This design comes from an exercise in tuning for small area and a short achievable clock period on the open sky130 flow, not from production work. In this exercise RTL edits were held to simulation tests only and were not proved equivalent to the original. Not every run is shown, and edits may drop behaviour that the tests do not exercise.

==> design/flow/design.v <==
module bf16_class # (
    parameter NUM_WIDTH = 16,
    parameter EXP_WIDTH = 8,
    parameter SIG_WIDTH = 7,
    parameter FLAG_WIDTH = 4
) (
    input [NUM_WIDTH-1:0] i_data,
    output [FLAG_WIDTH-1:0] o_flag,
    output [SIG_WIDTH-1:0] o_sig,
    output signed [EXP_WIDTH-1:0] o_exp_out,
    output o_sign
);
wire signed [EXP_WIDTH-1:0] o_exp;
wire nan, zero, inf, norm;
assign o_sign = i_data[NUM_WIDTH-1];
assign o_exp = i_data[NUM_WIDTH-2:SIG_WIDTH];
assign o_sig = i_data[SIG_WIDTH-1:0];
assign nan = &o_exp && |o_sig;
assign zero = &(~o_exp);
assign inf = &o_exp && &(~o_sig);
assign norm = ~nan && ~zero && ~inf;
assign o_flag = {nan, zero, inf, norm};
assign o_exp_out = o_exp - 'd127;
endmodule
(*use_dsp = "yes"*) module bf16_mul # (
    parameter EXP_WIDTH = 8,
    parameter SIG_WIDTH = 7,
    parameter FLAG_WIDTH = 4
) (
    input [EXP_WIDTH+SIG_WIDTH:0] i_data_a,
    input [EXP_WIDTH+SIG_WIDTH:0] i_data_b,
    output reg [EXP_WIDTH+SIG_WIDTH:0] o_data,
    output reg [FLAG_WIDTH-1:0] o_flag
);
wire [FLAG_WIDTH-1:0] flag_a, flag_b;
wire signed [EXP_WIDTH-1:0] exp_a, exp_b;
wire [SIG_WIDTH-1:0] sig_a, sig_b;
wire sign_a, sign_b;
reg sign;
reg [2*SIG_WIDTH+1:0] sig_raw;
reg [SIG_WIDTH-1:0] sig;
reg signed [EXP_WIDTH+1:0] exp_raw, exp, exp_out;
bf16_class m_class_a (
    i_data_a,
    flag_a,
    sig_a,
    exp_a,
    sign_a
);
bf16_class m_class_b (
    i_data_b,
    flag_b,
    sig_b,
    exp_b,
    sign_b
);
always @(*) begin
    o_flag = 4'b0000;
    o_data = 'd0;
    sig_raw = 'd0; sig = 'd0;
    exp_raw = 'd0; exp = 'd0; exp_out = 'd0;
    sign = i_data_a[15]^i_data_b[15];
    if(flag_a[3] | flag_b[3]) begin
        o_data = {16'b0_11111111_1000000};
        o_flag[3] = 1'b1;
    end
    else if(flag_a[2] | flag_b[2]) begin
        if(flag_a[1] | flag_b[1]) begin
            o_data = {16'b1_11111111_1000000};
            o_flag[3] = 1'b1;
        end
        else begin
            o_data = {sign, 15'b00000000_0000000};
            o_flag[2] = 1'b1;
        end
    end  
    else if(flag_a[1] | flag_b[1]) begin
        o_data = {sign, 15'b11111111_0000000};
        o_flag[1] = 1'b1;
    end
    else begin
        exp_raw = exp_a + exp_b;  
        sig_raw = {1'b1, sig_a} * {1'b1, sig_b};  
        if(sig_raw[15] == 1'b1) begin
            sig = sig_raw[14:8];
            exp = exp_raw + 'd1;
        end
        else begin
            sig = sig_raw[13:7];
            exp = exp_raw;
        end
        if(exp < -126) begin
            o_data = {sign, 15'b00000000_0000000};
            o_flag[2] = 1'b1;
        end
        else if(exp > 127) begin
            o_data = {sign, 15'b11111111_0000000};
            o_flag[1] = 1'b1;
        end
        else begin
            exp_out = exp + 127;
            o_data = {sign, exp_out[7:0], sig[6:0]};
            o_flag[0] = 1'b1;
        end
    end
end
endmodule
module bf16_add #(
    parameter EXP_WIDTH = 8,
    parameter SIG_WIDTH = 7, 
    parameter FLAG_WIDTH = 4
) (
    input [EXP_WIDTH+SIG_WIDTH:0] i_data_a,
    input [EXP_WIDTH+SIG_WIDTH:0] i_data_b,
    output reg [EXP_WIDTH+SIG_WIDTH:0] o_data,
    output reg [FLAG_WIDTH-1:0] o_flag
);
wire [FLAG_WIDTH-1:0] flag_a, flag_b;
wire signed [EXP_WIDTH-1:0] exp_a, exp_b;
wire [SIG_WIDTH-1:0] sig_a, sig_b;
wire sign_a, sign_b;
bf16_class m_class_a (
    i_data_a,
    flag_a,
    sig_a,
    exp_a,
    sign_a
);
bf16_class m_class_b (
    i_data_b,
    flag_b,
    sig_b,
    exp_b,
    sign_b
);
reg [SIG_WIDTH-1:0] sig_augend, sig_addend, sig_norm;
reg signed [EXP_WIDTH:0] exp_augend, exp_addend, exp_norm;
reg sign_augend, sign_addend;
reg signed [EXP_WIDTH+1:0] shift_count;
reg [SIG_WIDTH:0] sig_sum;
reg sub;
reg signed [SIG_WIDTH+2:0] adder_op_a;
reg signed [SIG_WIDTH+2:0] adder_op_b;
reg signed [SIG_WIDTH+2:0] adder_out;
always @(*) begin
    o_flag = 4'b0000;
    o_data = 'd0;
    sig_augend = 'd0; sig_addend = 'd0; sig_norm = 'd0;
    exp_augend = 'd0; exp_addend = 'd0; exp_norm = 'd0;
    sign_augend = 1'b0; sign_addend = 1'b0; shift_count = 'd0;
    sig_sum = 'd0;
    adder_op_a = 'd0; adder_op_b = 'd0; adder_out = 'd0;
    sub = sign_a^sign_b;
    if(flag_a[3] | flag_b[3]) begin
        o_data = flag_b[3] ? i_data_b : i_data_a;
        o_flag[3] = 1'b1;
    end
    else if(flag_a[2] & flag_b[2]) begin
        o_data = {sign_a&sign_b, 15'b0000000_00000000};
        o_flag[2] = 1'b1; 
    end
    else if(flag_a[2] | flag_b[2]) begin
        o_data = flag_b[2] ? i_data_a : i_data_b;
        o_flag[2] = 1'b1; 
    end
    else if(flag_a[1] | flag_b[1]) begin
        if(flag_a[1] & flag_b[1] && sign_a^sign_b) begin
            o_data = {sign_a^sign_b, 15'b11111111_1000000};
            o_flag[3] = 1'b1;
        end
        else begin
            o_data = flag_a[1] ? i_data_a : i_data_b;
            o_flag[1] = 1'b1;
        end
    end
    else begin
        if(i_data_a[14:0] < i_data_b[14:0]) begin
            sig_augend = sig_b;
            sig_addend = sig_a;
            exp_augend = exp_b;
            exp_addend = exp_a;
            sign_augend = sign_b;
            sign_addend = sign_a;
            shift_count = exp_b - exp_a;
        end
        else begin
            sig_augend = sig_a;
            sig_addend = sig_b;
            exp_augend = exp_a;
            exp_addend = exp_b;
            sign_augend = sign_a;
            sign_addend = sign_b;
            shift_count = exp_a - exp_b;
        end
        adder_op_a = {1'b1, sig_augend, 1'b0};
        adder_op_b = ({1'b1, sig_addend, 1'b0} >> shift_count);
        adder_out = adder_op_a + adder_op_b;
        if(!sub) begin  
            if(adder_out[SIG_WIDTH+2]) begin
                exp_norm = exp_augend+'d128;
                o_data = {sign_augend, exp_norm[EXP_WIDTH-1:0], adder_out[SIG_WIDTH+1:2]};
            end
            else begin
                exp_norm = exp_augend+'d127;
                o_data = {sign_augend, exp_norm[EXP_WIDTH-1:0], adder_out[SIG_WIDTH:1]};
            end
            if(exp_norm[EXP_WIDTH-1:0] == 8'b11111111) begin
                o_data[SIG_WIDTH-1:0] = 7'b0000000;
                o_flag[1] = 1'b1;
            end
            else 
                o_flag[0] = 1'b1;        
        end
        else begin         
            adder_out = adder_op_a - adder_op_b;
            sig_norm = 'd0;
            if(adder_out[8]) begin
                sig_norm[6:0] = adder_out[7:1];
                exp_norm = exp_augend + 'd127;
            end
            else if(adder_out[7]) begin
                sig_norm[6:0] = adder_out[6:0];
                exp_norm = exp_augend + 'd126;
            end
            else if(adder_out[6]) begin
                sig_norm[6:1] = adder_out[5:0];
                exp_norm = exp_augend + 'd125;
            end
            else if(adder_out[5]) begin
                sig_norm[6:2] = adder_out[4:0];
                exp_norm = exp_augend + 'd124;
            end
            else if(adder_out[4]) begin
                sig_norm[6:3] = adder_out[3:0];
                exp_norm = exp_augend + 'd123;
            end
            else if(adder_out[3]) begin
                sig_norm[6:4] = adder_out[2:0];
                exp_norm = exp_augend + 'd122;
            end
            else if(adder_out[2]) begin
                sig_norm[6:5] = adder_out[1:0];
                exp_norm = exp_augend + 'd121;
            end
            else if(adder_out[1]) begin
                sig_norm[6] = adder_out[0];
                exp_norm = exp_augend + 'd120;
            end
            else if(adder_out[0]) begin
                sig_norm = 'd0;
                exp_norm = exp_augend + 'd119;
            end
            else begin
                sig_norm = 'd0;
                exp_norm = 'd0;
                sign_augend = 0;
            end
            o_data = {sign_augend, exp_norm[EXP_WIDTH-1:0], sig_norm[SIG_WIDTH-1:0]};
            if(exp_norm[EXP_WIDTH-1:0] == 8'b00000000) begin
                o_data[SIG_WIDTH-1:0] = 7'b0000000;
                o_flag[2] = 1'b1;
            end
            else 
                o_flag[0] = 1'b1;
        end
    end
end
endmodule
module gemm_pe #(
    parameter DATA_WIDTH = 16,
    parameter FLAG_WIDTH = 4
) (
    input i_clk,
    input i_rst,
    input i_valid,
    input [DATA_WIDTH-1:0] i_data_x,
    input [DATA_WIDTH-1:0] i_data_w,
    output reg [DATA_WIDTH-1:0] o_data_x,
    output reg [DATA_WIDTH-1:0] o_data_w,
    output reg [DATA_WIDTH-1:0] o_data_acc,
    output reg [FLAG_WIDTH-1:0] o_flag_acc
);
wire [DATA_WIDTH-1:0] o_mul_data, o_add_data;
wire [FLAG_WIDTH-1:0] o_mul_flag, o_add_flag;
bf16_mul m_mul(
    .i_data_a(i_data_x),
    .i_data_b(i_data_w),
    .o_data(o_mul_data),
    .o_flag(o_mul_flag)
);
bf16_add m_add(
    .i_data_a(o_data_acc),
    .i_data_b(o_mul_data),
    .o_data(o_add_data),
    .o_flag(o_add_flag)
);
always @(posedge i_clk) begin
    if(i_rst) begin
        o_data_acc <= 'd0;
        o_flag_acc <= 'd0;
        o_data_x <= 'd0;
        o_data_w <= 'd0;
    end
    else if(i_valid) begin
        o_data_acc <= o_add_data;
        o_flag_acc <= o_add_flag;
        o_data_x <= i_data_x;
        o_data_w <= i_data_w;
    end
end
endmodule
module gemm_arr #(
    parameter ROWS = 4,
    parameter COLS = 4,
    parameter N_ROWS = 2,  
    parameter N_COLS = 2,  
    parameter DATA_WIDTH = 16,
    parameter FLAG_WIDTH = 4
) (
    input i_clk,
    input i_rst,
    input i_valid,
    input [COLS*DATA_WIDTH-1:0] i_data_w,
    input [ROWS*DATA_WIDTH-1:0] i_data_x,
    input [N_COLS-1:0] i_addr,
    output [ROWS*DATA_WIDTH-1:0] o_data_acc,  
    output [ROWS*FLAG_WIDTH-1:0] o_data_flag
);
    wire [DATA_WIDTH-1:0] conn_w [ROWS*COLS-1:0]; 
    wire [DATA_WIDTH-1:0] conn_x [ROWS*COLS-1:0];
    wire [ROWS*DATA_WIDTH-1:0] conn_acc [COLS-1:0];  
    wire [ROWS*FLAG_WIDTH-1:0] conn_flag [COLS-1:0];
    genvar i;
    genvar j;
    generate
        for(i=0; i<ROWS; i=i+1) begin
            for(j=0; j<COLS; j=j+1) begin
                if(i==0 && j==0) begin
                    gemm_pe m_pe (
                        .i_clk(i_clk),
                        .i_rst(i_rst),
                        .i_valid(i_valid),
                        .i_data_x(i_data_x[ROWS*DATA_WIDTH-1:(ROWS-1)*DATA_WIDTH]),  
                        .i_data_w(i_data_w[COLS*DATA_WIDTH-1:(COLS-1)*DATA_WIDTH]),  
                        .o_data_x(conn_x[0]),
                        .o_data_w(conn_w[0]),
                        .o_data_acc(conn_acc[0][ROWS*DATA_WIDTH-1:(ROWS-1)*DATA_WIDTH]),  
                        .o_flag_acc(conn_flag[0][ROWS*FLAG_WIDTH-1:(ROWS-1)*FLAG_WIDTH])
                    );
                end
                else if(i==0) begin
                    gemm_pe m_pe (
                        .i_clk(i_clk),
                        .i_rst(i_rst),
                        .i_valid(i_valid),
                        .i_data_x(conn_x[j-1]),
                        .i_data_w(i_data_w[(COLS-j)*DATA_WIDTH-1:(COLS-1-j)*DATA_WIDTH]),   
                        .o_data_x(conn_x[j]),
                        .o_data_w(conn_w[j]),
                        .o_data_acc(conn_acc[j][ROWS*DATA_WIDTH-1:(ROWS-1)*DATA_WIDTH]),
                        .o_flag_acc(conn_flag[j][ROWS*FLAG_WIDTH-1:(ROWS-1)*FLAG_WIDTH])
                    );
                end
                else if(j==0) begin
                    gemm_pe m_pe (
                        .i_clk(i_clk),
                        .i_rst(i_rst),
                        .i_valid(i_valid),
                        .i_data_x(i_data_x[(ROWS-i)*DATA_WIDTH-1:(ROWS-1-i)*DATA_WIDTH]),  
                        .i_data_w(conn_w[(i-1)*COLS]),
                        .o_data_x(conn_x[i*COLS]),
                        .o_data_w(conn_w[i*COLS]),
                        .o_data_acc(conn_acc[0][(ROWS-i)*DATA_WIDTH-1:(ROWS-1-i)*DATA_WIDTH]),
                        .o_flag_acc(conn_flag[0][(ROWS-i)*FLAG_WIDTH-1:(ROWS-1-i)*FLAG_WIDTH])
                    );
                end
                else begin
                    gemm_pe m_pe (
                        .i_clk(i_clk),
                        .i_rst(i_rst),
                        .i_valid(i_valid),
                        .i_data_x(conn_x[i*COLS+j-1]),
                        .i_data_w(conn_w[(i-1)*COLS+j]),
                        .o_data_x(conn_x[i*COLS+j]),
                        .o_data_w(conn_w[i*COLS+j]),
                        .o_data_acc(conn_acc[j][(ROWS-i)*DATA_WIDTH-1:(ROWS-1-i)*DATA_WIDTH]),
                        .o_flag_acc(conn_flag[j][(ROWS-i)*FLAG_WIDTH-1:(ROWS-1-i)*FLAG_WIDTH])
                    );
                end
            end
        end
    endgenerate
    assign o_data_acc = conn_acc[i_addr];
    assign o_data_flag = conn_flag[i_addr];
endmodule
==> design/flow/run.sh <==
#!/bin/bash
# synth_recipe.tcl (not shown) runs the flow's synth.tcl, then flattens the netlist and writes it again
# the make line also repeats each setting of config.mk as NAME=value (left out here)
make -C /OpenROAD-flow-scripts/flow DESIGN_CONFIG=/design/flow/config.mk WORK_HOME=/design/flow/orfs CLKGATE_MAP_FILE= SYNTH_SCRIPT=/design/flow/synth_recipe.tcl finish
==> design/flow/config.mk <==
export PLATFORM = sky130hd
export DESIGN_NAME = gemm_arr
export DESIGN_NICKNAME = gemm_arr
export VERILOG_FILES = /design/flow/design.v
export SDC_FILE = /design/flow/constraint.sdc
export NUM_CORES = 4
export LEC_CHECK = 0
export CAP_MARGIN = 20
export CORE_MARGIN = 2
export CORE_UTILIZATION = 40
export SLEW_MARGIN = 20
==> design/flow/constraint.sdc <==
create_clock -name core_clock -period 16.0 [get_ports {i_clk}]
set_input_delay 3.2000 -clock core_clock [delete_from_list [all_inputs] [get_ports {i_clk}]]
set_output_delay 3.2000 -clock core_clock [all_outputs]
set_load 0.01 [all_outputs]
==> run_1/clock_map.png <==
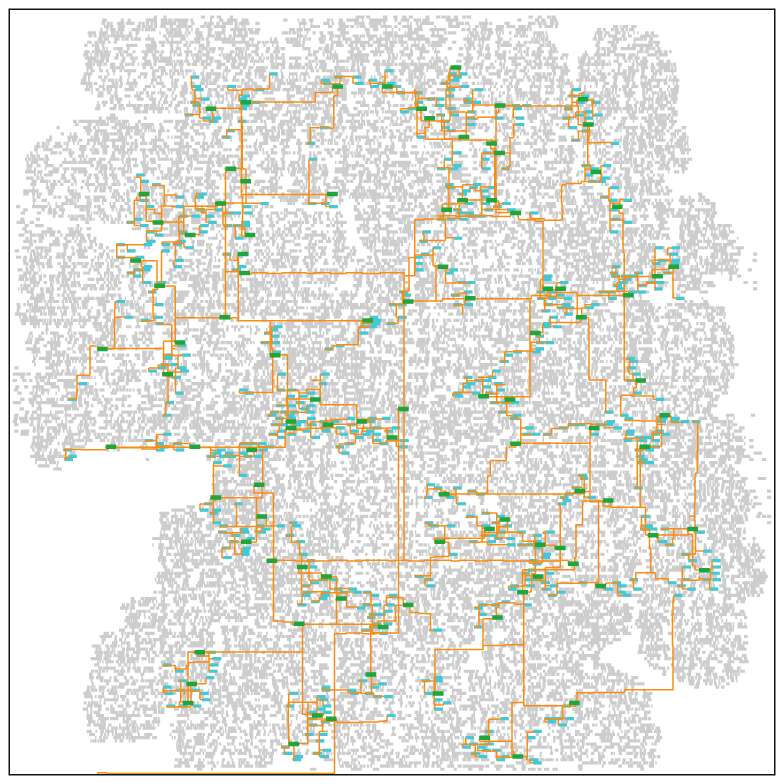
orange -> clock wires  # length 15,000 um
cyan -> flip-flops  # count 704
green -> cells driving clock nets  # count 102
routed clock nets = 103
Worst-Skew Late Latency: 0.89 ns
Final Skew: 0.0541 ns

==> run_1/cts_layout.png <==
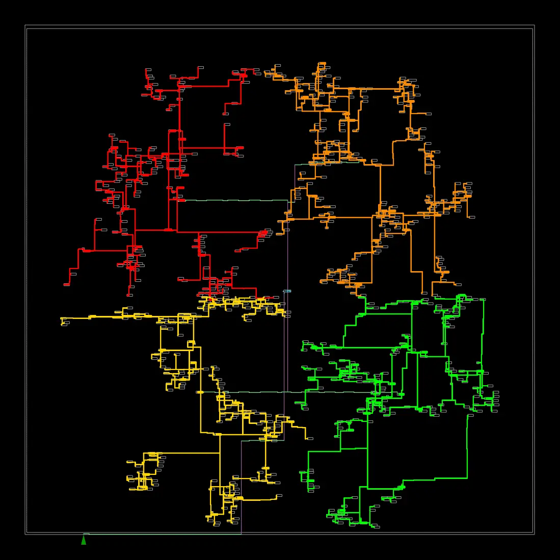
cts bufs inserted: 102
# clock sinks: 704
root buffer cell: clkbuf_16
htree depth: 3

==> run_1/zoom.png <==
Window x 144 to 184, y 473 to 513 um. Cells in gray, sequential cells in the stronger gray; small squares are vias.
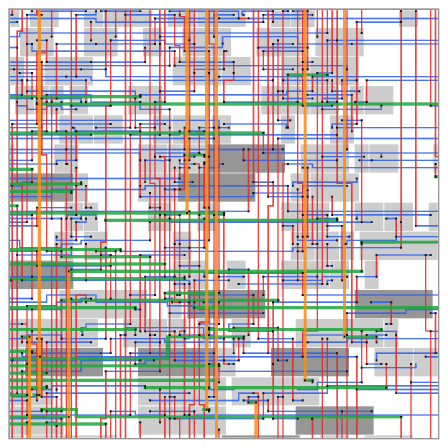
blue -> met1
green -> met3
orange -> met4
red -> met2
sequential cells in the window = 10
cells with their middle in the window = 92
most frequent = ha_1 (12), dfxtp_1 (10), buf_4 (9)
netlist names of flops here include = genblk1.genblk1.genblk1.genblk1.m_pe.o_data_acc (7), genblk1.genblk1.genblk1.genblk1.m_pe.o_flag_acc (3)

run 1: through the flow:
stage | setup TNS, ns | instance area [um2]
final | 0 | 194000
after global routing | -0.330 | 194000
after CTS | 0 | 193000
after detailed placement | -3.98 | 190000
after global placement | -0.673 | 190000
after floorplan | 0 | 171000
run 1: final cells by class:
cell class,instances,share of cell area [%]
diodes,26,0.0336
clock buffers,120,1.41
clock inverters,61,0.371
inverters,2056,3.99
multi-input cells,19800,74.8
flip-flops and latches,704,7.28
well taps,5663,3.66
repair buffers,2073,8.47
run 1: worst reg2reg max path, delay by kind of cell, from the launching register on:
kind                     cells  cell delay, ns
AND/OR/NAND/NOR             20            5.53
adder cells (fa/ha/maj)      8            3.18
AO/OA/AOI/OAI               14            3.05
buffers and inverters       10            1.28
multiplexers                 2            0.77
XOR/XNOR                     3            0.71
flip-flops                   1            0.66
run 1: routing by layer:
layer / routed length, um / vias up / track usage, % / part of all wire, %
met4: 31600 / 28 / 12.3 / 4.6
met3: 56200 / 1272 / 4.58 / 8.1
li1: - / 87600 / - / -
met5: 175 / - / 0 / 0.025
met2: 295000 / 7594 / 46.7 / 43
met1: 306000 / 88900 / 42.0 / 44
run 1: cells by family after synthesis:
| logic type | share of synthesized area (%) |
|---|---|
| AO/OA/AOI/OAI | 25.7 |
| flip-flops | 8.25 |
| adder cells (fa/ha/maj) | 20.3 |
| multiplexers | 6.79 |
| XOR/XNOR | 7.24 |
| AND/OR/NAND/NOR | 24.5 |
| buffers and inverters | 7.25 |
run 1: cells in the final DEF, fill, tap and decap left out, types with 259 or more instances in the layout:
| cell | count |
|---|---|
| a211oi_1 | 302 |
| a21o_1 | 430 |
| a21oi_1 | 1502 |
| a31oi_1 | 314 |
| and2_1 | 735 |
| and3_1 | 269 |
| buf_4 | 1836 |
| dfxtp_1 | 703 |
| fa_1 | 640 |
| ha_1 | 1742 |
| inv_1 | 2028 |
| mux2i_1 | 784 |
| nand2_1 | 2032 |
| nand3_1 | 780 |
| nand4_1 | 259 |
| nor2_1 | 2338 |
| nor3_1 | 673 |
| o211ai_1 | 315 |
| o21ai_0 | 1322 |
| xnor2_1 | 838 |
| xor2_1 | 527 |
==> flow_summary_export.csv, run 1 <==
group,metric,value,unit
yosys,yosysSeqAreaShare,8.25,%
worst_setup_path,crit_path_max_incr_delay,0.57,ns
timing,slew_headroom,23.8,%
timing,hold_violations,0,
yosys,yosys-top-cells-count,"nor2_1, nand2_1, inv_1, ha_1, a21oi_1",
outcome,status,"finished clean",
detailed_routing,routed_via_density,6.07,
timing,worst_hold_slack,0.457,ns
clock_tree,clkTransAtPathRegs,0.06,ns
global_route,grt_max_degree,103,
global_route,grt_use_total,30.3,%
worst_setup_path,startpoint_type,"input pin",
layout,fillCellCount,43300,
detailed_routing,first_iter_violations,19300,
layout,drive_above_1_share,11.2,%
worst_setup_path,reg2regPathDepth,57,
worst_setup_path,crit_family,"compound AO/OA/AOI/OAI gates",
timing,setup_violations,0,
worst_setup_path,path_depth,55,
detailed_routing,antenna_left,0,
clock_tree,postCtsSetupRepairBufs,0,
timing,fin_crit_sh,96.2,%
timing,finalMaxSlewViolations,0,
yosys,synth_edf_count,0,
clock_tree,cts_tree,"yes",
floorplanning,dieArea,432000,um2
detailed_routing,num_vias,185000,
yosys,synth_top_area_share,12.8,%
placed_design,dp_worst_setup_slack,-0.315,ns
timing,setup_ws,0.609,ns
detailed_routing,wl_per_cell,22.6,um
yosys,yosysWarnings,4,
yosys,synth_cell_types,139,
global_route,grt_overflow,0,
worst_setup_path,startpoint,"i_data_w[36]",
hold_path,hold_path_depth,2,
global_route,antenna_found_initial,55,
yosys,yosysMostFrequentCell,"nor2_1",
worst_setup_path,critical_path.endpoint_type,"flip-flop",
layout,largest_registers,"genblk1.genblk1.genblk1.genblk1.genblk1.m_pe.o_data_acc: 192 flops, genblk1.genblk1.genblk1.genblk1.genblk1.m_pe.o_data_x: 144 flops, genblk1.genblk1.genblk1.genblk1.genblk1.m_pe.o_data_w: 128 flops",
worst_setup_path,path_max_fanout,24,
layout,multiInputGateArea,145000,um2
hold_path,hold_class,"reg -> reg",
yosys,synthFlopType,"dfxtp_1",
floorplanning,core,424000,um2
placed_design,hpwl,559,mm
layout,areaGrowthSynthToFinish,13.4,%
worst_setup_path,worstPathBufferInverterCount,15,
yosys,synth_cells,23800,
floorplanning,die_w,657,um
placed_design,io_buffers,212,
yosys,ys_ff_latch,704,
worst_setup_path,arrival,16.07,ns
--- run 2 (changed files replaced; the others as in run 1) ---
==> design/flow/design.v <==
module bf16_class (
    input  [15:0] i_data,
    output        o_zero,
    output        o_max,    
    output        o_nan,
    output        o_inf
);
assign o_zero = ~|i_data[14:7];
assign o_max  = &i_data[14:7];
assign o_nan  = o_max & (|i_data[6:0]);
assign o_inf  = o_max & ~(|i_data[6:0]);
endmodule
module bf16_mul (
    input  [15:0] i_data_a,
    input  [15:0] i_data_b,
    output [15:0] o_data,
    output        o_nan,
    output        o_zero,
    output        o_inf
);
wire za, ma, na, ia, zb, mb, nb, ib;
bf16_class m_ca (.i_data(i_data_a), .o_zero(za), .o_max(ma), .o_nan(na), .o_inf(ia));
bf16_class m_cb (.i_data(i_data_b), .o_zero(zb), .o_max(mb), .o_nan(nb), .o_inf(ib));
wire        sign = i_data_a[15] ^ i_data_b[15];
wire [15:0] m    = {1'b1, i_data_a[6:0]} * {1'b1, i_data_b[6:0]};
wire        c    = m[15];
wire [6:0]  frac = c ? m[14:8] : m[13:7];
wire [9:0]  esum = {2'b0, i_data_a[14:7]} + {2'b0, i_data_b[14:7]} + {9'b0, c};
wire        uf   = esum < 10'd128;
wire        of   = esum > 10'd381;
wire [7:0]  eout = esum[7:0] + 8'd129;
wire any_nan  = na | nb;
wire any_zero = za | zb;
wire any_inf  = ia | ib;
assign o_nan  = any_nan | (any_zero & any_inf);
assign o_zero = ~any_nan & any_zero & ~any_inf | ~any_nan & ~any_zero & ~any_inf & uf;
assign o_inf  = ~any_nan & ~any_zero & (any_inf | of);
assign o_data = any_nan  ? 16'h7FC0 :
                any_zero ? (any_inf ? 16'hFFC0 : {sign, 15'd0}) :
                any_inf  ? {sign, 8'hFF, 7'd0} :
                uf       ? {sign, 15'd0} :
                of       ? {sign, 8'hFF, 7'd0} :
                           {sign, eout, frac};
endmodule
module bf16_add (
    input  [15:0] i_data_a,
    input  [15:0] i_data_b,
    output reg [15:0] o_data,
    output reg [3:0]  o_flag
);
wire za, ma, na, ia, zb, mb, nb, ib;
bf16_class m_ca (.i_data(i_data_a), .o_zero(za), .o_max(ma), .o_nan(na), .o_inf(ia));
bf16_class m_cb (.i_data(i_data_b), .o_zero(zb), .o_max(mb), .o_nan(nb), .o_inf(ib));
wire sa = i_data_a[15], sb = i_data_b[15];
wire swap = i_data_a[14:0] < i_data_b[14:0];
wire [15:0] big   = swap ? i_data_b : i_data_a;
wire [15:0] sml = swap ? i_data_a : i_data_b;
wire [7:0]  d     = big[14:7] - sml[14:7];
wire [8:0]  opa   = {1'b1, big[6:0], 1'b0};
wire [8:0]  opb   = (d > 8'd8) ? 9'd0 : ({1'b1, sml[6:0], 1'b0} >> d[3:0]);
wire        sub   = sa ^ sb;
wire [9:0]  sum   = opa + opb;
wire [7:0]  e_add = big[14:7] + {7'd0, sum[9]};
wire [6:0]  f_add = sum[9] ? sum[8:2] : sum[7:1];
wire        add_inf = &e_add;
wire [8:0]  diff  = opa - opb;
reg  [3:0]  lz;
always @(*) begin
    casez (diff)
        9'b1????????: lz = 4'd0;
        9'b01???????: lz = 4'd1;
        9'b001??????: lz = 4'd2;
        9'b0001?????: lz = 4'd3;
        9'b00001????: lz = 4'd4;
        9'b000001???: lz = 4'd5;
        9'b0000001??: lz = 4'd6;
        9'b00000001?: lz = 4'd7;
        default:      lz = 4'd8;
    endcase
end
wire [8:0]  dnorm = diff << lz;
wire [7:0]  e_sub = big[14:7] - {4'd0, lz};
wire        cancel = ~|diff;
wire        sub_zero = cancel | ~|e_sub;
always @(*) begin
    o_flag = 4'b0000;
    if (na | nb) begin
        o_data = nb ? i_data_b : i_data_a;
        o_flag[3] = 1'b1;
    end else if (za & zb) begin
        o_data = {sa & sb, 15'd0};
        o_flag[2] = 1'b1;
    end else if (za | zb) begin
        o_data = zb ? i_data_a : i_data_b;
        o_flag[2] = 1'b1;
    end else if (ia | ib) begin
        if (ia & ib & sub) begin
            o_data = 16'hFFC0;
            o_flag[3] = 1'b1;
        end else begin
            o_data = ia ? i_data_a : i_data_b;
            o_flag[1] = 1'b1;
        end
    end else if (!sub) begin
        o_data = {big[15], e_add, add_inf ? 7'd0 : f_add};
        o_flag[1] = add_inf;
        o_flag[0] = ~add_inf;
    end else begin
        o_data = cancel ? 16'd0 : sub_zero ? {big[15], 15'd0} : {big[15], e_sub, dnorm[7:1]};
        o_flag[2] = sub_zero;
        o_flag[0] = ~sub_zero;
    end
end
endmodule
module gemm_pe #(
    parameter DATA_WIDTH = 16,
    parameter FLAG_WIDTH = 4
) (
    input i_clk,
    input i_rst,
    input i_valid,
    input [DATA_WIDTH-1:0] i_data_x,
    input [DATA_WIDTH-1:0] i_data_w,
    output reg [DATA_WIDTH-1:0] o_data_x,
    output reg [DATA_WIDTH-1:0] o_data_w,
    output reg [DATA_WIDTH-1:0] o_data_acc,
    output reg [FLAG_WIDTH-1:0] o_flag_acc
);
wire [15:0] mul_data, add_data;
wire [3:0]  add_flag;
wire        mul_nan, mul_zero, mul_inf;
bf16_mul m_mul (
    .i_data_a(i_data_x),
    .i_data_b(i_data_w),
    .o_data(mul_data),
    .o_nan(mul_nan),
    .o_zero(mul_zero),
    .o_inf(mul_inf)
);
bf16_add m_add (
    .i_data_a(o_data_acc),
    .i_data_b(mul_data),
    .o_data(add_data),
    .o_flag(add_flag)
);
always @(posedge i_clk) begin
    if (i_rst) begin
        o_data_acc <= 16'd0;
        o_flag_acc <= 4'd0;
    end else if (i_valid) begin
        o_data_acc <= add_data;
        o_flag_acc <= add_flag;
    end
end
always @(posedge i_clk) begin
    if (i_rst) begin
        o_data_x[15:7] <= 9'd0;
        o_data_w[15:7] <= 9'd0;
    end else if (i_valid) begin
        o_data_x[15:7] <= i_data_x[15:7];
        o_data_w[15:7] <= i_data_w[15:7];
    end
end
always @(posedge i_clk) begin
    if (i_valid) begin
        o_data_x[6:0] <= i_data_x[6:0];
        o_data_w[6:0] <= i_data_w[6:0];
    end
end
endmodule
module gemm_arr #(
    parameter ROWS = 4,
    parameter COLS = 4,
    parameter N_ROWS = 2,  
    parameter N_COLS = 2,  
    parameter DATA_WIDTH = 16,
    parameter FLAG_WIDTH = 4
) (
    input i_clk,
    input i_rst,
    input i_valid,
    input [COLS*DATA_WIDTH-1:0] i_data_w,
    input [ROWS*DATA_WIDTH-1:0] i_data_x,
    input [N_COLS-1:0] i_addr,
    output [ROWS*DATA_WIDTH-1:0] o_data_acc,  
    output [ROWS*FLAG_WIDTH-1:0] o_data_flag
);
    wire [DATA_WIDTH-1:0] conn_w [ROWS*COLS-1:0]; 
    wire [DATA_WIDTH-1:0] conn_x [ROWS*COLS-1:0];
    wire [ROWS*DATA_WIDTH-1:0] conn_acc [COLS-1:0];  
    wire [ROWS*FLAG_WIDTH-1:0] conn_flag [COLS-1:0];
    genvar i;
    genvar j;
    generate
        for(i=0; i<ROWS; i=i+1) begin
            for(j=0; j<COLS; j=j+1) begin
                if(i==0 && j==0) begin
                    gemm_pe m_pe (
                        .i_clk(i_clk),
                        .i_rst(i_rst),
                        .i_valid(i_valid),
                        .i_data_x(i_data_x[ROWS*DATA_WIDTH-1:(ROWS-1)*DATA_WIDTH]),  
                        .i_data_w(i_data_w[COLS*DATA_WIDTH-1:(COLS-1)*DATA_WIDTH]),  
                        .o_data_x(conn_x[0]),
                        .o_data_w(conn_w[0]),
                        .o_data_acc(conn_acc[0][ROWS*DATA_WIDTH-1:(ROWS-1)*DATA_WIDTH]),  
                        .o_flag_acc(conn_flag[0][ROWS*FLAG_WIDTH-1:(ROWS-1)*FLAG_WIDTH])
                    );
                end
                else if(i==0) begin
                    gemm_pe m_pe (
                        .i_clk(i_clk),
                        .i_rst(i_rst),
                        .i_valid(i_valid),
                        .i_data_x(conn_x[j-1]),
                        .i_data_w(i_data_w[(COLS-j)*DATA_WIDTH-1:(COLS-1-j)*DATA_WIDTH]),   
                        .o_data_x(conn_x[j]),
                        .o_data_w(conn_w[j]),
                        .o_data_acc(conn_acc[j][ROWS*DATA_WIDTH-1:(ROWS-1)*DATA_WIDTH]),
                        .o_flag_acc(conn_flag[j][ROWS*FLAG_WIDTH-1:(ROWS-1)*FLAG_WIDTH])
                    );
                end
                else if(j==0) begin
                    gemm_pe m_pe (
                        .i_clk(i_clk),
                        .i_rst(i_rst),
                        .i_valid(i_valid),
                        .i_data_x(i_data_x[(ROWS-i)*DATA_WIDTH-1:(ROWS-1-i)*DATA_WIDTH]),  
                        .i_data_w(conn_w[(i-1)*COLS]),
                        .o_data_x(conn_x[i*COLS]),
                        .o_data_w(conn_w[i*COLS]),
                        .o_data_acc(conn_acc[0][(ROWS-i)*DATA_WIDTH-1:(ROWS-1-i)*DATA_WIDTH]),
                        .o_flag_acc(conn_flag[0][(ROWS-i)*FLAG_WIDTH-1:(ROWS-1-i)*FLAG_WIDTH])
                    );
                end
                else begin
                    gemm_pe m_pe (
                        .i_clk(i_clk),
                        .i_rst(i_rst),
                        .i_valid(i_valid),
                        .i_data_x(conn_x[i*COLS+j-1]),
                        .i_data_w(conn_w[(i-1)*COLS+j]),
                        .o_data_x(conn_x[i*COLS+j]),
                        .o_data_w(conn_w[i*COLS+j]),
                        .o_data_acc(conn_acc[j][(ROWS-i)*DATA_WIDTH-1:(ROWS-1-i)*DATA_WIDTH]),
                        .o_flag_acc(conn_flag[j][(ROWS-i)*FLAG_WIDTH-1:(ROWS-1-i)*FLAG_WIDTH])
                    );
                end
            end
        end
    endgenerate
    assign o_data_acc = conn_acc[i_addr];
    assign o_data_flag = conn_flag[i_addr];
endmodule
==> run_2/clock_map.png <==
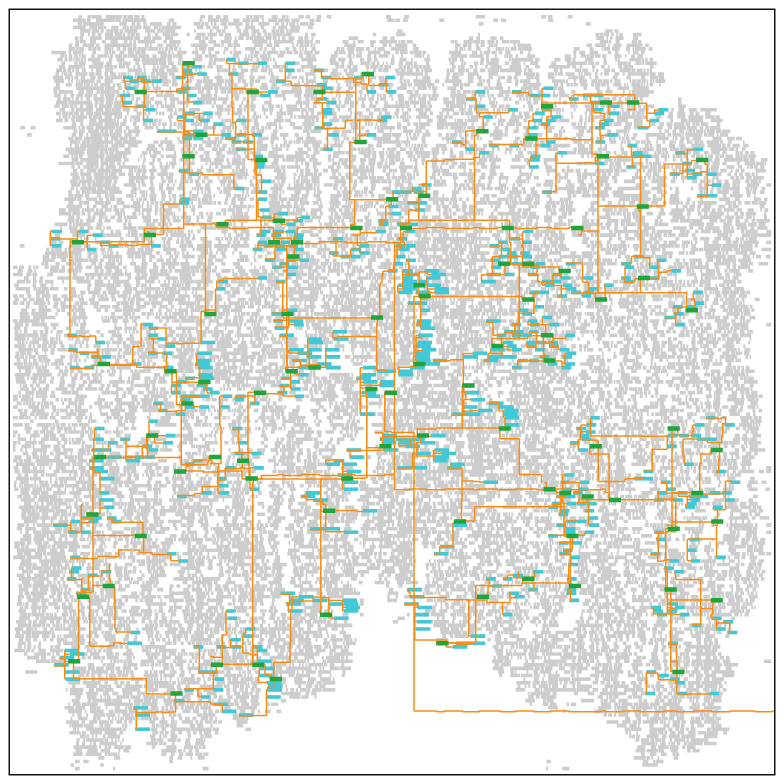
green -> cells driving clock nets  # count 96
cyan -> flip-flops  # count 704
orange -> clock wires  # length 14,000 um
routed clock nets = 97
flops lie = spread over the die

==> run_2/final_congestion.png <==
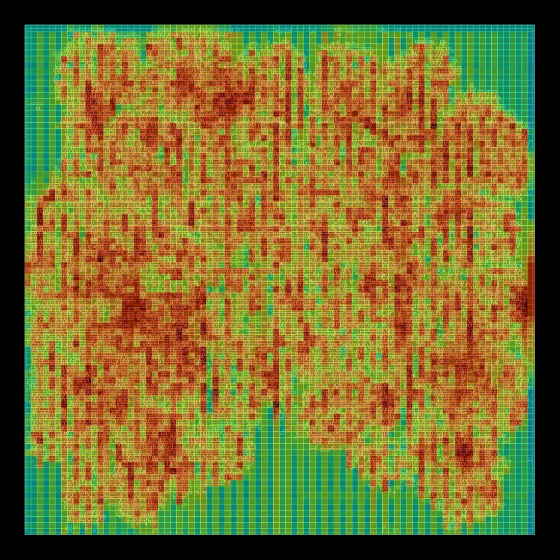
grt peak-use layer: met2
GRT Util Overall: 30.2%

==> flow_summary_export.csv, run 2 <==
group,metric,value,unit
floorplanning,initial_core_util,40.2,%
detailed_routing,antenna_left,0,
layout,fillCellCount,32000,
timing,tightest_slew,1.23,ns
detailed_routing,wl_met1,224,mm
yosys,async_reset_ff_share,0,%
timing,setup_ws,-0.744,ns
timing,hold_violations,0,
layout,final_cell_mix,"buf_4, inv_1, nor2_1",
yosys,yosys-top-cells-count,"inv_1, nor2_1, nand2_1, ha_1, a21oi_1",
detailed_routing,finalWirelength,536,mm
worst_setup_path,worstPathBufferInverterCount,12,
layout,nNetsFinal,22100,
hold_path,hold_class,"reg -> reg",
worst_setup_path,path_max_fanout,5,
yosys,synth_cell_types,136,
yosys,avgSynthCellArea,7.54,um2
yosys,synthFlopType,"dfxtp_1",
placed_design,dp_worst_setup_slack,-2.48,ns
clock_tree,numCtsBuffers,96,
global_route,antenna_found_initial,66,
clock_tree,clk_latency,0.79,ns
detailed_routing,route.met3.wl,41.2,mm
outcome,status,"finished with violations",
worst_setup_path,critical_path.endpoint_type,"flip-flop",
floorplanning,die_w,580,um
detailed_routing,wl_met2,245,mm
detailed_routing,routed_via_density,5.89,
clock_tree,cts_tree,"yes",
yosys,yosysWarnings,3,
layout,largest_registers,"genblk1.genblk1.genblk1.genblk1.genblk1.m_pe.o_data_acc: 192 flops, genblk1.genblk1.genblk1.genblk1.genblk1.m_pe.o_data_x: 144 flops, genblk1.genblk1.genblk1.genblk1.genblk1.m_pe.o_data_w: 128 flops",
clock_tree,cts_sinks,704,
yosys,synth_edf_count,168,
clock_tree,cts_hold_buffers,0,
floorplanning,floorplan.rows,211,
clock_tree,cts-root-buf,"clkbuf_16",
placed_design,io_buffers,212,
job,cap_violations,0,
layout,top_register,"genblk1.genblk1.genblk1.genblk1.genblk1.m_pe.o_data_acc",
yosys,yosysMostFrequentCell,"inv_1",
floorplanning,io_pins,213,
yosys,ys_ff_latch,704,
detailed_routing,top_layer_used,"met5",
placed_design,hpwl,432,mm
timing,setup_violations,56,
global_route,gr-usage-met3,5.62,%
detailed_routing,wl_per_cell,21.8,um
detailed_routing,drc,0,
layout,mostFrequentLayoutCell,"buf_4",
detailed_routing,first_iter_violations,12500,
worst_setup_path,crit_family,"compound AO/OA/AOI/OAI gates",
floorplanning,dieArea,337000,um2
worst_setup_path,arrival,17.42,ns
timing,slew_headroom,17.2,%
clock_tree,postCtsSetupRepairBufs,196,
worst_setup_path,crit_path_max_incr_delay,0.54,ns
floorplanning,core,331000,um2
global_route,grt_use_met2,49.8,%
global_route,grt_max_degree,120,
timing,skew,0.0374,ns
global_route,grt_overflow,0,
layout,drive_above_1_share,24.2,%
layout,areaGrowthSynthToFinish,28.6,%
layout,largest_reg_flops,192,
global_route,met1_usage,38.7,%
yosys,synth_cells,17600,
yosys,synth_top_area_share,12.1,%
timing,fin_crit_sh,105,%
yosys,yosysSeqAreaShare,11.9,%
timing,finalMaxSlewViolations,0,
outcome,so_faults,"negative setup slack",
detailed_routing,num_vias,145000,
clock_tree,cts_resized,502,
worst_setup_path,startpoint_type,"input pin",
placed_design,place.gp.congestion,0.986,
clock_tree,clkTransAtPathRegs,0.07,ns
clock_tree,htreeDepth,3,
==> run_2/registers.png <==
Other sequential cells in the stronger gray, the rest of the logic in the fainter gray.
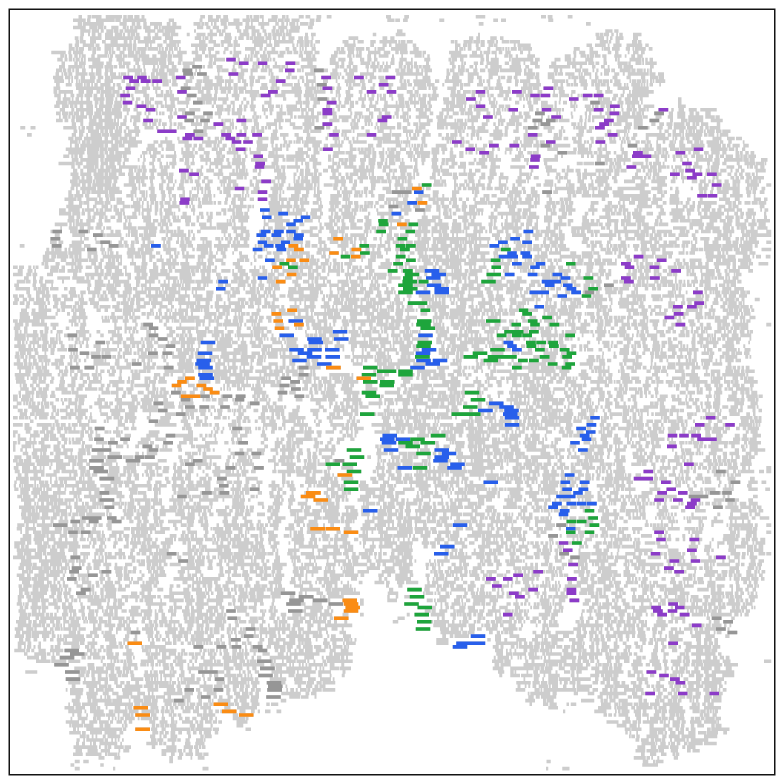
purple -> genblk1.genblk1.genblk1.genblk1.genblk1.m_pe.o_data_acc  # flops 192, where spread over the die
green -> genblk1.genblk1.genblk1.genblk1.genblk1.m_pe.o_data_w  # flops 128, where middle
orange -> genblk1.genblk1.genblk1.genblk1.m_pe.o_data_w  # flops 48
blue -> genblk1.genblk1.genblk1.genblk1.genblk1.m_pe.o_data_x  # flops 144
not colored = 192
fraction of area in registers: 9.23%
storage element area: 15,800 um2
final core utilization: 51.7%

run 2: cell count changes after synthesis, sizes merged, moves of 241 or more:
cell,delta
nor2,-672
nand2,-589
ha,-464
xnor2,-455
clkbuf,-438
a21oi,-432
o21ai,-375
nand3,-357
nor3,-273
inv,-265
xor2,-242
mux2i,-241
run 2: metrics by stage:
stage	util, %	instances	cell area [um2]	hold slack, ns	setup TNS [ns]
2_1_floorplan	-	17600	136000	0.438	-66.00
3_3_place_gp	47.8	23900	158000	0.446	-193.05
3_5_place_dp	47.8	23900	158000	0.454	-204.02
4_1_cts	49.8	24300	165000	0.462	-11.76
5_1_grt	51.7	24500	171000	0.468	-81.12
6_report	51.7	24600	171000	0.465	-11.81
run 2: area by class of cell:
cell class / count / area (um2) / area share [%]
Timing Repair Buffer: 3019 / 23800 / 13.9
Multi-Input combinational cell: 14500 / 116000 / 67.7
Antenna cell: 20 / 50.0 / 0.0293
Clock buffer: 122 / 2740 / 1.60
Inverter: 1783 / 6720 / 3.93
Sequential cell: 704 / 15800 / 9.23
Clock inverter: 58 / 606 / 0.354
Tap cell: 4366 / 5460 / 3.20
run 2: path summary, 6_finish.rpt:
check                           cells after the start  slack, ns         from        end
worst max-delay path                               71      -0.74  i_data_w[2]  flip-flop
worst min register to register                      2       0.46    flip-flop  flip-flop
worst min-delay path                                2       0.46    flip-flop  flip-flop
worst max register to register                     64       0.65    flip-flop  flip-flop
run 2: cell families (layout without fill, tap and decap cells):
| logic type | Yosys count | count (layout) | share of synthesized area (%) |
|---|---|---|---|
| xor gates and xnor gates | 679 | 679 | 4.50 |
| other | 0 | 20 | 0 |
| muxes | 748 | 748 | 6.69 |
| DFF | 704 | 704 | 11.9 |
| and+or+nand+nor | 6452 | 6452 | 24.4 |
| buffers and inverters | 2428 | 4982 | 6.93 |
| AOI/OAI and AO/OA | 4681 | 4681 | 24.0 |
| adders and majority gates | 1921 | 1921 | 21.7 |
==> run 3: a larger rewrite; changed files in full <==
==> design/flow/design.v <==
module bf16_class (
    input  [15:0] i_data,
    output        o_zero,
    output        o_nan,
    output        o_inf
);
wire emax = &i_data[14:7];
wire fnz  = |i_data[6:0];
assign o_zero = ~|i_data[14:7];
assign o_nan  = emax & fnz;
assign o_inf  = emax & ~fnz;
endmodule
module bf16_sigmul (
    input  [6:0]  a,
    input  [6:0]  b,
    output [15:0] p
);
wire t1 = (a[0] & b[6]) ^ (a[1] & b[5]);
wire t2 = (a[0] & b[6]) & (a[1] & b[5]);
wire t3 = a[0] ^ (a[1] & b[6]) ^ (a[2] & b[5]);
wire t4 = (a[0] & (a[1] & b[6])) | ((a[2] & b[5]) & (a[0] ^ (a[1] & b[6])));
wire t5 = (a[3] & b[4]) ^ (a[4] & b[3]);
wire t6 = (a[3] & b[4]) & (a[4] & b[3]);
wire t7 = a[1] ^ (a[2] & b[6]) ^ (a[3] & b[5]);
wire t8 = (a[1] & (a[2] & b[6])) | ((a[3] & b[5]) & (a[1] ^ (a[2] & b[6])));
wire t9 = (a[4] & b[4]) ^ (a[5] & b[3]);
wire t10 = (a[4] & b[4]) & (a[5] & b[3]);
wire t11 = a[2] ^ (a[3] & b[6]) ^ (a[4] & b[5]);
wire t12 = (a[2] & (a[3] & b[6])) | ((a[4] & b[5]) & (a[2] ^ (a[3] & b[6])));
wire t13 = (a[0] & b[4]) ^ (a[1] & b[3]);
wire t14 = (a[0] & b[4]) & (a[1] & b[3]);
wire t15 = (a[0] & b[5]) ^ (a[1] & b[4]) ^ (a[2] & b[3]);
wire t16 = ((a[0] & b[5]) & (a[1] & b[4])) | ((a[2] & b[3]) & ((a[0] & b[5]) ^ (a[1] & b[4])));
wire t17 = (a[3] & b[2]) ^ (a[4] & b[1]);
wire t18 = (a[3] & b[2]) & (a[4] & b[1]);
wire t19 = t1 ^ (a[2] & b[4]) ^ (a[3] & b[3]);
wire t20 = (t1 & (a[2] & b[4])) | ((a[3] & b[3]) & (t1 ^ (a[2] & b[4])));
wire t21 = (a[4] & b[2]) ^ (a[5] & b[1]) ^ (a[6] & b[0]);
wire t22 = ((a[4] & b[2]) & (a[5] & b[1])) | ((a[6] & b[0]) & ((a[4] & b[2]) ^ (a[5] & b[1])));
wire t23 = t2 ^ t3 ^ t5;
wire t24 = (t2 & t3) | (t5 & (t2 ^ t3));
wire t25 = (a[5] & b[2]) ^ (a[6] & b[1]) ^ b[0];
wire t26 = ((a[5] & b[2]) & (a[6] & b[1])) | (b[0] & ((a[5] & b[2]) ^ (a[6] & b[1])));
wire t27 = t4 ^ t6 ^ t7;
wire t28 = (t4 & t6) | (t7 & (t4 ^ t6));
wire t29 = t9 ^ (a[6] & b[2]) ^ b[1];
wire t30 = (t9 & (a[6] & b[2])) | (b[1] & (t9 ^ (a[6] & b[2])));
wire t31 = t8 ^ t10 ^ t11;
wire t32 = (t8 & t10) | (t11 & (t8 ^ t10));
wire t33 = (a[5] & b[4]) ^ (a[6] & b[3]) ^ b[2];
wire t34 = ((a[5] & b[4]) & (a[6] & b[3])) | (b[2] & ((a[5] & b[4]) ^ (a[6] & b[3])));
wire t35 = t12 ^ a[3] ^ (a[4] & b[6]);
wire t36 = (t12 & a[3]) | ((a[4] & b[6]) & (t12 ^ a[3]));
wire t37 = (a[5] & b[5]) ^ (a[6] & b[4]) ^ b[3];
wire t38 = ((a[5] & b[5]) & (a[6] & b[4])) | (b[3] & ((a[5] & b[5]) ^ (a[6] & b[4])));
wire t39 = a[4] ^ (a[5] & b[6]) ^ (a[6] & b[5]);
wire t40 = (a[4] & (a[5] & b[6])) | ((a[6] & b[5]) & (a[4] ^ (a[5] & b[6])));
wire t41 = (a[0] & b[3]) ^ (a[1] & b[2]);
wire t42 = (a[0] & b[3]) & (a[1] & b[2]);
wire t43 = t13 ^ (a[2] & b[2]) ^ (a[3] & b[1]);
wire t44 = (t13 & (a[2] & b[2])) | ((a[3] & b[1]) & (t13 ^ (a[2] & b[2])));
wire t45 = t14 ^ t15 ^ t17;
wire t46 = (t14 & t15) | (t17 & (t14 ^ t15));
wire t47 = t16 ^ t18 ^ t19;
wire t48 = (t16 & t18) | (t19 & (t16 ^ t18));
wire t49 = t20 ^ t22 ^ t23;
wire t50 = (t20 & t22) | (t23 & (t20 ^ t22));
wire t51 = t24 ^ t26 ^ t27;
wire t52 = (t24 & t26) | (t27 & (t24 ^ t26));
wire t53 = t28 ^ t30 ^ t31;
wire t54 = (t28 & t30) | (t31 & (t28 ^ t30));
wire t55 = t32 ^ t34 ^ t35;
wire t56 = (t32 & t34) | (t35 & (t32 ^ t34));
wire t57 = t36 ^ t38 ^ t39;
wire t58 = (t36 & t38) | (t39 & (t36 ^ t38));
wire t59 = t40 ^ a[5] ^ (a[6] & b[6]);
wire t60 = (t40 & a[5]) | ((a[6] & b[6]) & (t40 ^ a[5]));
wire t61 = (a[0] & b[2]) ^ (a[1] & b[1]);
wire t62 = (a[0] & b[2]) & (a[1] & b[1]);
wire t63 = t41 ^ (a[2] & b[1]) ^ (a[3] & b[0]);
wire t64 = (t41 & (a[2] & b[1])) | ((a[3] & b[0]) & (t41 ^ (a[2] & b[1])));
wire t65 = t42 ^ t43 ^ (a[4] & b[0]);
wire t66 = (t42 & t43) | ((a[4] & b[0]) & (t42 ^ t43));
wire t67 = t44 ^ t45 ^ (a[5] & b[0]);
wire t68 = (t44 & t45) | ((a[5] & b[0]) & (t44 ^ t45));
wire t69 = t46 ^ t47 ^ t21;
wire t70 = (t46 & t47) | (t21 & (t46 ^ t47));
wire t71 = t48 ^ t49 ^ t25;
wire t72 = (t48 & t49) | (t25 & (t48 ^ t49));
wire t73 = t50 ^ t51 ^ t29;
wire t74 = (t50 & t51) | (t29 & (t50 ^ t51));
wire t75 = t52 ^ t53 ^ t33;
wire t76 = (t52 & t53) | (t33 & (t52 ^ t53));
wire t77 = t54 ^ t55 ^ t37;
wire t78 = (t54 & t55) | (t37 & (t54 ^ t55));
wire t79 = t56 ^ t57 ^ b[4];
wire t80 = (t56 & t57) | (b[4] & (t56 ^ t57));
wire t81 = t58 ^ t59 ^ b[5];
wire t82 = (t58 & t59) | (b[5] & (t58 ^ t59));
wire t83 = t60 ^ a[6] ^ b[6];
wire t84 = (t60 & a[6]) | (b[6] & (t60 ^ a[6]));
wire [15:0] r0 = {1'b0, t84, t82, t80, t78, t76, t74, t72, t70, t68, t66, t64, t62, t61, (a[0] & b[1]), (a[0] & b[0])};
wire [15:0] r1 = {1'b0, 1'b1, t83, t81, t79, t77, t75, t73, t71, t69, t67, t65, t63, (a[2] & b[0]), (a[1] & b[0]), 1'b0};
assign p = r0 + r1;
endmodule
module bf16_add_far (
    input  [9:0]  i_x,
    input  [9:0]  i_y,
    input         i_sub,
    output [6:0]  o_frac,
    output [1:0]  o_pos      
);
wire [11:0] rx = {1'b0, i_x, i_sub} + {i_sub, i_y ^ {10{i_sub}}, i_sub};
wire [10:0] r  = rx[11:1];
assign o_pos  = r[10] ? 2'd3 : r[9] ? 2'd2 : r[8] ? 2'd1 : 2'd0;
assign o_frac = r[10] ? r[9:3] : r[9] ? r[8:2] : r[8] ? r[7:1] : r[6:0];
endmodule
module bf16_add_near (
    input  [9:0]  i_x,
    input  [9:0]  i_y,
    output [6:0]  o_frac,
    output [3:0]  o_lz,      
    output        o_neg,     
    output        o_zero     
);
wire [10:0] d1 = {1'b0, i_x} - {1'b0, i_y};
wire [10:0] d2 = {1'b0, i_y} - {1'b0, i_x};
assign o_neg = d1[10];
wire [9:0]  r  = o_neg ? d2[9:0] : d1[9:0];
bf16_norm10 m_norm (.i_r(r), .o_frac(o_frac), .o_lz(o_lz), .o_zero(o_zero));
endmodule
module bf16_add_single (
    input  [9:0]  i_x,
    input  [9:0]  i_y,
    input         i_sub,
    output [6:0]  o_frac,
    output [3:0]  o_lz,      
    output        o_neg,
    output        o_zero
);
wire [11:0] rx = {1'b0, i_x, i_sub} + {i_sub, i_y ^ {10{i_sub}}, i_sub};
wire [10:0] d  = rx[11:1];
assign o_neg = i_sub & d[10];
wire [10:0] r  = o_neg ? (~d + 11'd1) : d;
reg  [3:0]  lz;
always @(*) begin
    casez (r)
        11'b1??????????: lz = 4'd0;
        11'b01?????????: lz = 4'd1;
        11'b001????????: lz = 4'd2;
        11'b0001???????: lz = 4'd3;
        11'b00001??????: lz = 4'd4;
        11'b000001?????: lz = 4'd5;
        11'b0000001????: lz = 4'd6;
        11'b00000001???: lz = 4'd7;
        11'b000000001??: lz = 4'd8;
        11'b0000000001?: lz = 4'd9;
        default:         lz = 4'd10;
    endcase
end
wire [10:0] rs = r << lz;
assign o_lz   = lz;
assign o_frac = rs[9:3];
assign o_zero = ~|r;
endmodule
module bf16_norm10 (
    input  [9:0]  i_r,
    output [6:0]  o_frac,
    output [3:0]  o_lz,
    output        o_zero
);
reg  [3:0]  lz;
always @(*) begin
    casez (i_r)
        10'b1?????????: lz = 4'd0;
        10'b01????????: lz = 4'd1;
        10'b001???????: lz = 4'd2;
        10'b0001??????: lz = 4'd3;
        10'b00001?????: lz = 4'd4;
        10'b000001????: lz = 4'd5;
        10'b0000001???: lz = 4'd6;
        10'b00000001??: lz = 4'd7;
        10'b000000001?: lz = 4'd8;
        10'b0000000001: lz = 4'd9;
        default:        lz = 4'd10;
    endcase
end
wire [9:0]  rs = i_r << lz;
assign o_lz   = lz;
assign o_frac = rs[8:2];
assign o_zero = ~|i_r;
endmodule
module bf16_fma #(
    parameter FAST = 1       
) (
    input  [15:0] i_x,
    input  [15:0] i_w,
    input  [15:0] i_acc,
    output reg [15:0] o_data,
    output reg [3:0]  o_flag
);
wire [15:0] x = i_x, w = i_w, a = i_acc;
wire xz, xn, xi, wz, wn, wi, az, an, ai;
bf16_class m_cx (.i_data(x), .o_zero(xz), .o_nan(xn), .o_inf(xi));
bf16_class m_cw (.i_data(w), .o_zero(wz), .o_nan(wn), .o_inf(wi));
bf16_class m_ca (.i_data(a), .o_zero(az), .o_nan(an), .o_inf(ai));
wire        sa  = a[15];
wire [7:0]  ea  = a[14:7];
wire [8:0]  ma  = {1'b1, a[6:0], 1'b0};
wire        ps  = x[15] ^ w[15];
wire        sub = sa ^ ps;
wire [15:0] m;
bf16_sigmul m_sig (.a(x[6:0]), .b(w[6:0]), .p(m));
wire        c   = m[15];
wire [9:0]  W   = {m[15:8], m[7] & ~c, 1'b0};
wire [8:0]  esum = {1'b0, x[14:7]} + {1'b0, w[14:7]};
wire [7:0]  pe0  = esum[7:0] + 8'd129;             
wire        uf   = c ? (esum < 9'd127) : (esum < 9'd128);
wire        of   = c ? (esum > 9'd380) : (esum > 9'd381);
wire        p_any_nan  = xn | wn;
wire        p_any_zero = xz | wz;
wire        p_any_inf  = xi | wi;
wire        p_nan  = p_any_nan | (p_any_zero & p_any_inf);
wire        p_zero = ~p_nan & (p_any_zero | (~p_any_inf & uf));
wire        p_inf  = ~p_nan & ~p_any_zero & (p_any_inf | of);
wire [15:0] p_nan_val = {~p_any_nan, 15'h7FC0};
wire [15:0] p_inf_val = {ps, 8'hFF, 7'd0};
wire [9:0]  t0   = {2'b0, ea} + 10'd127 - {1'b0, esum};
wire        tneg = t0[9];
wire        fra  = ~tneg & ~az;
wire [7:0]  base = fra ? ea : pe0;                 
wire        shz  = |t0[8:4] | (t0[3] & |t0[2:1]);
wire [9:0]  ysh  = shz ? 10'd0 : (W >> t0[3:0]);
wire [9:0]  nt   = ~t0;                            
wire        shz2 = |nt[8:3] | az;
wire [8:0]  ash  = shz2 ? 9'd0 : ({1'b0, ma[8:1]} >> nt[2:0]);
wire [9:0]  ysm  = {1'b0, ash[8:1], ash[0] & ~c};
wire [9:0]  fx   = fra ? {1'b0, ma} : W;
wire [9:0]  fy   = fra ? ysh : ysm;
wire        sx   = fra ? sa : ps;                  
wire        near_t = c ? (t0 == 10'd0 || t0 == 10'd1 || t0 == 10'd2)
                       : (t0 == 10'h3FF || t0 == 10'd0 || t0 == 10'd1);
wire        near   = sub & ~az & near_t;
reg  [15:0] s_data;
reg         s_inf, s_zero;
generate
    if (FAST) begin : g_fast
        wire [6:0] f_far;
        wire [1:0] p_far;
        bf16_add_far m_far (.i_x(fx), .i_y(fy), .i_sub(sub), .o_frac(f_far), .o_pos(p_far));
        wire [7:0] e_far    = base + {{6{p_far == 2'd0}}, p_far - 2'd1};
        wire       far_inf  = ~sub & (&e_far);
        wire       far_zero = sub & ~|e_far;
        wire [9:0] nx = tneg ? W : {1'b0, ma};
        wire [9:0] ny = tneg ? {2'b0, ma[8:1]} : t0[1] ? {2'b0, W[9:2]} : t0[0] ? {1'b0, W[9:1]} : W;
        wire [6:0] f_near;
        wire [3:0] lz_near;
        wire       n_neg, n_cancel;
        bf16_add_near m_near (.i_x(nx), .i_y(ny), .o_frac(f_near), .o_lz(lz_near),
                              .o_neg(n_neg), .o_zero(n_cancel));
        wire [7:0] e_near    = base + 8'd1 - {4'd0, lz_near};
        wire       near_zero = n_cancel | ~|e_near;
        wire       s_near    = (tneg ? ps : sa) ^ n_neg;
        always @(*) begin
            if (near) begin
                s_inf  = 1'b0;
                s_zero = near_zero;
                s_data = near_zero ? {s_near & ~n_cancel, 15'd0} : {s_near, e_near, f_near};
            end else begin
                s_inf  = far_inf;
                s_zero = far_zero;
                s_data = far_inf ? {sx, 8'hFF, 7'd0} : far_zero ? {sx, 15'd0} : {sx, e_far, f_far};
            end
        end
    end else begin : g_small
        wire [6:0] f_s;
        wire [3:0] lz_s;
        wire       s_neg, s_cancel;
        bf16_add_single m_add (.i_x(fx), .i_y(fy), .i_sub(sub), .o_frac(f_s), .o_lz(lz_s),
                               .o_neg(s_neg), .o_zero(s_cancel));
        wire [7:0] e_s   = base + 8'd2 - {4'd0, lz_s};
        wire       sgn   = sx ^ s_neg;
        wire       zr    = sub & (s_cancel | ~|e_s);
        wire       inf   = ~sub & (&e_s);
        always @(*) begin
            s_inf  = inf;
            s_zero = zr;
            s_data = inf ? {sgn, 8'hFF, 7'd0} : zr ? {sgn & ~s_cancel, 15'd0} : {sgn, e_s, f_s};
        end
    end
endgenerate
always @(*) begin
    if (p_nan) begin
        o_data = p_nan_val;
        o_flag = 4'b1000;
    end else if (an) begin
        o_data = a;
        o_flag = 4'b1000;
    end else if (p_zero) begin
        o_data = az ? {sa & ps, 15'd0} : a;
        o_flag = 4'b0100;
    end else if (ai & p_inf & sub) begin
        o_data = 16'hFFC0;
        o_flag = 4'b1000;
    end else if (ai) begin
        o_data = a;
        o_flag = 4'b0010;
    end else if (p_inf) begin
        o_data = p_inf_val;
        o_flag = az ? 4'b0100 : 4'b0010;
    end else if (az) begin
        o_data = s_data;
        o_flag = 4'b0100;
    end else begin
        o_data = s_data;
        o_flag = {1'b0, s_zero, s_inf, ~s_zero & ~s_inf};
    end
end
endmodule
module gemm_pe #(
    parameter FAST = 1,           
    parameter DATA_WIDTH = 16,
    parameter FLAG_WIDTH = 4
) (
    input i_clk,
    input i_rst,
    input i_valid,
    input [DATA_WIDTH-1:0] i_data_x,
    input [DATA_WIDTH-1:0] i_data_w,
    output reg [DATA_WIDTH-1:0] o_data_x,
    output reg [DATA_WIDTH-1:0] o_data_w,
    output reg [DATA_WIDTH-1:0] o_data_acc,
    output reg [FLAG_WIDTH-1:0] o_flag_acc
);
wire [15:0] n_data;
wire [3:0]  n_flag;
bf16_fma #(.FAST(FAST)) m_fma (
    .i_x(i_data_x), .i_w(i_data_w), .i_acc(o_data_acc),
    .o_data(n_data), .o_flag(n_flag)
);
always @(posedge i_clk) begin
    if (i_rst) begin
        o_data_acc <= 16'd0;
        o_flag_acc <= 4'd0;
    end else if (i_valid) begin
        o_data_acc <= n_data;
        o_flag_acc <= n_flag;
    end
end
always @(posedge i_clk) begin
    if (i_rst) begin
        o_data_x[15:7] <= 9'd0;
        o_data_w[15:7] <= 9'd0;
    end else if (i_valid) begin
        o_data_x[15:7] <= i_data_x[15:7];
        o_data_w[15:7] <= i_data_w[15:7];
    end
end
always @(posedge i_clk) begin
    if (i_valid) begin
        o_data_x[6:0] <= i_data_x[6:0];
        o_data_w[6:0] <= i_data_w[6:0];
    end
end
endmodule
module gemm_arr #(
    parameter ROWS = 4,
    parameter COLS = 4,
    parameter N_ROWS = 2,  
    parameter N_COLS = 2,  
    parameter DATA_WIDTH = 16,
    parameter FLAG_WIDTH = 4
) (
    input i_clk,
    input i_rst,
    input i_valid,
    input [COLS*DATA_WIDTH-1:0] i_data_w,
    input [ROWS*DATA_WIDTH-1:0] i_data_x,
    input [N_COLS-1:0] i_addr,
    output [ROWS*DATA_WIDTH-1:0] o_data_acc,  
    output [ROWS*FLAG_WIDTH-1:0] o_data_flag
);
    wire [DATA_WIDTH-1:0] conn_w [ROWS*COLS-1:0]; 
    wire [DATA_WIDTH-1:0] conn_x [ROWS*COLS-1:0];
    wire [ROWS*DATA_WIDTH-1:0] conn_acc [COLS-1:0];  
    wire [ROWS*FLAG_WIDTH-1:0] conn_flag [COLS-1:0];
    genvar i;
    genvar j;
    generate
        for(i=0; i<ROWS; i=i+1) begin
            for(j=0; j<COLS; j=j+1) begin
                if(i==0 && j==0) begin
                    gemm_pe m_pe (
                        .i_clk(i_clk),
                        .i_rst(i_rst),
                        .i_valid(i_valid),
                        .i_data_x(i_data_x[ROWS*DATA_WIDTH-1:(ROWS-1)*DATA_WIDTH]),  
                        .i_data_w(i_data_w[COLS*DATA_WIDTH-1:(COLS-1)*DATA_WIDTH]),  
                        .o_data_x(conn_x[0]),
                        .o_data_w(conn_w[0]),
                        .o_data_acc(conn_acc[0][ROWS*DATA_WIDTH-1:(ROWS-1)*DATA_WIDTH]),  
                        .o_flag_acc(conn_flag[0][ROWS*FLAG_WIDTH-1:(ROWS-1)*FLAG_WIDTH])
                    );
                end
                else if(i==0) begin
                    gemm_pe m_pe (
                        .i_clk(i_clk),
                        .i_rst(i_rst),
                        .i_valid(i_valid),
                        .i_data_x(conn_x[j-1]),
                        .i_data_w(i_data_w[(COLS-j)*DATA_WIDTH-1:(COLS-1-j)*DATA_WIDTH]),   
                        .o_data_x(conn_x[j]),
                        .o_data_w(conn_w[j]),
                        .o_data_acc(conn_acc[j][ROWS*DATA_WIDTH-1:(ROWS-1)*DATA_WIDTH]),
                        .o_flag_acc(conn_flag[j][ROWS*FLAG_WIDTH-1:(ROWS-1)*FLAG_WIDTH])
                    );
                end
                else if(j==0) begin
                    gemm_pe m_pe (
                        .i_clk(i_clk),
                        .i_rst(i_rst),
                        .i_valid(i_valid),
                        .i_data_x(i_data_x[(ROWS-i)*DATA_WIDTH-1:(ROWS-1-i)*DATA_WIDTH]),  
                        .i_data_w(conn_w[(i-1)*COLS]),
                        .o_data_x(conn_x[i*COLS]),
                        .o_data_w(conn_w[i*COLS]),
                        .o_data_acc(conn_acc[0][(ROWS-i)*DATA_WIDTH-1:(ROWS-1-i)*DATA_WIDTH]),
                        .o_flag_acc(conn_flag[0][(ROWS-i)*FLAG_WIDTH-1:(ROWS-1-i)*FLAG_WIDTH])
                    );
                end
                else begin
                    gemm_pe #(.FAST(0)) m_pe (
                        .i_clk(i_clk),
                        .i_rst(i_rst),
                        .i_valid(i_valid),
                        .i_data_x(conn_x[i*COLS+j-1]),
                        .i_data_w(conn_w[(i-1)*COLS+j]),
                        .o_data_x(conn_x[i*COLS+j]),
                        .o_data_w(conn_w[i*COLS+j]),
                        .o_data_acc(conn_acc[j][(ROWS-i)*DATA_WIDTH-1:(ROWS-1-i)*DATA_WIDTH]),
                        .o_flag_acc(conn_flag[j][(ROWS-i)*FLAG_WIDTH-1:(ROWS-1-i)*FLAG_WIDTH])
                    );
                end
            end
        end
    endgenerate
    assign o_data_acc = conn_acc[i_addr];
    assign o_data_flag = conn_flag[i_addr];
endmodule
==> design/flow/config.mk <==
export PLATFORM = sky130hd
export DESIGN_NAME = gemm_arr
export DESIGN_NICKNAME = gemm_arr
export VERILOG_FILES = /design/flow/design.v
export SDC_FILE = /design/flow/constraint.sdc
export NUM_CORES = 4
export LEC_CHECK = 0
export CAP_MARGIN = 20
export CORE_MARGIN = 2
export CORE_UTILIZATION = 40
export SETUP_SLACK_MARGIN = 4
export SLEW_MARGIN = 20
==> run_3/clock_map.png <==
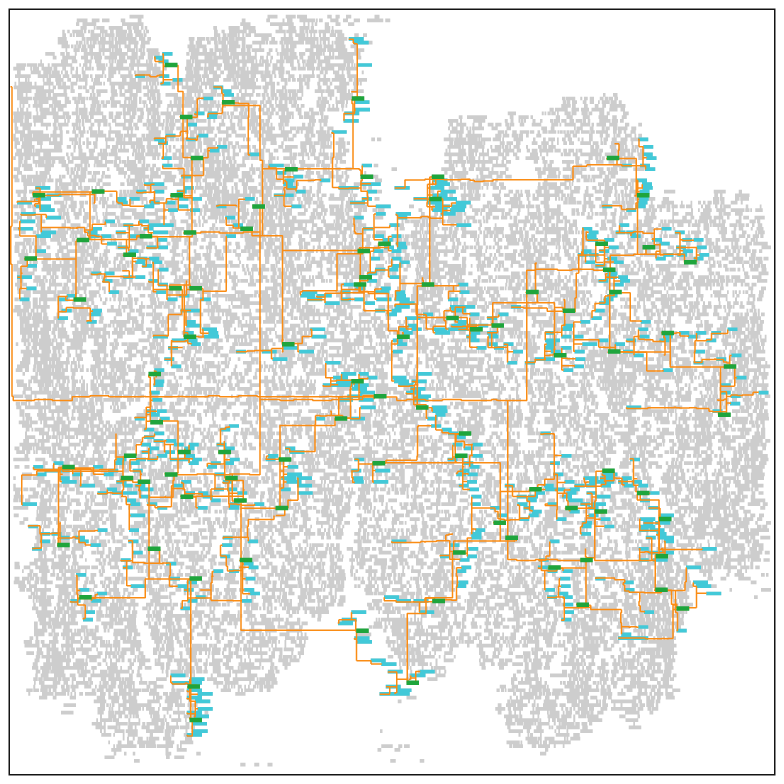
green -> cells driving clock nets  # count 93
cyan -> flip-flops  # count 704
orange -> clock wires  # length 13,100 um
routed clock nets = 94
Final Skew: 0.0467 ns

==> run_3/cts_layout.png <==
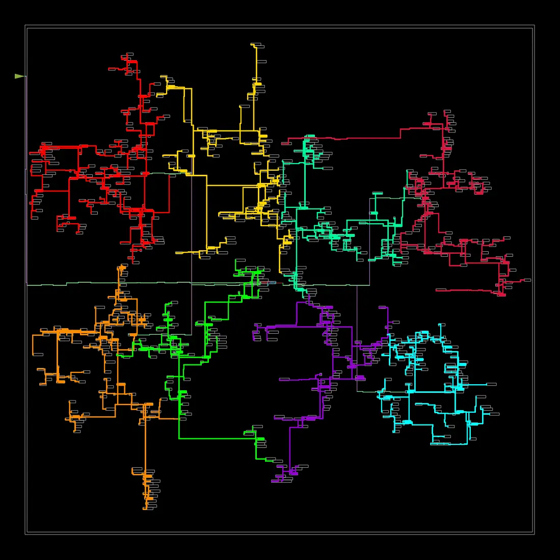
cts bufs inserted: 93
FFs & Latches: 704

==> flow_summary_export.csv, run 3 <==
group,metric,value,unit
outcome,status,"finished clean",
yosys,async_reset_ff_share,0,%
timing,fin_crit_sh,77.1,%
clock_tree,cts_sinks,704,
worst_setup_path,arrival,12.96,ns
layout,fin_area,148000,um2
detailed_routing,finalWirelength,445,mm
worst_setup_path,crit_path_max_incr_delay,0.53,ns
yosys,ys_ff_latch,704,
detailed_routing,drc,0,
yosys,yosys-top-cells-count,"inv_1, nor2_1, nand2_1, ha_1, a21oi_1",
hold_path,hold_class,"reg -> reg",
worst_setup_path,crit_slowest_cell,"fa_1",
clock_tree,cts_tree,"yes",
detailed_routing,first_iter_violations,11100,
global_route,grt_first_pass_wirelength,674,mm
clock_tree,postCtsSetupRepairBufs,378,
yosys,synth_edf_count,168,
global_route,grt_overflow,0,
timing,tightest_slew,1.17,ns
placed_design,hpwl,343,mm
layout,mostFrequentLayoutCell,"inv_1",
detailed_routing,route.met3.wl,34.5,mm
clock_tree,cts-root-buf,"clkbuf_16",
global_route,first_global_vias,115000,
detailed_routing,wl_met1,193,mm
floorplanning,dieHeight,558,um
floorplanning,initial_core_util,40.2,%
yosys,synth_cell_types,138,
clock_tree,cts_buffer_depth,3,
yosys,synth_top_area_share,12.7,%
placed_design,dp_cells,20100,
clock_tree,clk_latency,0.78,ns
floorplanning,io_pins,213,
yosys,synth_nets,18200,
placed_design,dp_worst_setup_slack,1.27,ns
detailed_routing,routed_via_density,5.85,
floorplanning,floorplan.rows,203,
worst_setup_path,rrSetupSlack,4.50,ns
timing,slew_headroom,21.5,%
global_route,grt_use_total,27.1,%
floorplanning,die_w,558,um
floorplanning,core,306000,um2
global_route,grt_max_degree,120,
yosys,synthFlopType,"dfxtp_1",
timing,tns,0,ns
layout,drive_above_1_share,17.6,%
timing,finalMaxSlewViolations,0,
layout,largest_registers,"genblk1.genblk1.genblk1.genblk1.genblk1.m_pe.o_data_acc: 192 flops, genblk1.genblk1.genblk1.genblk1.genblk1.m_pe.o_data_x: 144 flops, genblk1.genblk1.genblk1.genblk1.genblk1.m_pe.o_data_w: 128 flops",
timing,rsz0062_at_grt,"true",
detailed_routing,wl_met2,201,mm
detailed_routing,num_vias,123000,
detailed_routing,top_layer_used,"met5",
yosys,yosysMostFrequentCell,"inv_1",
timing,setup_violations,0,
yosys,yosysWarnings,7,
global_route,antenna_found_initial,35,
yosys,yosysSeqAreaShare,12.8,%
layout,final_cells,21100,
layout,areaGrowthSynthToFinish,20.1,%
worst_setup_path,critical_path.endpoint_type,"flip-flop",
placed_design,place.gp.congestion,0.964,
layout,largest_reg_flops,192,
worst_setup_path,reg2regPathDepth,57,
layout,final_cell_mix,"inv_1, nand2_1, nor2_1",
detailed_routing,wl_per_cell,21.1,um
worst_setup_path,path_max_fanout,6,
worst_setup_path,startpoint_type,"input pin",
timing,worst_hold_slack,0.463,ns
clock_tree,cts_resized,787,
clock_tree,cts_hold_buffers,0,
clock_tree,htreeDepth,3,
job,cap_violations,0,
yosys,synth_top_cell_by_area,"ha_1",
timing,hold_violations,0,
yosys,synth_cells,16200,
layout,top_register,"genblk1.genblk1.genblk1.genblk1.genblk1.m_pe.o_data_acc",
yosys,avgSynthCellArea,7.60,um2
placed_design,io_buffers,212,
floorplanning,dieArea,312000,um2
detailed_routing,antenna_left,0,
worst_setup_path,crit_top_cell,"a21oi_2",
placed_design,placed_area,131000,um2
timing,setup_ws,3.67,ns
yosys,synthTopCellsByArea,"ha_1, fa_1, dfxtp_1",
layout,nNetsFinal,18900,
clock_tree,clkTransAtPathRegs,0.06,ns
hold_path,hold_path_depth,2,
==> run_3/final_congestion.png <==
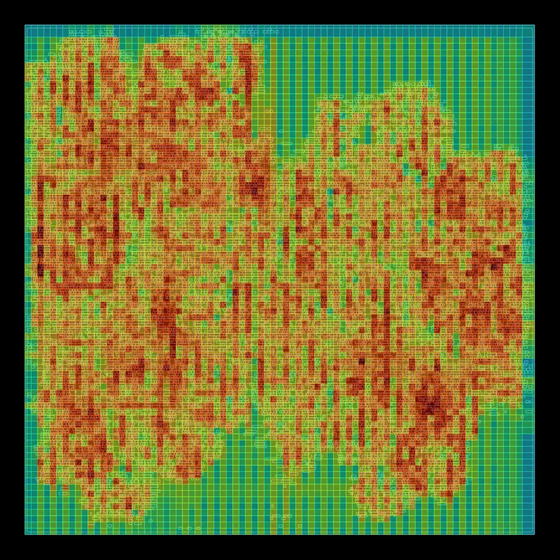
global-route track usage on met3: 4.08%
GR Util met2: 43.9%
GR met1 Demand/Resource: 37.0%
final core utilization: 48.3%

run 3: cell types whose count changed in the layout (fill, tap and decap cells not counted), moves of 73 or more:
cell and change:
a21oi_1 -74, a21oi_2 +75, a31oi_1 -82, and2_1 -291
buf_4 -1790, nand2_1 +174, nand3_1 -154, nand4_1 -100
o211ai_1 -73, o21ai_0 -135, or2_2 -84, xnor2_1 +125
run 3: area by class of cell:
class | count | area (um2)
fillers | 30100 | 158000
clock buffers | 120 | 2630
inverters | 1782 | 6770
flip-flops and latches | 704 | 15800
multi-input cells | 13100 | 107000
diodes | 15 | 37.5
repair buffers | 1166 | 9660
well taps | 4100 | 5130
clock inverters | 55 | 689
run 3: logic make-up (layout without fill, tap and decap cells):
group / Yosys count / in the layout / synth area share (%)
AND/OR/NAND/NOR: 5518 / 5518 / 21.2
multiplexers: 775 / 775 / 7.48
flip-flops: 704 / 704 / 12.8
other: 0 / 15 / 0
XOR/XNOR: 940 / 940 / 6.75
adder cells (fa/ha/maj): 1878 / 1878 / 23.0
buffers and inverters: 2339 / 3123 / 7.19
AO/OA/AOI/OAI: 4029 / 4034 / 21.6
run 3: per-layer routing:
metal  vias to the layer above  track usage (%)
met2                      4654             43.9
met1                     59300             37.0
met5                         -                0
met4                        18             8.56
li1                      58600                -
met3                       885             4.08
run 3: how the worst max path moves through the flow:
stage	from	end	slack (ns)	cells past startpoint
finish	i_data_w[21]	flip-flop	3.67	52
global route	i_data_w[21]	flip-flop	3.27	56
CTS	i_data_w[22]	flip-flop	3.92	52
detailed placement	i_data_w[53]	flip-flop	1.27	43
global placement	i_data_w[53]	flip-flop	1.37	43
floorplan	i_data_w[21]	flip-flop	3.54	51
run 3: critical path, delay by kind of cell:
family | cells | cell delay (ns)
buffers and inverters | 9 | 0.71
AO/OA/AOI/OAI | 21 | 3.50
multiplexers | 2 | 0.54
AND/OR/NAND/NOR | 10 | 1.92
XOR/XNOR | 2 | 0.32
adder cells (fa/ha/maj) | 8 | 2.72
==> run 4: changes to the inputs <==
--- a/design/flow/config.mk
+++ b/design/flow/config.mk
@@ -8,5 +8,4 @@
 export CAP_MARGIN = 20
 export CORE_MARGIN = 2
 export CORE_UTILIZATION = 40
-export SETUP_SLACK_MARGIN = 4
 export SLEW_MARGIN = 20
==> run_4/final_congestion.png <==
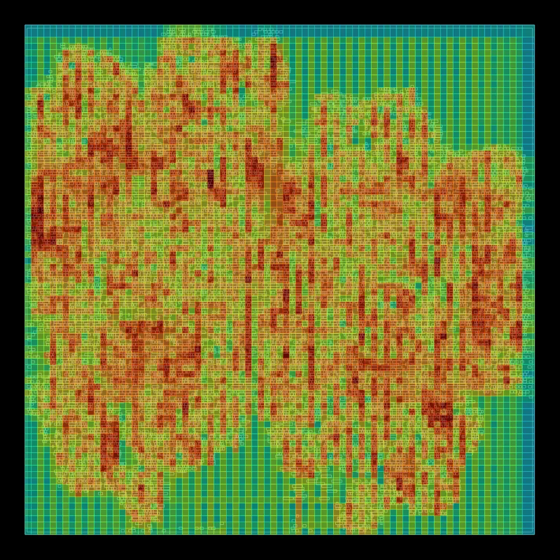
GR Util met2: 41.8%
GR met1 Demand/Resource: 36.7%
final core utilization: 43.3%
global-route track usage on met3: 4.27%
GRT Util Overall: 26.5%

==> run_4/cts_layout.png <==
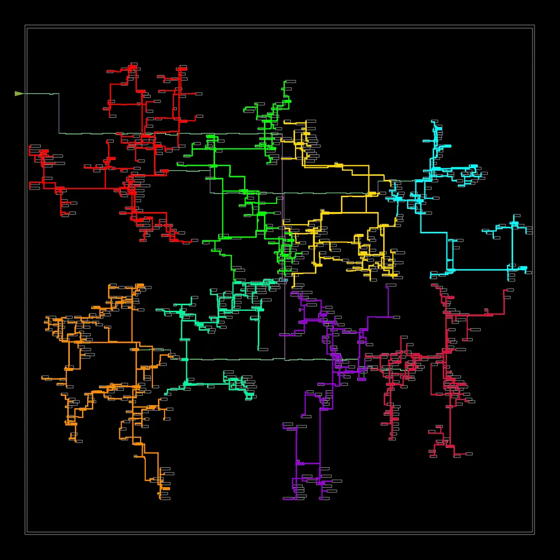
cts bufs inserted: 91

==> flow_summary_export.csv, run 4 <==
group,metric,value,unit
clock_tree,postCtsSetupRepairBufs,0,
global_route,first_global_vias,110000,
detailed_routing,drc,0,
detailed_routing,antenna_left,0,
global_route,grt_max_degree,126,
yosys,synthFlopType,"dfxtp_1",
worst_setup_path,arrival,15.40,ns
floorplanning,core,306000,um2
floorplanning,initial_core_util,40.2,%
placed_design,place.gp.congestion,0.966,
yosys,synth_top_area_share,12.7,%
layout,top_register,"genblk1.genblk1.genblk1.genblk1.genblk1.m_pe.o_data_acc",
worst_setup_path,crit_family,"compound AO/OA/AOI/OAI gates",
clock_tree,clk_latency,0.80,ns
timing,setup_ws,1.30,ns
layout,largest_registers,"genblk1.genblk1.genblk1.genblk1.genblk1.m_pe.o_data_acc: 192 flops, genblk1.genblk1.genblk1.genblk1.genblk1.m_pe.o_data_x: 144 flops, genblk1.genblk1.genblk1.genblk1.genblk1.m_pe.o_data_w: 128 flops",
outcome,status,"finished clean",
detailed_routing,first_iter_violations,10200,
yosys,synth_edf_count,168,
timing,setup_violations,0,
placed_design,dp_worst_setup_slack,0.664,ns
worst_setup_path,crit_top_cell,"a21oi_1",
floorplanning,die_w,558,um
worst_setup_path,crit_path_max_incr_delay,0.67,ns
yosys,yosys-top-cells-count,"inv_1, nor2_1, nand2_1, ha_1, a21oi_1",
yosys,synth_nets,18200,
floorplanning,io_pins,213,
yosys,synth_cells,16200,
placed_design,io_buffers,212,
floorplanning,dieArea,312000,um2
global_route,grt_overflow,0,
layout,largest_reg_flops,192,
hold_path,hold_class,"reg -> reg",
detailed_routing,wl_per_cell,21.0,um
worst_setup_path,critical_path.endpoint_type,"flip-flop",
yosys,avgSynthCellArea,7.60,um2
layout,mostFrequentLayoutCell,"inv_1",
timing,slew_headroom,22.7,%
yosys,synthTopCellsByArea,"ha_1, fa_1, dfxtp_1",
yosys,yosysSeqAreaShare,12.8,%
clock_tree,cts_buffer_depth,3,
worst_setup_path,rrSetupSlack,1.48,ns
==> run_4/clock_map.png <==
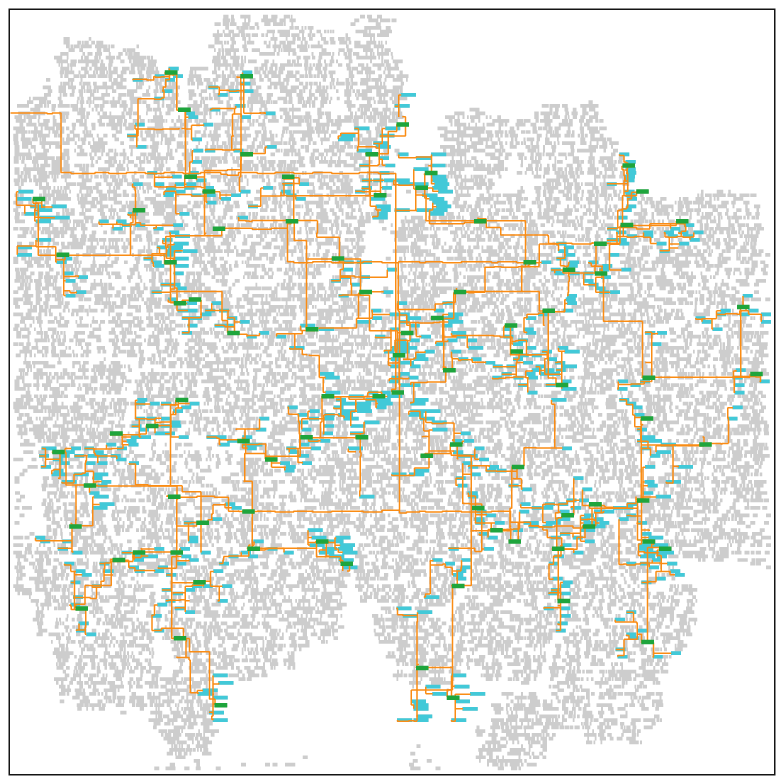
cyan -> flip-flops  # count 704
orange -> clock wires  # length 12,900 um
green -> cells driving clock nets  # count 91
routed clock nets = 92

==> run 4: cell counts after synthesis <==
Identical to the previous run, type by type.
==> run 4: final timing paths <==
path	end	cells past startpoint
setup / recovery	flip-flop	50
hold / removal	flip-flop	2
setup reg to reg	flip-flop	50
hold reg to reg	flip-flop	2
==> run 4: cell type report <==
class,instances,area [um2]
clock inverter,53,649
antenna,12,30.0
timing repair buffer,359,3260
sequential,704,15800
clock buffer,116,2550
multi-input combinational,13100,98400
tap,4100,5130
inverter,1782,6690
fill,31600,173000
==> run 4: cell families (layout without fill, tap and decap cells) <==
group	count (synthesis)	after routing	synth area share (%)
other	0	12	0
AOI/OAI and AO/OA	4029	4029	21.6
DFF	704	704	12.8
and+or+nand+nor	5518	5518	21.2
adders and majority gates	1878	1878	23.0
buffers and inverters	2339	2310	7.19
xor gates and xnor gates	940	940	6.75
muxes	775	775	7.48
==> run 4: metrics by stage <==
stage	hold WS (ns)	utilization [%]	instances	cell area (um2)
2_1_floorplan	0.421	-	16200	123000
3_3_place_gp	0.446	42.3	20100	129000
3_5_place_dp	0.453	42.3	20100	129000
4_1_cts	0.462	43.3	20300	132000
5_1_grt	0.485	43.3	20300	132000
6_report	0.462	43.3	20300	132000
==> run 4: routing by layer <==
metal,share of wire [%],vias to the layer above,global-route usage (%)
met2,44,3964,41.8
li1,-,56900,-
met4,3.4,26,8.37
met5,0.037,-,0
met1,45,56400,36.7
met3,7.5,648,4.27
==> run 4: worst reg2reg max path: cells and delay by family, from the launching register on <==
kind | cells | cell delay [ns]
AOI/OAI and AO/OA | 23 | 6.10
adders and majority gates | 10 | 3.69
and+or+nand+nor | 9 | 2.28
xor gates and xnor gates | 3 | 0.83
buffers and inverters | 5 | 0.82
DFF | 1 | 0.67
## Run 5: files that changed since run 4, shown whole
==> design/flow/design.v <==
module bf16_class (
    input  [15:0] i_data,
    output        o_zero,
    output        o_nan,
    output        o_inf
);
wire emax = &i_data[14:7];
wire fnz  = |i_data[6:0];
assign o_zero = ~|i_data[14:7];
assign o_nan  = emax & fnz;
assign o_inf  = emax & ~fnz;
endmodule
module bf16_sigmul (
    input  [6:0]  a,
    input  [6:0]  b,
    output [15:0] p
);
wire t1 = (a[0] & b[6]) ^ (a[1] & b[5]);
wire t2 = (a[0] & b[6]) & (a[1] & b[5]);
wire t3 = a[0] ^ (a[1] & b[6]) ^ (a[2] & b[5]);
wire t4 = (a[0] & (a[1] & b[6])) | ((a[2] & b[5]) & (a[0] ^ (a[1] & b[6])));
wire t5 = (a[3] & b[4]) ^ (a[4] & b[3]);
wire t6 = (a[3] & b[4]) & (a[4] & b[3]);
wire t7 = a[1] ^ (a[2] & b[6]) ^ (a[3] & b[5]);
wire t8 = (a[1] & (a[2] & b[6])) | ((a[3] & b[5]) & (a[1] ^ (a[2] & b[6])));
wire t9 = (a[4] & b[4]) ^ (a[5] & b[3]);
wire t10 = (a[4] & b[4]) & (a[5] & b[3]);
wire t11 = a[2] ^ (a[3] & b[6]) ^ (a[4] & b[5]);
wire t12 = (a[2] & (a[3] & b[6])) | ((a[4] & b[5]) & (a[2] ^ (a[3] & b[6])));
wire t13 = (a[0] & b[4]) ^ (a[1] & b[3]);
wire t14 = (a[0] & b[4]) & (a[1] & b[3]);
wire t15 = (a[0] & b[5]) ^ (a[1] & b[4]) ^ (a[2] & b[3]);
wire t16 = ((a[0] & b[5]) & (a[1] & b[4])) | ((a[2] & b[3]) & ((a[0] & b[5]) ^ (a[1] & b[4])));
wire t17 = (a[3] & b[2]) ^ (a[4] & b[1]);
wire t18 = (a[3] & b[2]) & (a[4] & b[1]);
wire t19 = t1 ^ (a[2] & b[4]) ^ (a[3] & b[3]);
wire t20 = (t1 & (a[2] & b[4])) | ((a[3] & b[3]) & (t1 ^ (a[2] & b[4])));
wire t21 = (a[4] & b[2]) ^ (a[5] & b[1]) ^ (a[6] & b[0]);
wire t22 = ((a[4] & b[2]) & (a[5] & b[1])) | ((a[6] & b[0]) & ((a[4] & b[2]) ^ (a[5] & b[1])));
wire t23 = t2 ^ t3 ^ t5;
wire t24 = (t2 & t3) | (t5 & (t2 ^ t3));
wire t25 = (a[5] & b[2]) ^ (a[6] & b[1]) ^ b[0];
wire t26 = ((a[5] & b[2]) & (a[6] & b[1])) | (b[0] & ((a[5] & b[2]) ^ (a[6] & b[1])));
wire t27 = t4 ^ t6 ^ t7;
wire t28 = (t4 & t6) | (t7 & (t4 ^ t6));
wire t29 = t9 ^ (a[6] & b[2]) ^ b[1];
wire t30 = (t9 & (a[6] & b[2])) | (b[1] & (t9 ^ (a[6] & b[2])));
wire t31 = t8 ^ t10 ^ t11;
wire t32 = (t8 & t10) | (t11 & (t8 ^ t10));
wire t33 = (a[5] & b[4]) ^ (a[6] & b[3]) ^ b[2];
wire t34 = ((a[5] & b[4]) & (a[6] & b[3])) | (b[2] & ((a[5] & b[4]) ^ (a[6] & b[3])));
wire t35 = t12 ^ a[3] ^ (a[4] & b[6]);
wire t36 = (t12 & a[3]) | ((a[4] & b[6]) & (t12 ^ a[3]));
wire t37 = (a[5] & b[5]) ^ (a[6] & b[4]) ^ b[3];
wire t38 = ((a[5] & b[5]) & (a[6] & b[4])) | (b[3] & ((a[5] & b[5]) ^ (a[6] & b[4])));
wire t39 = a[4] ^ (a[5] & b[6]) ^ (a[6] & b[5]);
wire t40 = (a[4] & (a[5] & b[6])) | ((a[6] & b[5]) & (a[4] ^ (a[5] & b[6])));
wire t41 = (a[0] & b[3]) ^ (a[1] & b[2]);
wire t42 = (a[0] & b[3]) & (a[1] & b[2]);
wire t43 = t13 ^ (a[2] & b[2]) ^ (a[3] & b[1]);
wire t44 = (t13 & (a[2] & b[2])) | ((a[3] & b[1]) & (t13 ^ (a[2] & b[2])));
wire t45 = t14 ^ t15 ^ t17;
wire t46 = (t14 & t15) | (t17 & (t14 ^ t15));
wire t47 = t16 ^ t18 ^ t19;
wire t48 = (t16 & t18) | (t19 & (t16 ^ t18));
wire t49 = t20 ^ t22 ^ t23;
wire t50 = (t20 & t22) | (t23 & (t20 ^ t22));
wire t51 = t24 ^ t26 ^ t27;
wire t52 = (t24 & t26) | (t27 & (t24 ^ t26));
wire t53 = t28 ^ t30 ^ t31;
wire t54 = (t28 & t30) | (t31 & (t28 ^ t30));
wire t55 = t32 ^ t34 ^ t35;
wire t56 = (t32 & t34) | (t35 & (t32 ^ t34));
wire t57 = t36 ^ t38 ^ t39;
wire t58 = (t36 & t38) | (t39 & (t36 ^ t38));
wire t59 = t40 ^ a[5] ^ (a[6] & b[6]);
wire t60 = (t40 & a[5]) | ((a[6] & b[6]) & (t40 ^ a[5]));
wire t61 = (a[0] & b[2]) ^ (a[1] & b[1]);
wire t62 = (a[0] & b[2]) & (a[1] & b[1]);
wire t63 = t41 ^ (a[2] & b[1]) ^ (a[3] & b[0]);
wire t64 = (t41 & (a[2] & b[1])) | ((a[3] & b[0]) & (t41 ^ (a[2] & b[1])));
wire t65 = t42 ^ t43 ^ (a[4] & b[0]);
wire t66 = (t42 & t43) | ((a[4] & b[0]) & (t42 ^ t43));
wire t67 = t44 ^ t45 ^ (a[5] & b[0]);
wire t68 = (t44 & t45) | ((a[5] & b[0]) & (t44 ^ t45));
wire t69 = t46 ^ t47 ^ t21;
wire t70 = (t46 & t47) | (t21 & (t46 ^ t47));
wire t71 = t48 ^ t49 ^ t25;
wire t72 = (t48 & t49) | (t25 & (t48 ^ t49));
wire t73 = t50 ^ t51 ^ t29;
wire t74 = (t50 & t51) | (t29 & (t50 ^ t51));
wire t75 = t52 ^ t53 ^ t33;
wire t76 = (t52 & t53) | (t33 & (t52 ^ t53));
wire t77 = t54 ^ t55 ^ t37;
wire t78 = (t54 & t55) | (t37 & (t54 ^ t55));
wire t79 = t56 ^ t57 ^ b[4];
wire t80 = (t56 & t57) | (b[4] & (t56 ^ t57));
wire t81 = t58 ^ t59 ^ b[5];
wire t82 = (t58 & t59) | (b[5] & (t58 ^ t59));
wire t83 = t60 ^ a[6] ^ b[6];
wire t84 = (t60 & a[6]) | (b[6] & (t60 ^ a[6]));
wire [15:0] r0 = {1'b0, t84, t82, t80, t78, t76, t74, t72, t70, t68, t66, t64, t62, t61, (a[0] & b[1]), (a[0] & b[0])};
wire [15:0] r1 = {1'b0, 1'b1, t83, t81, t79, t77, t75, t73, t71, t69, t67, t65, t63, (a[2] & b[0]), (a[1] & b[0]), 1'b0};
assign p = r0 + r1;
endmodule
module bf16_mul (
    input  [15:0] i_data_a,
    input  [15:0] i_data_b,
    output [15:0] o_data
);
wire za, na, ia, zb, nb, ib;
bf16_class m_ca (.i_data(i_data_a), .o_zero(za), .o_nan(na), .o_inf(ia));
bf16_class m_cb (.i_data(i_data_b), .o_zero(zb), .o_nan(nb), .o_inf(ib));
wire        ps   = i_data_a[15] ^ i_data_b[15];
wire [15:0] m;
bf16_sigmul m_sig (.a(i_data_a[6:0]), .b(i_data_b[6:0]), .p(m));
wire        c    = m[15];
wire [6:0]  pf   = c ? m[14:8] : m[13:7];
wire [8:0]  esum = {1'b0, i_data_a[14:7]} + {1'b0, i_data_b[14:7]};
wire [7:0]  pe0  = esum[7:0] + 8'd129;
wire [7:0]  pe1  = esum[7:0] + 8'd130;
wire        uf   = c ? (esum < 9'd127) : (esum < 9'd128);
wire        of   = c ? (esum > 9'd380) : (esum > 9'd381);
wire        any_nan  = na | nb;
wire        any_zero = za | zb;
wire        any_inf  = ia | ib;
assign o_data = any_nan  ? 16'h7FC0 :
                any_zero ? (any_inf ? 16'hFFC0 : {ps, 15'd0}) :
                any_inf  ? {ps, 8'hFF, 7'd0} :
                uf       ? {ps, 15'd0} :
                of       ? {ps, 8'hFF, 7'd0} :
                           {ps, c ? pe1 : pe0, pf};
endmodule
module bf16_add_far (
    input  [9:0]  i_x,
    input  [9:0]  i_y,
    input         i_sub,
    output [10:0] o_r
);
wire [11:0] rx = {1'b0, i_x, i_sub} + {i_sub, i_y ^ {10{i_sub}}, i_sub};
assign o_r = rx[11:1];
endmodule
module bf16_add_near (
    input  [9:0]  i_x,
    input  [9:0]  i_y,
    output [9:0]  o_r,       
    output        o_neg      
);
wire [10:0] d1 = {1'b0, i_x} - {1'b0, i_y};
wire [10:0] d2 = {1'b0, i_y} - {1'b0, i_x};
assign o_neg = d1[10];
assign o_r   = o_neg ? d2[9:0] : d1[9:0];
endmodule
module bf16_add_single (
    input  [9:0]  i_x,
    input  [9:0]  i_y,
    input         i_sub,
    output [10:0] o_r,       
    output        o_neg
);
wire [11:0] rx = {1'b0, i_x, i_sub} + {i_sub, i_y ^ {10{i_sub}}, i_sub};
wire [10:0] d  = rx[11:1];
assign o_neg = i_sub & d[10];
assign o_r   = o_neg ? (~d + 11'd1) : d;
endmodule
module bf16_acc_norm (
    input         i_final,
    input         i_fz,
    input         i_sign,
    input         i_sub,
    input  [7:0]  i_base,
    input  [10:0] i_r,
    output [15:0] o_data,
    output [2:0]  o_flag
);
reg  [3:0]  lz;
always @(*) begin
    casez (i_r)
        11'b1??????????: lz = 4'd0;
        11'b01?????????: lz = 4'd1;
        11'b001????????: lz = 4'd2;
        11'b0001???????: lz = 4'd3;
        11'b00001??????: lz = 4'd4;
        11'b000001?????: lz = 4'd5;
        11'b0000001????: lz = 4'd6;
        11'b00000001???: lz = 4'd7;
        11'b000000001??: lz = 4'd8;
        11'b0000000001?: lz = 4'd9;
        default:         lz = 4'd10;
    endcase
end
wire [10:0] rs     = i_r << lz;
wire [6:0]  frac   = rs[9:3];
wire [7:0]  e      = i_base + 8'd2 - {4'd0, lz};    
wire        cancel = ~|i_r;
wire        inf    = ~i_sub & (&e);
wire        zero   = i_sub & (cancel | ~|e);
assign o_data = i_final ? {i_sign, i_base, i_r[6:0]} :
                inf     ? {i_sign, 8'hFF, 7'd0} :
                zero    ? {i_sign & ~cancel, 15'd0} :
                          {i_sign, e, frac};
assign o_flag = i_final ? i_r[9:7] :
                i_fz    ? 3'b100 :
                inf     ? 3'b010 :
                zero    ? 3'b100 : 3'b001;
endmodule
module bf16_fma #(
    parameter FAST = 1       
) (
    input  [15:0] i_x,
    input  [15:0] i_w,
    input  [15:0] i_acc,
    output [22:0] o_state    
);
wire [15:0] x = i_x, w = i_w, a = i_acc;
wire xz, xn, xi, wz, wn, wi;
bf16_class m_cx (.i_data(x), .o_zero(xz), .o_nan(xn), .o_inf(xi));
bf16_class m_cw (.i_data(w), .o_zero(wz), .o_nan(wn), .o_inf(wi));
wire        ps  = x[15] ^ w[15];
wire [15:0] m;
bf16_sigmul m_sig (.a(x[6:0]), .b(w[6:0]), .p(m));
wire        c   = m[15];
wire [9:0]  W   = {m[15:8], m[7] & ~c, 1'b0};
wire [8:0]  esum = {1'b0, x[14:7]} + {1'b0, w[14:7]};
wire [7:0]  pe0  = esum[7:0] + 8'd129;             
wire        uf   = c ? (esum < 9'd127) : (esum < 9'd128);
wire        of   = c ? (esum > 9'd380) : (esum > 9'd381);
wire        p_any_nan  = xn | wn;
wire        p_any_zero = xz | wz;
wire        p_any_inf  = xi | wi;
wire        p_nan  = p_any_nan | (p_any_zero & p_any_inf);
wire        p_zero = ~p_nan & (p_any_zero | (~p_any_inf & uf));
wire        p_inf  = ~p_nan & ~p_any_zero & (p_any_inf | of);
wire [15:0] p_nan_val = {~p_any_nan, 15'h7FC0};
wire [9:0]  t0   = {2'b0, a[14:7]} + 10'd127 - {1'b0, esum};
bf16_fma_core #(.FAST(FAST)) m_core (
    .i_acc(a), .i_W(W), .i_c(c), .i_pe0(pe0), .i_t0(t0), .i_ps(ps),
    .i_p_nan(p_nan), .i_p_zero(p_zero), .i_p_inf(p_inf), .i_p_nan_val(p_nan_val),
    .o_state(o_state)
);
endmodule
module bf16_fma_core #(
    parameter FAST = 1       
) (
    input  [15:0] i_acc,
    input  [9:0]  i_W,
    input         i_c,
    input  [7:0]  i_pe0,
    input  [9:0]  i_t0,      
    input         i_ps,
    input         i_p_nan,
    input         i_p_zero,
    input         i_p_inf,
    input  [15:0] i_p_nan_val,
    output [22:0] o_state
);
wire [15:0] a = i_acc;
wire az, an, ai;
bf16_class m_ca (.i_data(a), .o_zero(az), .o_nan(an), .o_inf(ai));
wire        sa  = a[15];
wire [7:0]  ea  = a[14:7];
wire [8:0]  ma  = {1'b1, a[6:0], 1'b0};
wire        ps  = i_ps;
wire        sub = sa ^ ps;
wire        c   = i_c;
wire [9:0]  W   = i_W;
wire [7:0]  pe0 = i_pe0;
wire        p_nan = i_p_nan, p_zero = i_p_zero, p_inf = i_p_inf;
wire [15:0] p_nan_val = i_p_nan_val;
wire [15:0] p_inf_val = {ps, 8'hFF, 7'd0};
wire [9:0]  t0   = i_t0;
wire        tneg = t0[9];
wire        fra  = ~tneg & ~az;
wire [7:0]  base = fra ? ea : pe0;                 
wire        shz  = |t0[8:4] | (t0[3] & |t0[2:1]);
wire [9:0]  ysh  = shz ? 10'd0 : (W >> t0[3:0]);
wire [9:0]  nt   = ~t0;                            
wire        shz2 = |nt[8:3] | az;
wire [8:0]  ash  = shz2 ? 9'd0 : ({1'b0, ma[8:1]} >> nt[2:0]);
wire [9:0]  ysm  = {1'b0, ash[8:1], ash[0] & ~c};
wire [9:0]  fx   = fra ? {1'b0, ma} : W;
wire [9:0]  fy   = fra ? ysh : ysm;
wire        sx   = fra ? sa : ps;                  
wire        near_t = c ? (t0 == 10'd0 || t0 == 10'd1 || t0 == 10'd2)
                       : (t0 == 10'h3FF || t0 == 10'd0 || t0 == 10'd1);
wire        near   = sub & ~az & near_t;
wire [10:0] s_r;
wire        s_sign;
generate
    if (FAST) begin : g_fast
        wire [10:0] r_far;
        bf16_add_far m_far (.i_x(fx), .i_y(fy), .i_sub(sub), .o_r(r_far));
        wire [9:0] nx = tneg ? W : {1'b0, ma};
        wire [9:0] ny = tneg ? {2'b0, ma[8:1]} : t0[1] ? {2'b0, W[9:2]} : t0[0] ? {1'b0, W[9:1]} : W;
        wire [9:0] r_near;
        wire       n_neg;
        bf16_add_near m_near (.i_x(nx), .i_y(ny), .o_r(r_near), .o_neg(n_neg));
        assign s_r    = near ? {1'b0, r_near} : r_far;
        assign s_sign = sx ^ (near & n_neg);
    end else begin : g_small
        wire s_neg;
        bf16_add_single m_add (.i_x(fx), .i_y(fy), .i_sub(sub), .o_r(s_r), .o_neg(s_neg));
        assign s_sign = sx ^ s_neg;
    end
endgenerate
reg  [15:0] sp_data;
reg  [2:0]  sp_flag;
reg         sp_sel;
always @(*) begin
    sp_sel = 1'b1;
    if (p_nan) begin
        sp_data = p_nan_val;
        sp_flag = 3'b011;
    end else if (an) begin
        sp_data = a;
        sp_flag = 3'b011;
    end else if (p_zero) begin
        sp_data = az ? {sa & ps, 15'd0} : a;
        sp_flag = 3'b100;
    end else if (ai & p_inf & sub) begin
        sp_data = 16'hFFC0;
        sp_flag = 3'b011;
    end else if (ai) begin
        sp_data = a;
        sp_flag = 3'b010;
    end else if (p_inf) begin
        sp_data = p_inf_val;
        sp_flag = az ? 3'b100 : 3'b010;
    end else begin
        sp_sel  = 1'b0;
        sp_data = p_inf_val;
        sp_flag = 3'b100;
    end
end
assign o_state = sp_sel ? {1'b1, 1'b0, sp_data[15], 1'b0, sp_data[14:7], 1'b0, sp_flag, sp_data[6:0]}
                        : {1'b0, az, s_sign, sub, base, s_r};
endmodule
module gemm_pe #(
    parameter FAST = 1,           
    parameter DATA_WIDTH = 16,
    parameter FLAG_WIDTH = 4
) (
    input i_clk,
    input i_rst,
    input i_valid,
    input [DATA_WIDTH-1:0] i_data_x,
    input [DATA_WIDTH-1:0] i_data_w,
    output reg [DATA_WIDTH-1:0] o_data_x,
    output reg [DATA_WIDTH-1:0] o_data_w,
    output     [DATA_WIDTH-1:0] o_data_acc,
    output     [2:0]            o_flag_acc    
);
reg  [22:0] acc_q;
wire [22:0] acc_d;
bf16_acc_norm m_norm (
    .i_final(acc_q[22]), .i_fz(acc_q[21]), .i_sign(acc_q[20]), .i_sub(acc_q[19]),
    .i_base(acc_q[18:11]), .i_r(acc_q[10:0]),
    .o_data(o_data_acc), .o_flag(o_flag_acc)
);
bf16_fma #(.FAST(FAST)) m_fma (
    .i_x(i_data_x), .i_w(i_data_w), .i_acc(o_data_acc),
    .o_state(acc_d)
);
always @(posedge i_clk) begin
    if (i_rst)
        acc_q <= 23'h400000;
    else if (i_valid)
        acc_q <= acc_d;
end
always @(posedge i_clk) begin
    if (i_rst) begin
        o_data_x[15:7] <= 9'd0;
        o_data_w[15:7] <= 9'd0;
    end else if (i_valid) begin
        o_data_x[15:7] <= i_data_x[15:7];
        o_data_w[15:7] <= i_data_w[15:7];
    end
end
always @(posedge i_clk) begin
    if (i_valid) begin
        o_data_x[6:0] <= i_data_x[6:0];
        o_data_w[6:0] <= i_data_w[6:0];
    end
end
endmodule
module gemm_arr #(
    parameter ROWS = 4,
    parameter COLS = 4,
    parameter N_ROWS = 2,  
    parameter N_COLS = 2,  
    parameter DATA_WIDTH = 16,
    parameter FLAG_WIDTH = 4
) (
    input i_clk,
    input i_rst,
    input i_valid,
    input [COLS*DATA_WIDTH-1:0] i_data_w,
    input [ROWS*DATA_WIDTH-1:0] i_data_x,
    input [N_COLS-1:0] i_addr,
    output [ROWS*DATA_WIDTH-1:0] o_data_acc,  
    output [ROWS*FLAG_WIDTH-1:0] o_data_flag
);
    wire [DATA_WIDTH-1:0] conn_w [ROWS*COLS-1:0]; 
    wire [DATA_WIDTH-1:0] conn_x [ROWS*COLS-1:0];
    wire [ROWS*DATA_WIDTH-1:0] conn_acc [COLS-1:0];  
    wire [ROWS*3-1:0] conn_flag [COLS-1:0];    
    genvar i;
    genvar j;
    generate
        for(i=0; i<ROWS; i=i+1) begin
            for(j=0; j<COLS; j=j+1) begin
                if(i==0 && j==0) begin
                    gemm_pe m_pe (
                        .i_clk(i_clk),
                        .i_rst(i_rst),
                        .i_valid(i_valid),
                        .i_data_x(i_data_x[ROWS*DATA_WIDTH-1:(ROWS-1)*DATA_WIDTH]),  
                        .i_data_w(i_data_w[COLS*DATA_WIDTH-1:(COLS-1)*DATA_WIDTH]),  
                        .o_data_x(conn_x[0]),
                        .o_data_w(conn_w[0]),
                        .o_data_acc(conn_acc[0][ROWS*DATA_WIDTH-1:(ROWS-1)*DATA_WIDTH]),  
                        .o_flag_acc(conn_flag[0][ROWS*3-1:(ROWS-1)*3])
                    );
                end
                else if(i==0) begin
                    gemm_pe m_pe (
                        .i_clk(i_clk),
                        .i_rst(i_rst),
                        .i_valid(i_valid),
                        .i_data_x(conn_x[j-1]),
                        .i_data_w(i_data_w[(COLS-j)*DATA_WIDTH-1:(COLS-1-j)*DATA_WIDTH]),   
                        .o_data_x(conn_x[j]),
                        .o_data_w(conn_w[j]),
                        .o_data_acc(conn_acc[j][ROWS*DATA_WIDTH-1:(ROWS-1)*DATA_WIDTH]),
                        .o_flag_acc(conn_flag[j][ROWS*3-1:(ROWS-1)*3])
                    );
                end
                else if(j==0) begin
                    gemm_pe m_pe (
                        .i_clk(i_clk),
                        .i_rst(i_rst),
                        .i_valid(i_valid),
                        .i_data_x(i_data_x[(ROWS-i)*DATA_WIDTH-1:(ROWS-1-i)*DATA_WIDTH]),  
                        .i_data_w(conn_w[(i-1)*COLS]),
                        .o_data_x(conn_x[i*COLS]),
                        .o_data_w(conn_w[i*COLS]),
                        .o_data_acc(conn_acc[0][(ROWS-i)*DATA_WIDTH-1:(ROWS-1-i)*DATA_WIDTH]),
                        .o_flag_acc(conn_flag[0][(ROWS-i)*3-1:(ROWS-1-i)*3])
                    );
                end
                else begin
                    gemm_pe #(.FAST(0)) m_pe (
                        .i_clk(i_clk),
                        .i_rst(i_rst),
                        .i_valid(i_valid),
                        .i_data_x(conn_x[i*COLS+j-1]),
                        .i_data_w(conn_w[(i-1)*COLS+j]),
                        .o_data_x(conn_x[i*COLS+j]),
                        .o_data_w(conn_w[i*COLS+j]),
                        .o_data_acc(conn_acc[j][(ROWS-i)*DATA_WIDTH-1:(ROWS-1-i)*DATA_WIDTH]),
                        .o_flag_acc(conn_flag[j][(ROWS-i)*3-1:(ROWS-1-i)*3])
                    );
                end
            end
        end
    endgenerate
    assign o_data_acc = conn_acc[i_addr];
    wire [ROWS*3-1:0] sel_flag = conn_flag[i_addr];
    genvar r;
    generate
        for (r = 0; r < ROWS; r = r + 1) begin : g_flag
            wire [2:0] fc = sel_flag[r*3 +: 3];
            assign o_data_flag[r*FLAG_WIDTH +: FLAG_WIDTH] =
                {fc[1] & fc[0], fc[2], fc[1] & ~fc[0], fc[0] & ~fc[1]};
        end
    endgenerate
endmodule
==> design/flow/config.mk <==
export PLATFORM = sky130hd
export DESIGN_NAME = gemm_arr
export DESIGN_NICKNAME = gemm_arr
export VERILOG_FILES = /design/flow/design.v
export SDC_FILE = /design/flow/constraint.sdc
export NUM_CORES = 4
export LEC_CHECK = 0
export CAP_MARGIN = 20
export CORE_MARGIN = 2
export CORE_UTILIZATION = 40
export SETUP_SLACK_MARGIN = 4
export SLEW_MARGIN = 20
==> run_5/cts_layout.png <==
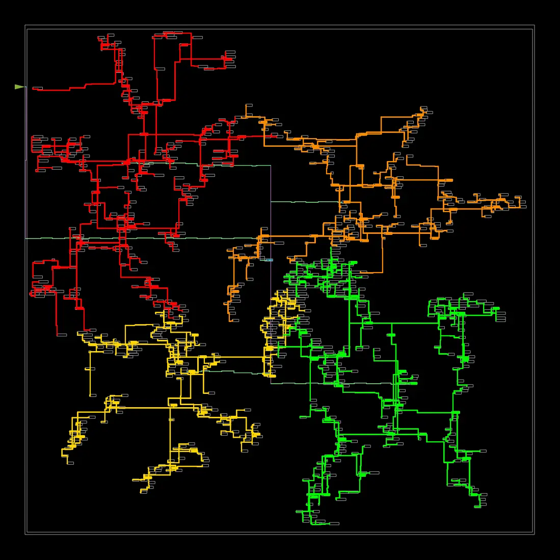
cts bufs inserted: 110
FFs & Latches: 752
# clock sinks: 752

==> run_5/zoom.png <==
Window x 123 to 163, y 410 to 450 um. Cells in gray, sequential cells in the stronger gray; small squares are vias.
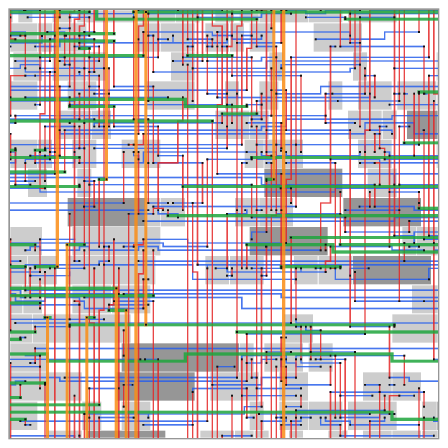
orange -> met4
red -> met2
blue -> met1
green -> met3
netlist names of flops here include = genblk1.genblk1.genblk1.m_pe.acc_q (4)
cells with their middle in the window = 82
sequential cells in the window = 7
most frequent = nor2_1 (6), a21oi_1 (6), dfxtp_1 (6)

==> flow_summary_export.csv, run 5 <==
group,metric,value,unit
yosys,avgSynthCellArea,7.60,um2
global_route,antenna_found_initial,53,
timing,finalCriticalPeriod,11.28,ns
global_route,grt_overflow,0,
global_route,first_global_vias,121000,
worst_setup_path,crit_type,"in -> reg",
yosys,yosysWarnings,6,
yosys,yosysSeqAreaShare,12.9,%
timing,slew_headroom,8.60,%
layout,largest_reg_flops,276,
clock_tree,clkTransAtPathRegs,0.07,ns
clock_tree,cts_tree,"yes",
timing,fin_crit_sh,70.5,%
timing,skew,0.120,ns
layout,final_cell_mix,"inv_1, nand2_1, nor2_1",
global_route,grt_use_total,28.3,%
layout,fin_area,140000,um2
placed_design,hpwl,385,mm
clock_tree,cts-root-buf,"clkbuf_16",
job,cap_violations,0,
floorplanning,initial_core_util,40.3,%
floorplanning,dieArea,328000,um2
worst_setup_path,path_max_fanout,10,
floorplanning,io_pins,213,
worst_setup_path,crit_top_cell,"fa_1",
timing,hold_violations,0,
timing,worst_hold_slack,0.468,ns
yosys,synth_cell_types,123,
global_route,grt_max_degree,136,
global_route,grt_first_pass_wirelength,739,mm
detailed_routing,routed_via_density,6.13,
layout,nNetsFinal,18800,
yosys,yosys-top-cells-count,"inv_1, nand2_1, nor2_1, ha_1, a21oi_1",
outcome,status,"finished clean",
clock_tree,cts_hold_buffers,0,
yosys,async_reset_ff_share,0,%
floorplanning,die_w,573,um
detailed_routing,finalWirelength,486,mm
placed_design,place.gp.congestion,0.983,
layout,largest_registers,"genblk1.genblk1.genblk1.genblk1.genblk1.m_pe.acc_q: 276 flops, genblk1.genblk1.genblk1.genblk1.genblk1.m_pe.o_data_x: 144 flops, genblk1.genblk1.genblk1.genblk1.genblk1.m_pe.o_data_w: 128 flops",
timing,tns,0,ns
yosys,synth_top_cell_by_area,"ha_1",
layout,drive_above_1_share,5.60,%
yosys,ys_ff_latch,752,
clock_tree,postCtsSetupRepairBufs,0,
floorplanning,floorplan.rows,208,
detailed_routing,wl_per_cell,22.9,um
worst_setup_path,crit_path_max_incr_delay,0.84,ns
yosys,synth_nets,19000,
yosys,synthTopCellsByArea,"ha_1, fa_1, dfxtp_1",
layout,mostFrequentLayoutCell,"inv_1",
timing,rsz0062_at_grt,"false",
detailed_routing,antenna_left,0,
worst_setup_path,critical_path.endpoint_type,"flip-flop",
yosys,synthFlopType,"dfxtp_1",
floorplanning,core,322000,um2
worst_setup_path,startpoint_type,"input pin",
timing,tightest_slew,1.36,ns
clock_tree,cts_buffer_depth,4,
yosys,synth_edf_count,168,
timing,finalMaxSlewViolations,0,
yosys,synth_cells,17100,
detailed_routing,first_iter_violations,13400,
detailed_routing,num_vias,130000,
timing,setup_violations,0,
layout,top_register,"genblk1.genblk1.genblk1.genblk1.genblk1.m_pe.acc_q",
hold_path,hold_class,"reg -> reg",
placed_design,io_buffers,212,
yosys,synth_top_area_share,11.3,%
placed_design,placed_area,136000,um2
worst_setup_path,crit_slowest_cell,"a2111oi_1",
clock_tree,clk_latency,0.93,ns
detailed_routing,drc,0,
clock_tree,htreeDepth,3,
layout,areaGrowthSynthToFinish,8.12,%
==> run_5/registers.png <==
Other sequential cells in the stronger gray, the rest of the logic in the fainter gray.
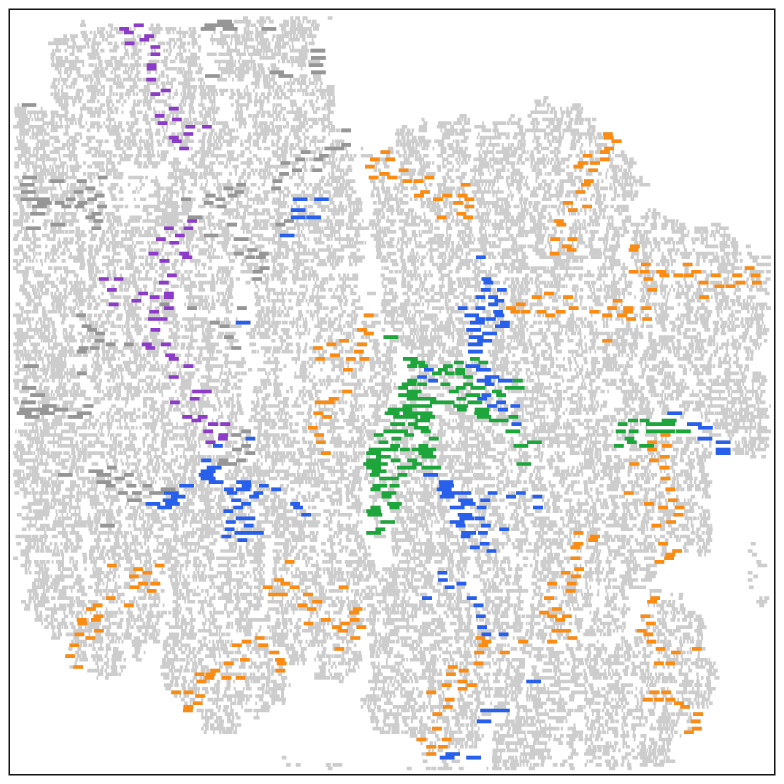
storage element area: 16,700 um2
final core utilization: 43.5%

-- run 5: cell count changes in the layout (fill, tap and decap cells not counted), sizes merged, moves of 57 or more --
cell / delta
a211oi: +104
a21oi: -168
a221oi: +57
a31oi: +74
and2: +125
buf: +89
ha: -77
inv: -101
mux2i: -127
nand3: +91
nor2: -107
o31ai: +105
xnor2: -72
-- run 5: final timing paths --
check               startpoint         to  slack [ns]  depth (start not counted)
setup reg to reg     flip-flop  flip-flop        4.84                         42
setup / recovery  i_data_w[37]  flip-flop        4.72                         26
hold / removal       flip-flop  flip-flop        0.47                          2
hold reg to reg      flip-flop  flip-flop        0.47                          2
-- run 5: per-stage QoR --
stage                     util [%]  worst slack [ns]  instances
after CTS                     43.5              4.61      21200
after detailed placement      42.3              3.84      21000
after global routing          43.5              4.01      21200
after global placement        42.3              4.01      21000
final                         43.5              4.72      21300
after floorplan                  -              5.42      17100
-- run 5: repair_timing --
action	4_1_cts	5_1_grt
gates resized for setup	0	8
hold endpoints to repair	0	0
endpoints found under the setup margin	0	33
-- run 5: critical path: cells and delay by family --
| family | cells | cell delay [ns] |
|---|---|---|
| xor+xnor | 1 | 0.16 |
| mux | 1 | 0.22 |
| compound gates | 10 | 3.53 |
| simple gates | 6 | 1.45 |
| buf+inv | 2 | 0.88 |
| fa+ha+maj | 6 | 2.60 |
-- run 5: metal layers --
metal | track usage [%] | vias up | wire length (um)
li1 | - | 61400 | -
met3 | 4.78 | 885 | 40200
met2 | 43.9 | 5374 | 211000
met4 | 13.1 | 24 | 24600
met5 | 0 | - | 145
met1 | 38.3 | 62600 | 210000
-- run 5: final cells by class --
class	instances	area, um2
inverters	1704	6410
diodes	32	80.1
repair buffers	448	3930
well taps	4305	5390
clock inverters	54	656
flip-flops and latches	752	16700
clock buffers	148	3140
multi-input cells	13800	104000
fillers	32900	182000
-- run 5: cells by family after synthesis --
family,after synthesis,share of synthesized area (%)
simple gates,5828,22.1
xor+xnor,828,5.60
flops,752,12.9
fa+ha+maj,1798,21.0
buf+inv,2486,7.25
mux,628,5.84
compound gates,4733,25.4
==> run 6: changes to the inputs <==
--- a/design/flow/config.mk
+++ b/design/flow/config.mk
@@ -8,5 +8,5 @@
 export CAP_MARGIN = 20
 export CORE_MARGIN = 2
 export CORE_UTILIZATION = 40
-export SETUP_SLACK_MARGIN = 4
+export SETUP_SLACK_MARGIN = 5
 export SLEW_MARGIN = 20
==> run_6/final_congestion.png <==
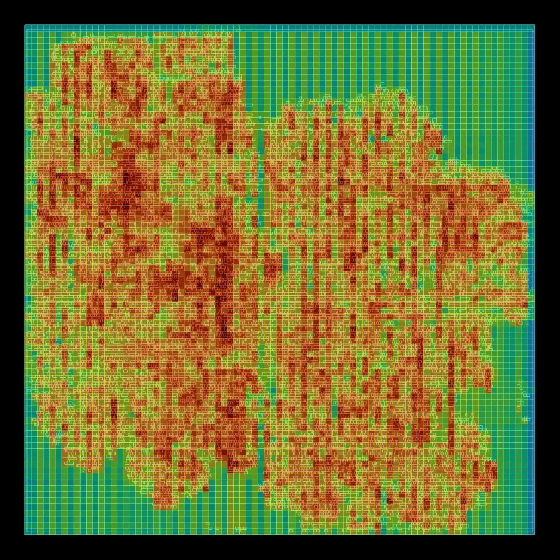
global-route track usage on met3: 4.75%
final core utilization: 43.8%

==> run_6/cell_classes.png <==
The bar under the picture is 200 um long.
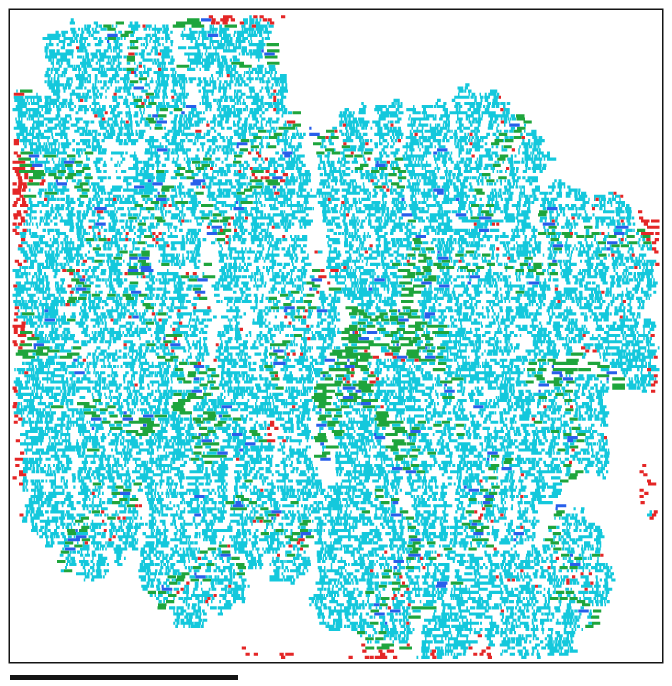
red -> other buffers and delay cells  # cells 465
green -> flip-flops  # cells 752
blue -> clock drivers and dummy loads  # cells 202
cyan -> all other logic  # cells 15,519
cell row count: 208
post-route cell area: 141,000 um2
fraction of area in registers: 11.9%
Core Area: 322,000 um2

==> flow_summary_export.csv, run 6 <==
group,metric,value,unit
global_route,grt_first_pass_wirelength,739,mm
placed_design,place.gp.congestion,0.983,
layout,final_cell_mix,"inv_1, nand2_1, nor2_1",
clock_tree,cts_tree,"yes",
detailed_routing,first_pass_iters,8,
placed_design,dp_worst_setup_slack,3.84,ns
floorplanning,dieArea,328000,um2
timing,slew_headroom,13.3,%
outcome,status,"finished clean",
clock_tree,cts_buffer_depth,4,
placed_design,placed_area,136000,um2
layout,mostFrequentLayoutCell,"inv_1",
yosys,yosysMostFrequentCell,"inv_1",
placed_design,io_buffers,212,
yosys,async_reset_ff_share,0,%
timing,finalMaxSlewViolations,0,
floorplanning,die_w,573,um
clock_tree,clkTransAtPathRegs,0.06,ns
yosys,syn-cell-area,130000,um2
worst_setup_path,crit_path_max_incr_delay,0.63,ns
yosys,synth_top_area_share,11.3,%
yosys,synthFlopType,"dfxtp_1",
clock_tree,clk_latency,0.94,ns
detailed_routing,routed_via_density,6.12,
detailed_routing,antenna_left,0,
yosys,synth_cells,17100,
worst_setup_path,crit_top_cell,"fa_1",
detailed_routing,drc,0,
global_route,antenna_found_initial,53,
timing,skew,0.127,ns
global_route,grt_use_total,28.3,%
timing,setup_violations,0,
floorplanning,dieHeight,573,um
timing,setup_ws,5.40,ns
timing,hold_violations,0,
timing,tightest_slew,1.29,ns
yosys,synth_nets,19000,
floorplanning,initial_core_util,40.3,%
layout,fillCellCount,32900,
worst_setup_path,crit_slowest_cell,"clkdlybuf4s50_1",
yosys,synthMuxAreaShare,5.84,%
worst_setup_path,arrival,11.37,ns
job,cap_violations,0,
layout,largest_reg_flops,276,
detailed_routing,finalWirelength,487,mm
worst_setup_path,startpoint_type,"input pin",
yosys,synth_compound_area_share,25.4,%
timing,tns,0,ns
timing,fin_crit_sh,66.3,%
detailed_routing,wl_per_cell,22.9,um
layout,nNetsFinal,18800,
yosys,synthSimpleGateAreaFrac,22.1,%
detailed_routing,first_iter_violations,13100,
yosys,synth_top_cell_by_area,"ha_1",
yosys,ys_ff_latch,752,
detailed_routing,num_vias,130000,
yosys,synth_edf_count,168,
yosys,avgSynthCellArea,7.60,um2
placed_design,hpwl,385,mm
global_route,grt_overflow,0,
layout,largest_registers,"genblk1.genblk1.genblk1.genblk1.genblk1.m_pe.acc_q: 276 flops, genblk1.genblk1.genblk1.genblk1.genblk1.m_pe.o_data_x: 144 flops, genblk1.genblk1.genblk1.genblk1.genblk1.m_pe.o_data_w: 128 flops",
timing,rsz0062_at_grt,"true",
hold_path,hold_class,"reg -> reg",
yosys,synth_cell_types,123,
yosys,synth_fa_ha_area_share,21.0,%
worst_setup_path,crit_type,"in -> reg",
clock_tree,htreeDepth,3,
clock_tree,cts_sinks,752,
layout,drive_above_1_share,6.22,%
clock_tree,cts-root-buf,"clkbuf_16",
global_route,grt_max_degree,136,
yosys,synth-xor-area-share,5.60,%
yosys,yosys-top-cells-count,"inv_1, nand2_1, nor2_1, ha_1, a21oi_1",
clock_tree,numCtsBuffers,110,
layout,areaGrowthSynthToFinish,8.67,%
worst_setup_path,critical_path.endpoint_type,"flip-flop",
yosys,synth_top_family_by_area,"compound AO/OA/AOI/OAI gates",
yosys,yosysWarnings,6,
timing,finalCriticalPeriod,10.60,ns
yosys,yosysSeqAreaShare,12.9,%
layout,top_register,"genblk1.genblk1.genblk1.genblk1.genblk1.m_pe.acc_q",
floorplanning,io_pins,213,
worst_setup_path,path_max_fanout,10,
yosys,synthTopCellsByArea,"ha_1, fa_1, dfxtp_1",
global_route,first_global_vias,121000,
==> run_6/registers.png <==
Other sequential cells in the stronger gray, the rest of the logic in the fainter gray.
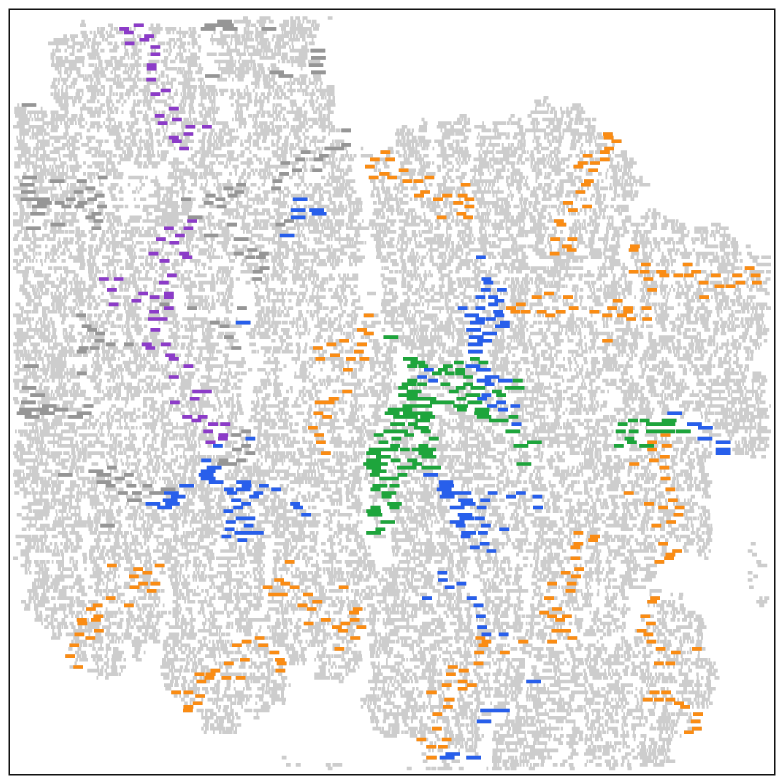
green -> genblk1.genblk1.genblk1.genblk1.genblk1.m_pe.o_data_w  # flops 128, where middle
purple -> genblk1.genblk1.genblk1.genblk1.m_pe.acc_q  # flops 69
orange -> genblk1.genblk1.genblk1.genblk1.genblk1.m_pe.acc_q  # flops 276, where spread over the die
blue -> genblk1.genblk1.genblk1.genblk1.genblk1.m_pe.o_data_x  # flops 144

-- run 6: cell counts after synthesis --
No cell type changed its count.
-- run 6: final timing paths --
kind	startpoint	endpoint	slack, ns	cells after the start
worst min-delay path	flip-flop	flip-flop	0.47	2
worst max register to register	flip-flop	flip-flop	5.47	38
worst min register to register	flip-flop	flip-flop	0.47	2
worst max-delay path	i_data_x[35]	flip-flop	5.40	30
-- run 6: area by class of cell --
cell class	count	area, um2	share of cell area, %
antenna	32	80.1	0.0569
clock buffer	148	3140	2.23
clock inverter	54	656	0.466
inverter	1704	6410	4.55
multi-input combinational	13800	104000	74.1
sequential	752	16700	11.9
tap	4305	5390	3.83
timing repair buffer	465	4080	2.90
-- run 6: critical path, delay by kind of cell --
family	cells	cell delay, ns
compound gates	12	2.76
fa+ha+maj	6	2.81
buf+inv	4	0.95
mux	2	0.29
simple gates	6	1.31
-- run 6: logic make-up after synthesis --
kind of cell,after synthesis
simple gates,5828
compound gates,4733
buf+inv,2486
fa+ha+maj,1798
xor+xnor,828
flops,752
mux,628
-- run 6: routing by layer --
layer | vias to the layer above | routed length [um] | track usage, % | part of all wire [%]
met2 | 5282 | 212000 | 43.9 | 44
met1 | 62700 | 210000 | 38.3 | 43
met3 | 866 | 39900 | 4.75 | 8.2
li1 | 61400 | - | - | -
met5 | - | 131 | 0 | 0.027
met4 | 22 | 24800 | 13.0 | 5.1
-- run 6: metrics by stage --
step / instances / hold slack [ns]
6_report: 21300 / 0.468
5_1_grt: 21300 / 0.487
4_1_cts: 21200 / 0.465
3_5_place_dp: 21000 / 0.451
3_3_place_gp: 21000 / 0.431
2_1_floorplan: 17100 / 0.419
-- run 6: what timing repair did --
item / in CTS / in global routing
hold endpoints to repair: 0 / 0
gates resized for setup: 14 / 133
setup endpoints to repair: 39 / 158
hold buffers: 0 / 0
buffers inserted: 3 / 14
pin swaps: 1 / 6

-- port drivers added, routing unchanged --
In the flow no input, the clock included, has a driving cell. The finished layouts below were timed again as built, in two steps. Step 1 assumes that a clkbuf_16 drives the clock port and a buf_2 every other input. Step 2 also shifts input and output timing later by t, the mid clock arrival at the registers, as if the neighbouring blocks saw the same clock. a / b / c = ideal ports / drivers / drivers and shift; a / b = the first two.
run | t (ns) | slack for setup (ns) | worst setup path after step 2
run 1 | 0.968 | 0.609 / 0.665 / -0.304 | input to register
run 2 | 0.879 | -0.744 / -0.780 / -1.658 | input to register
run 3 | 0.860 | 3.670 / 3.619 / 2.759 | input to register
run 4 | 0.873 | 1.297 / 1.262 / 0.389 | input to register
run 5 | 0.975 | 4.725 / 4.789 / 3.814 | input to register
run 6 | 0.977 | 5.400 / 5.346 / 4.428 | input to register
Met with ideal ports but missed after step 2: setup timing in run 1. For run 6, which loses most, drivers alone change the setup slack by -0.054 ns; drivers and shift together by -0.972 ns.
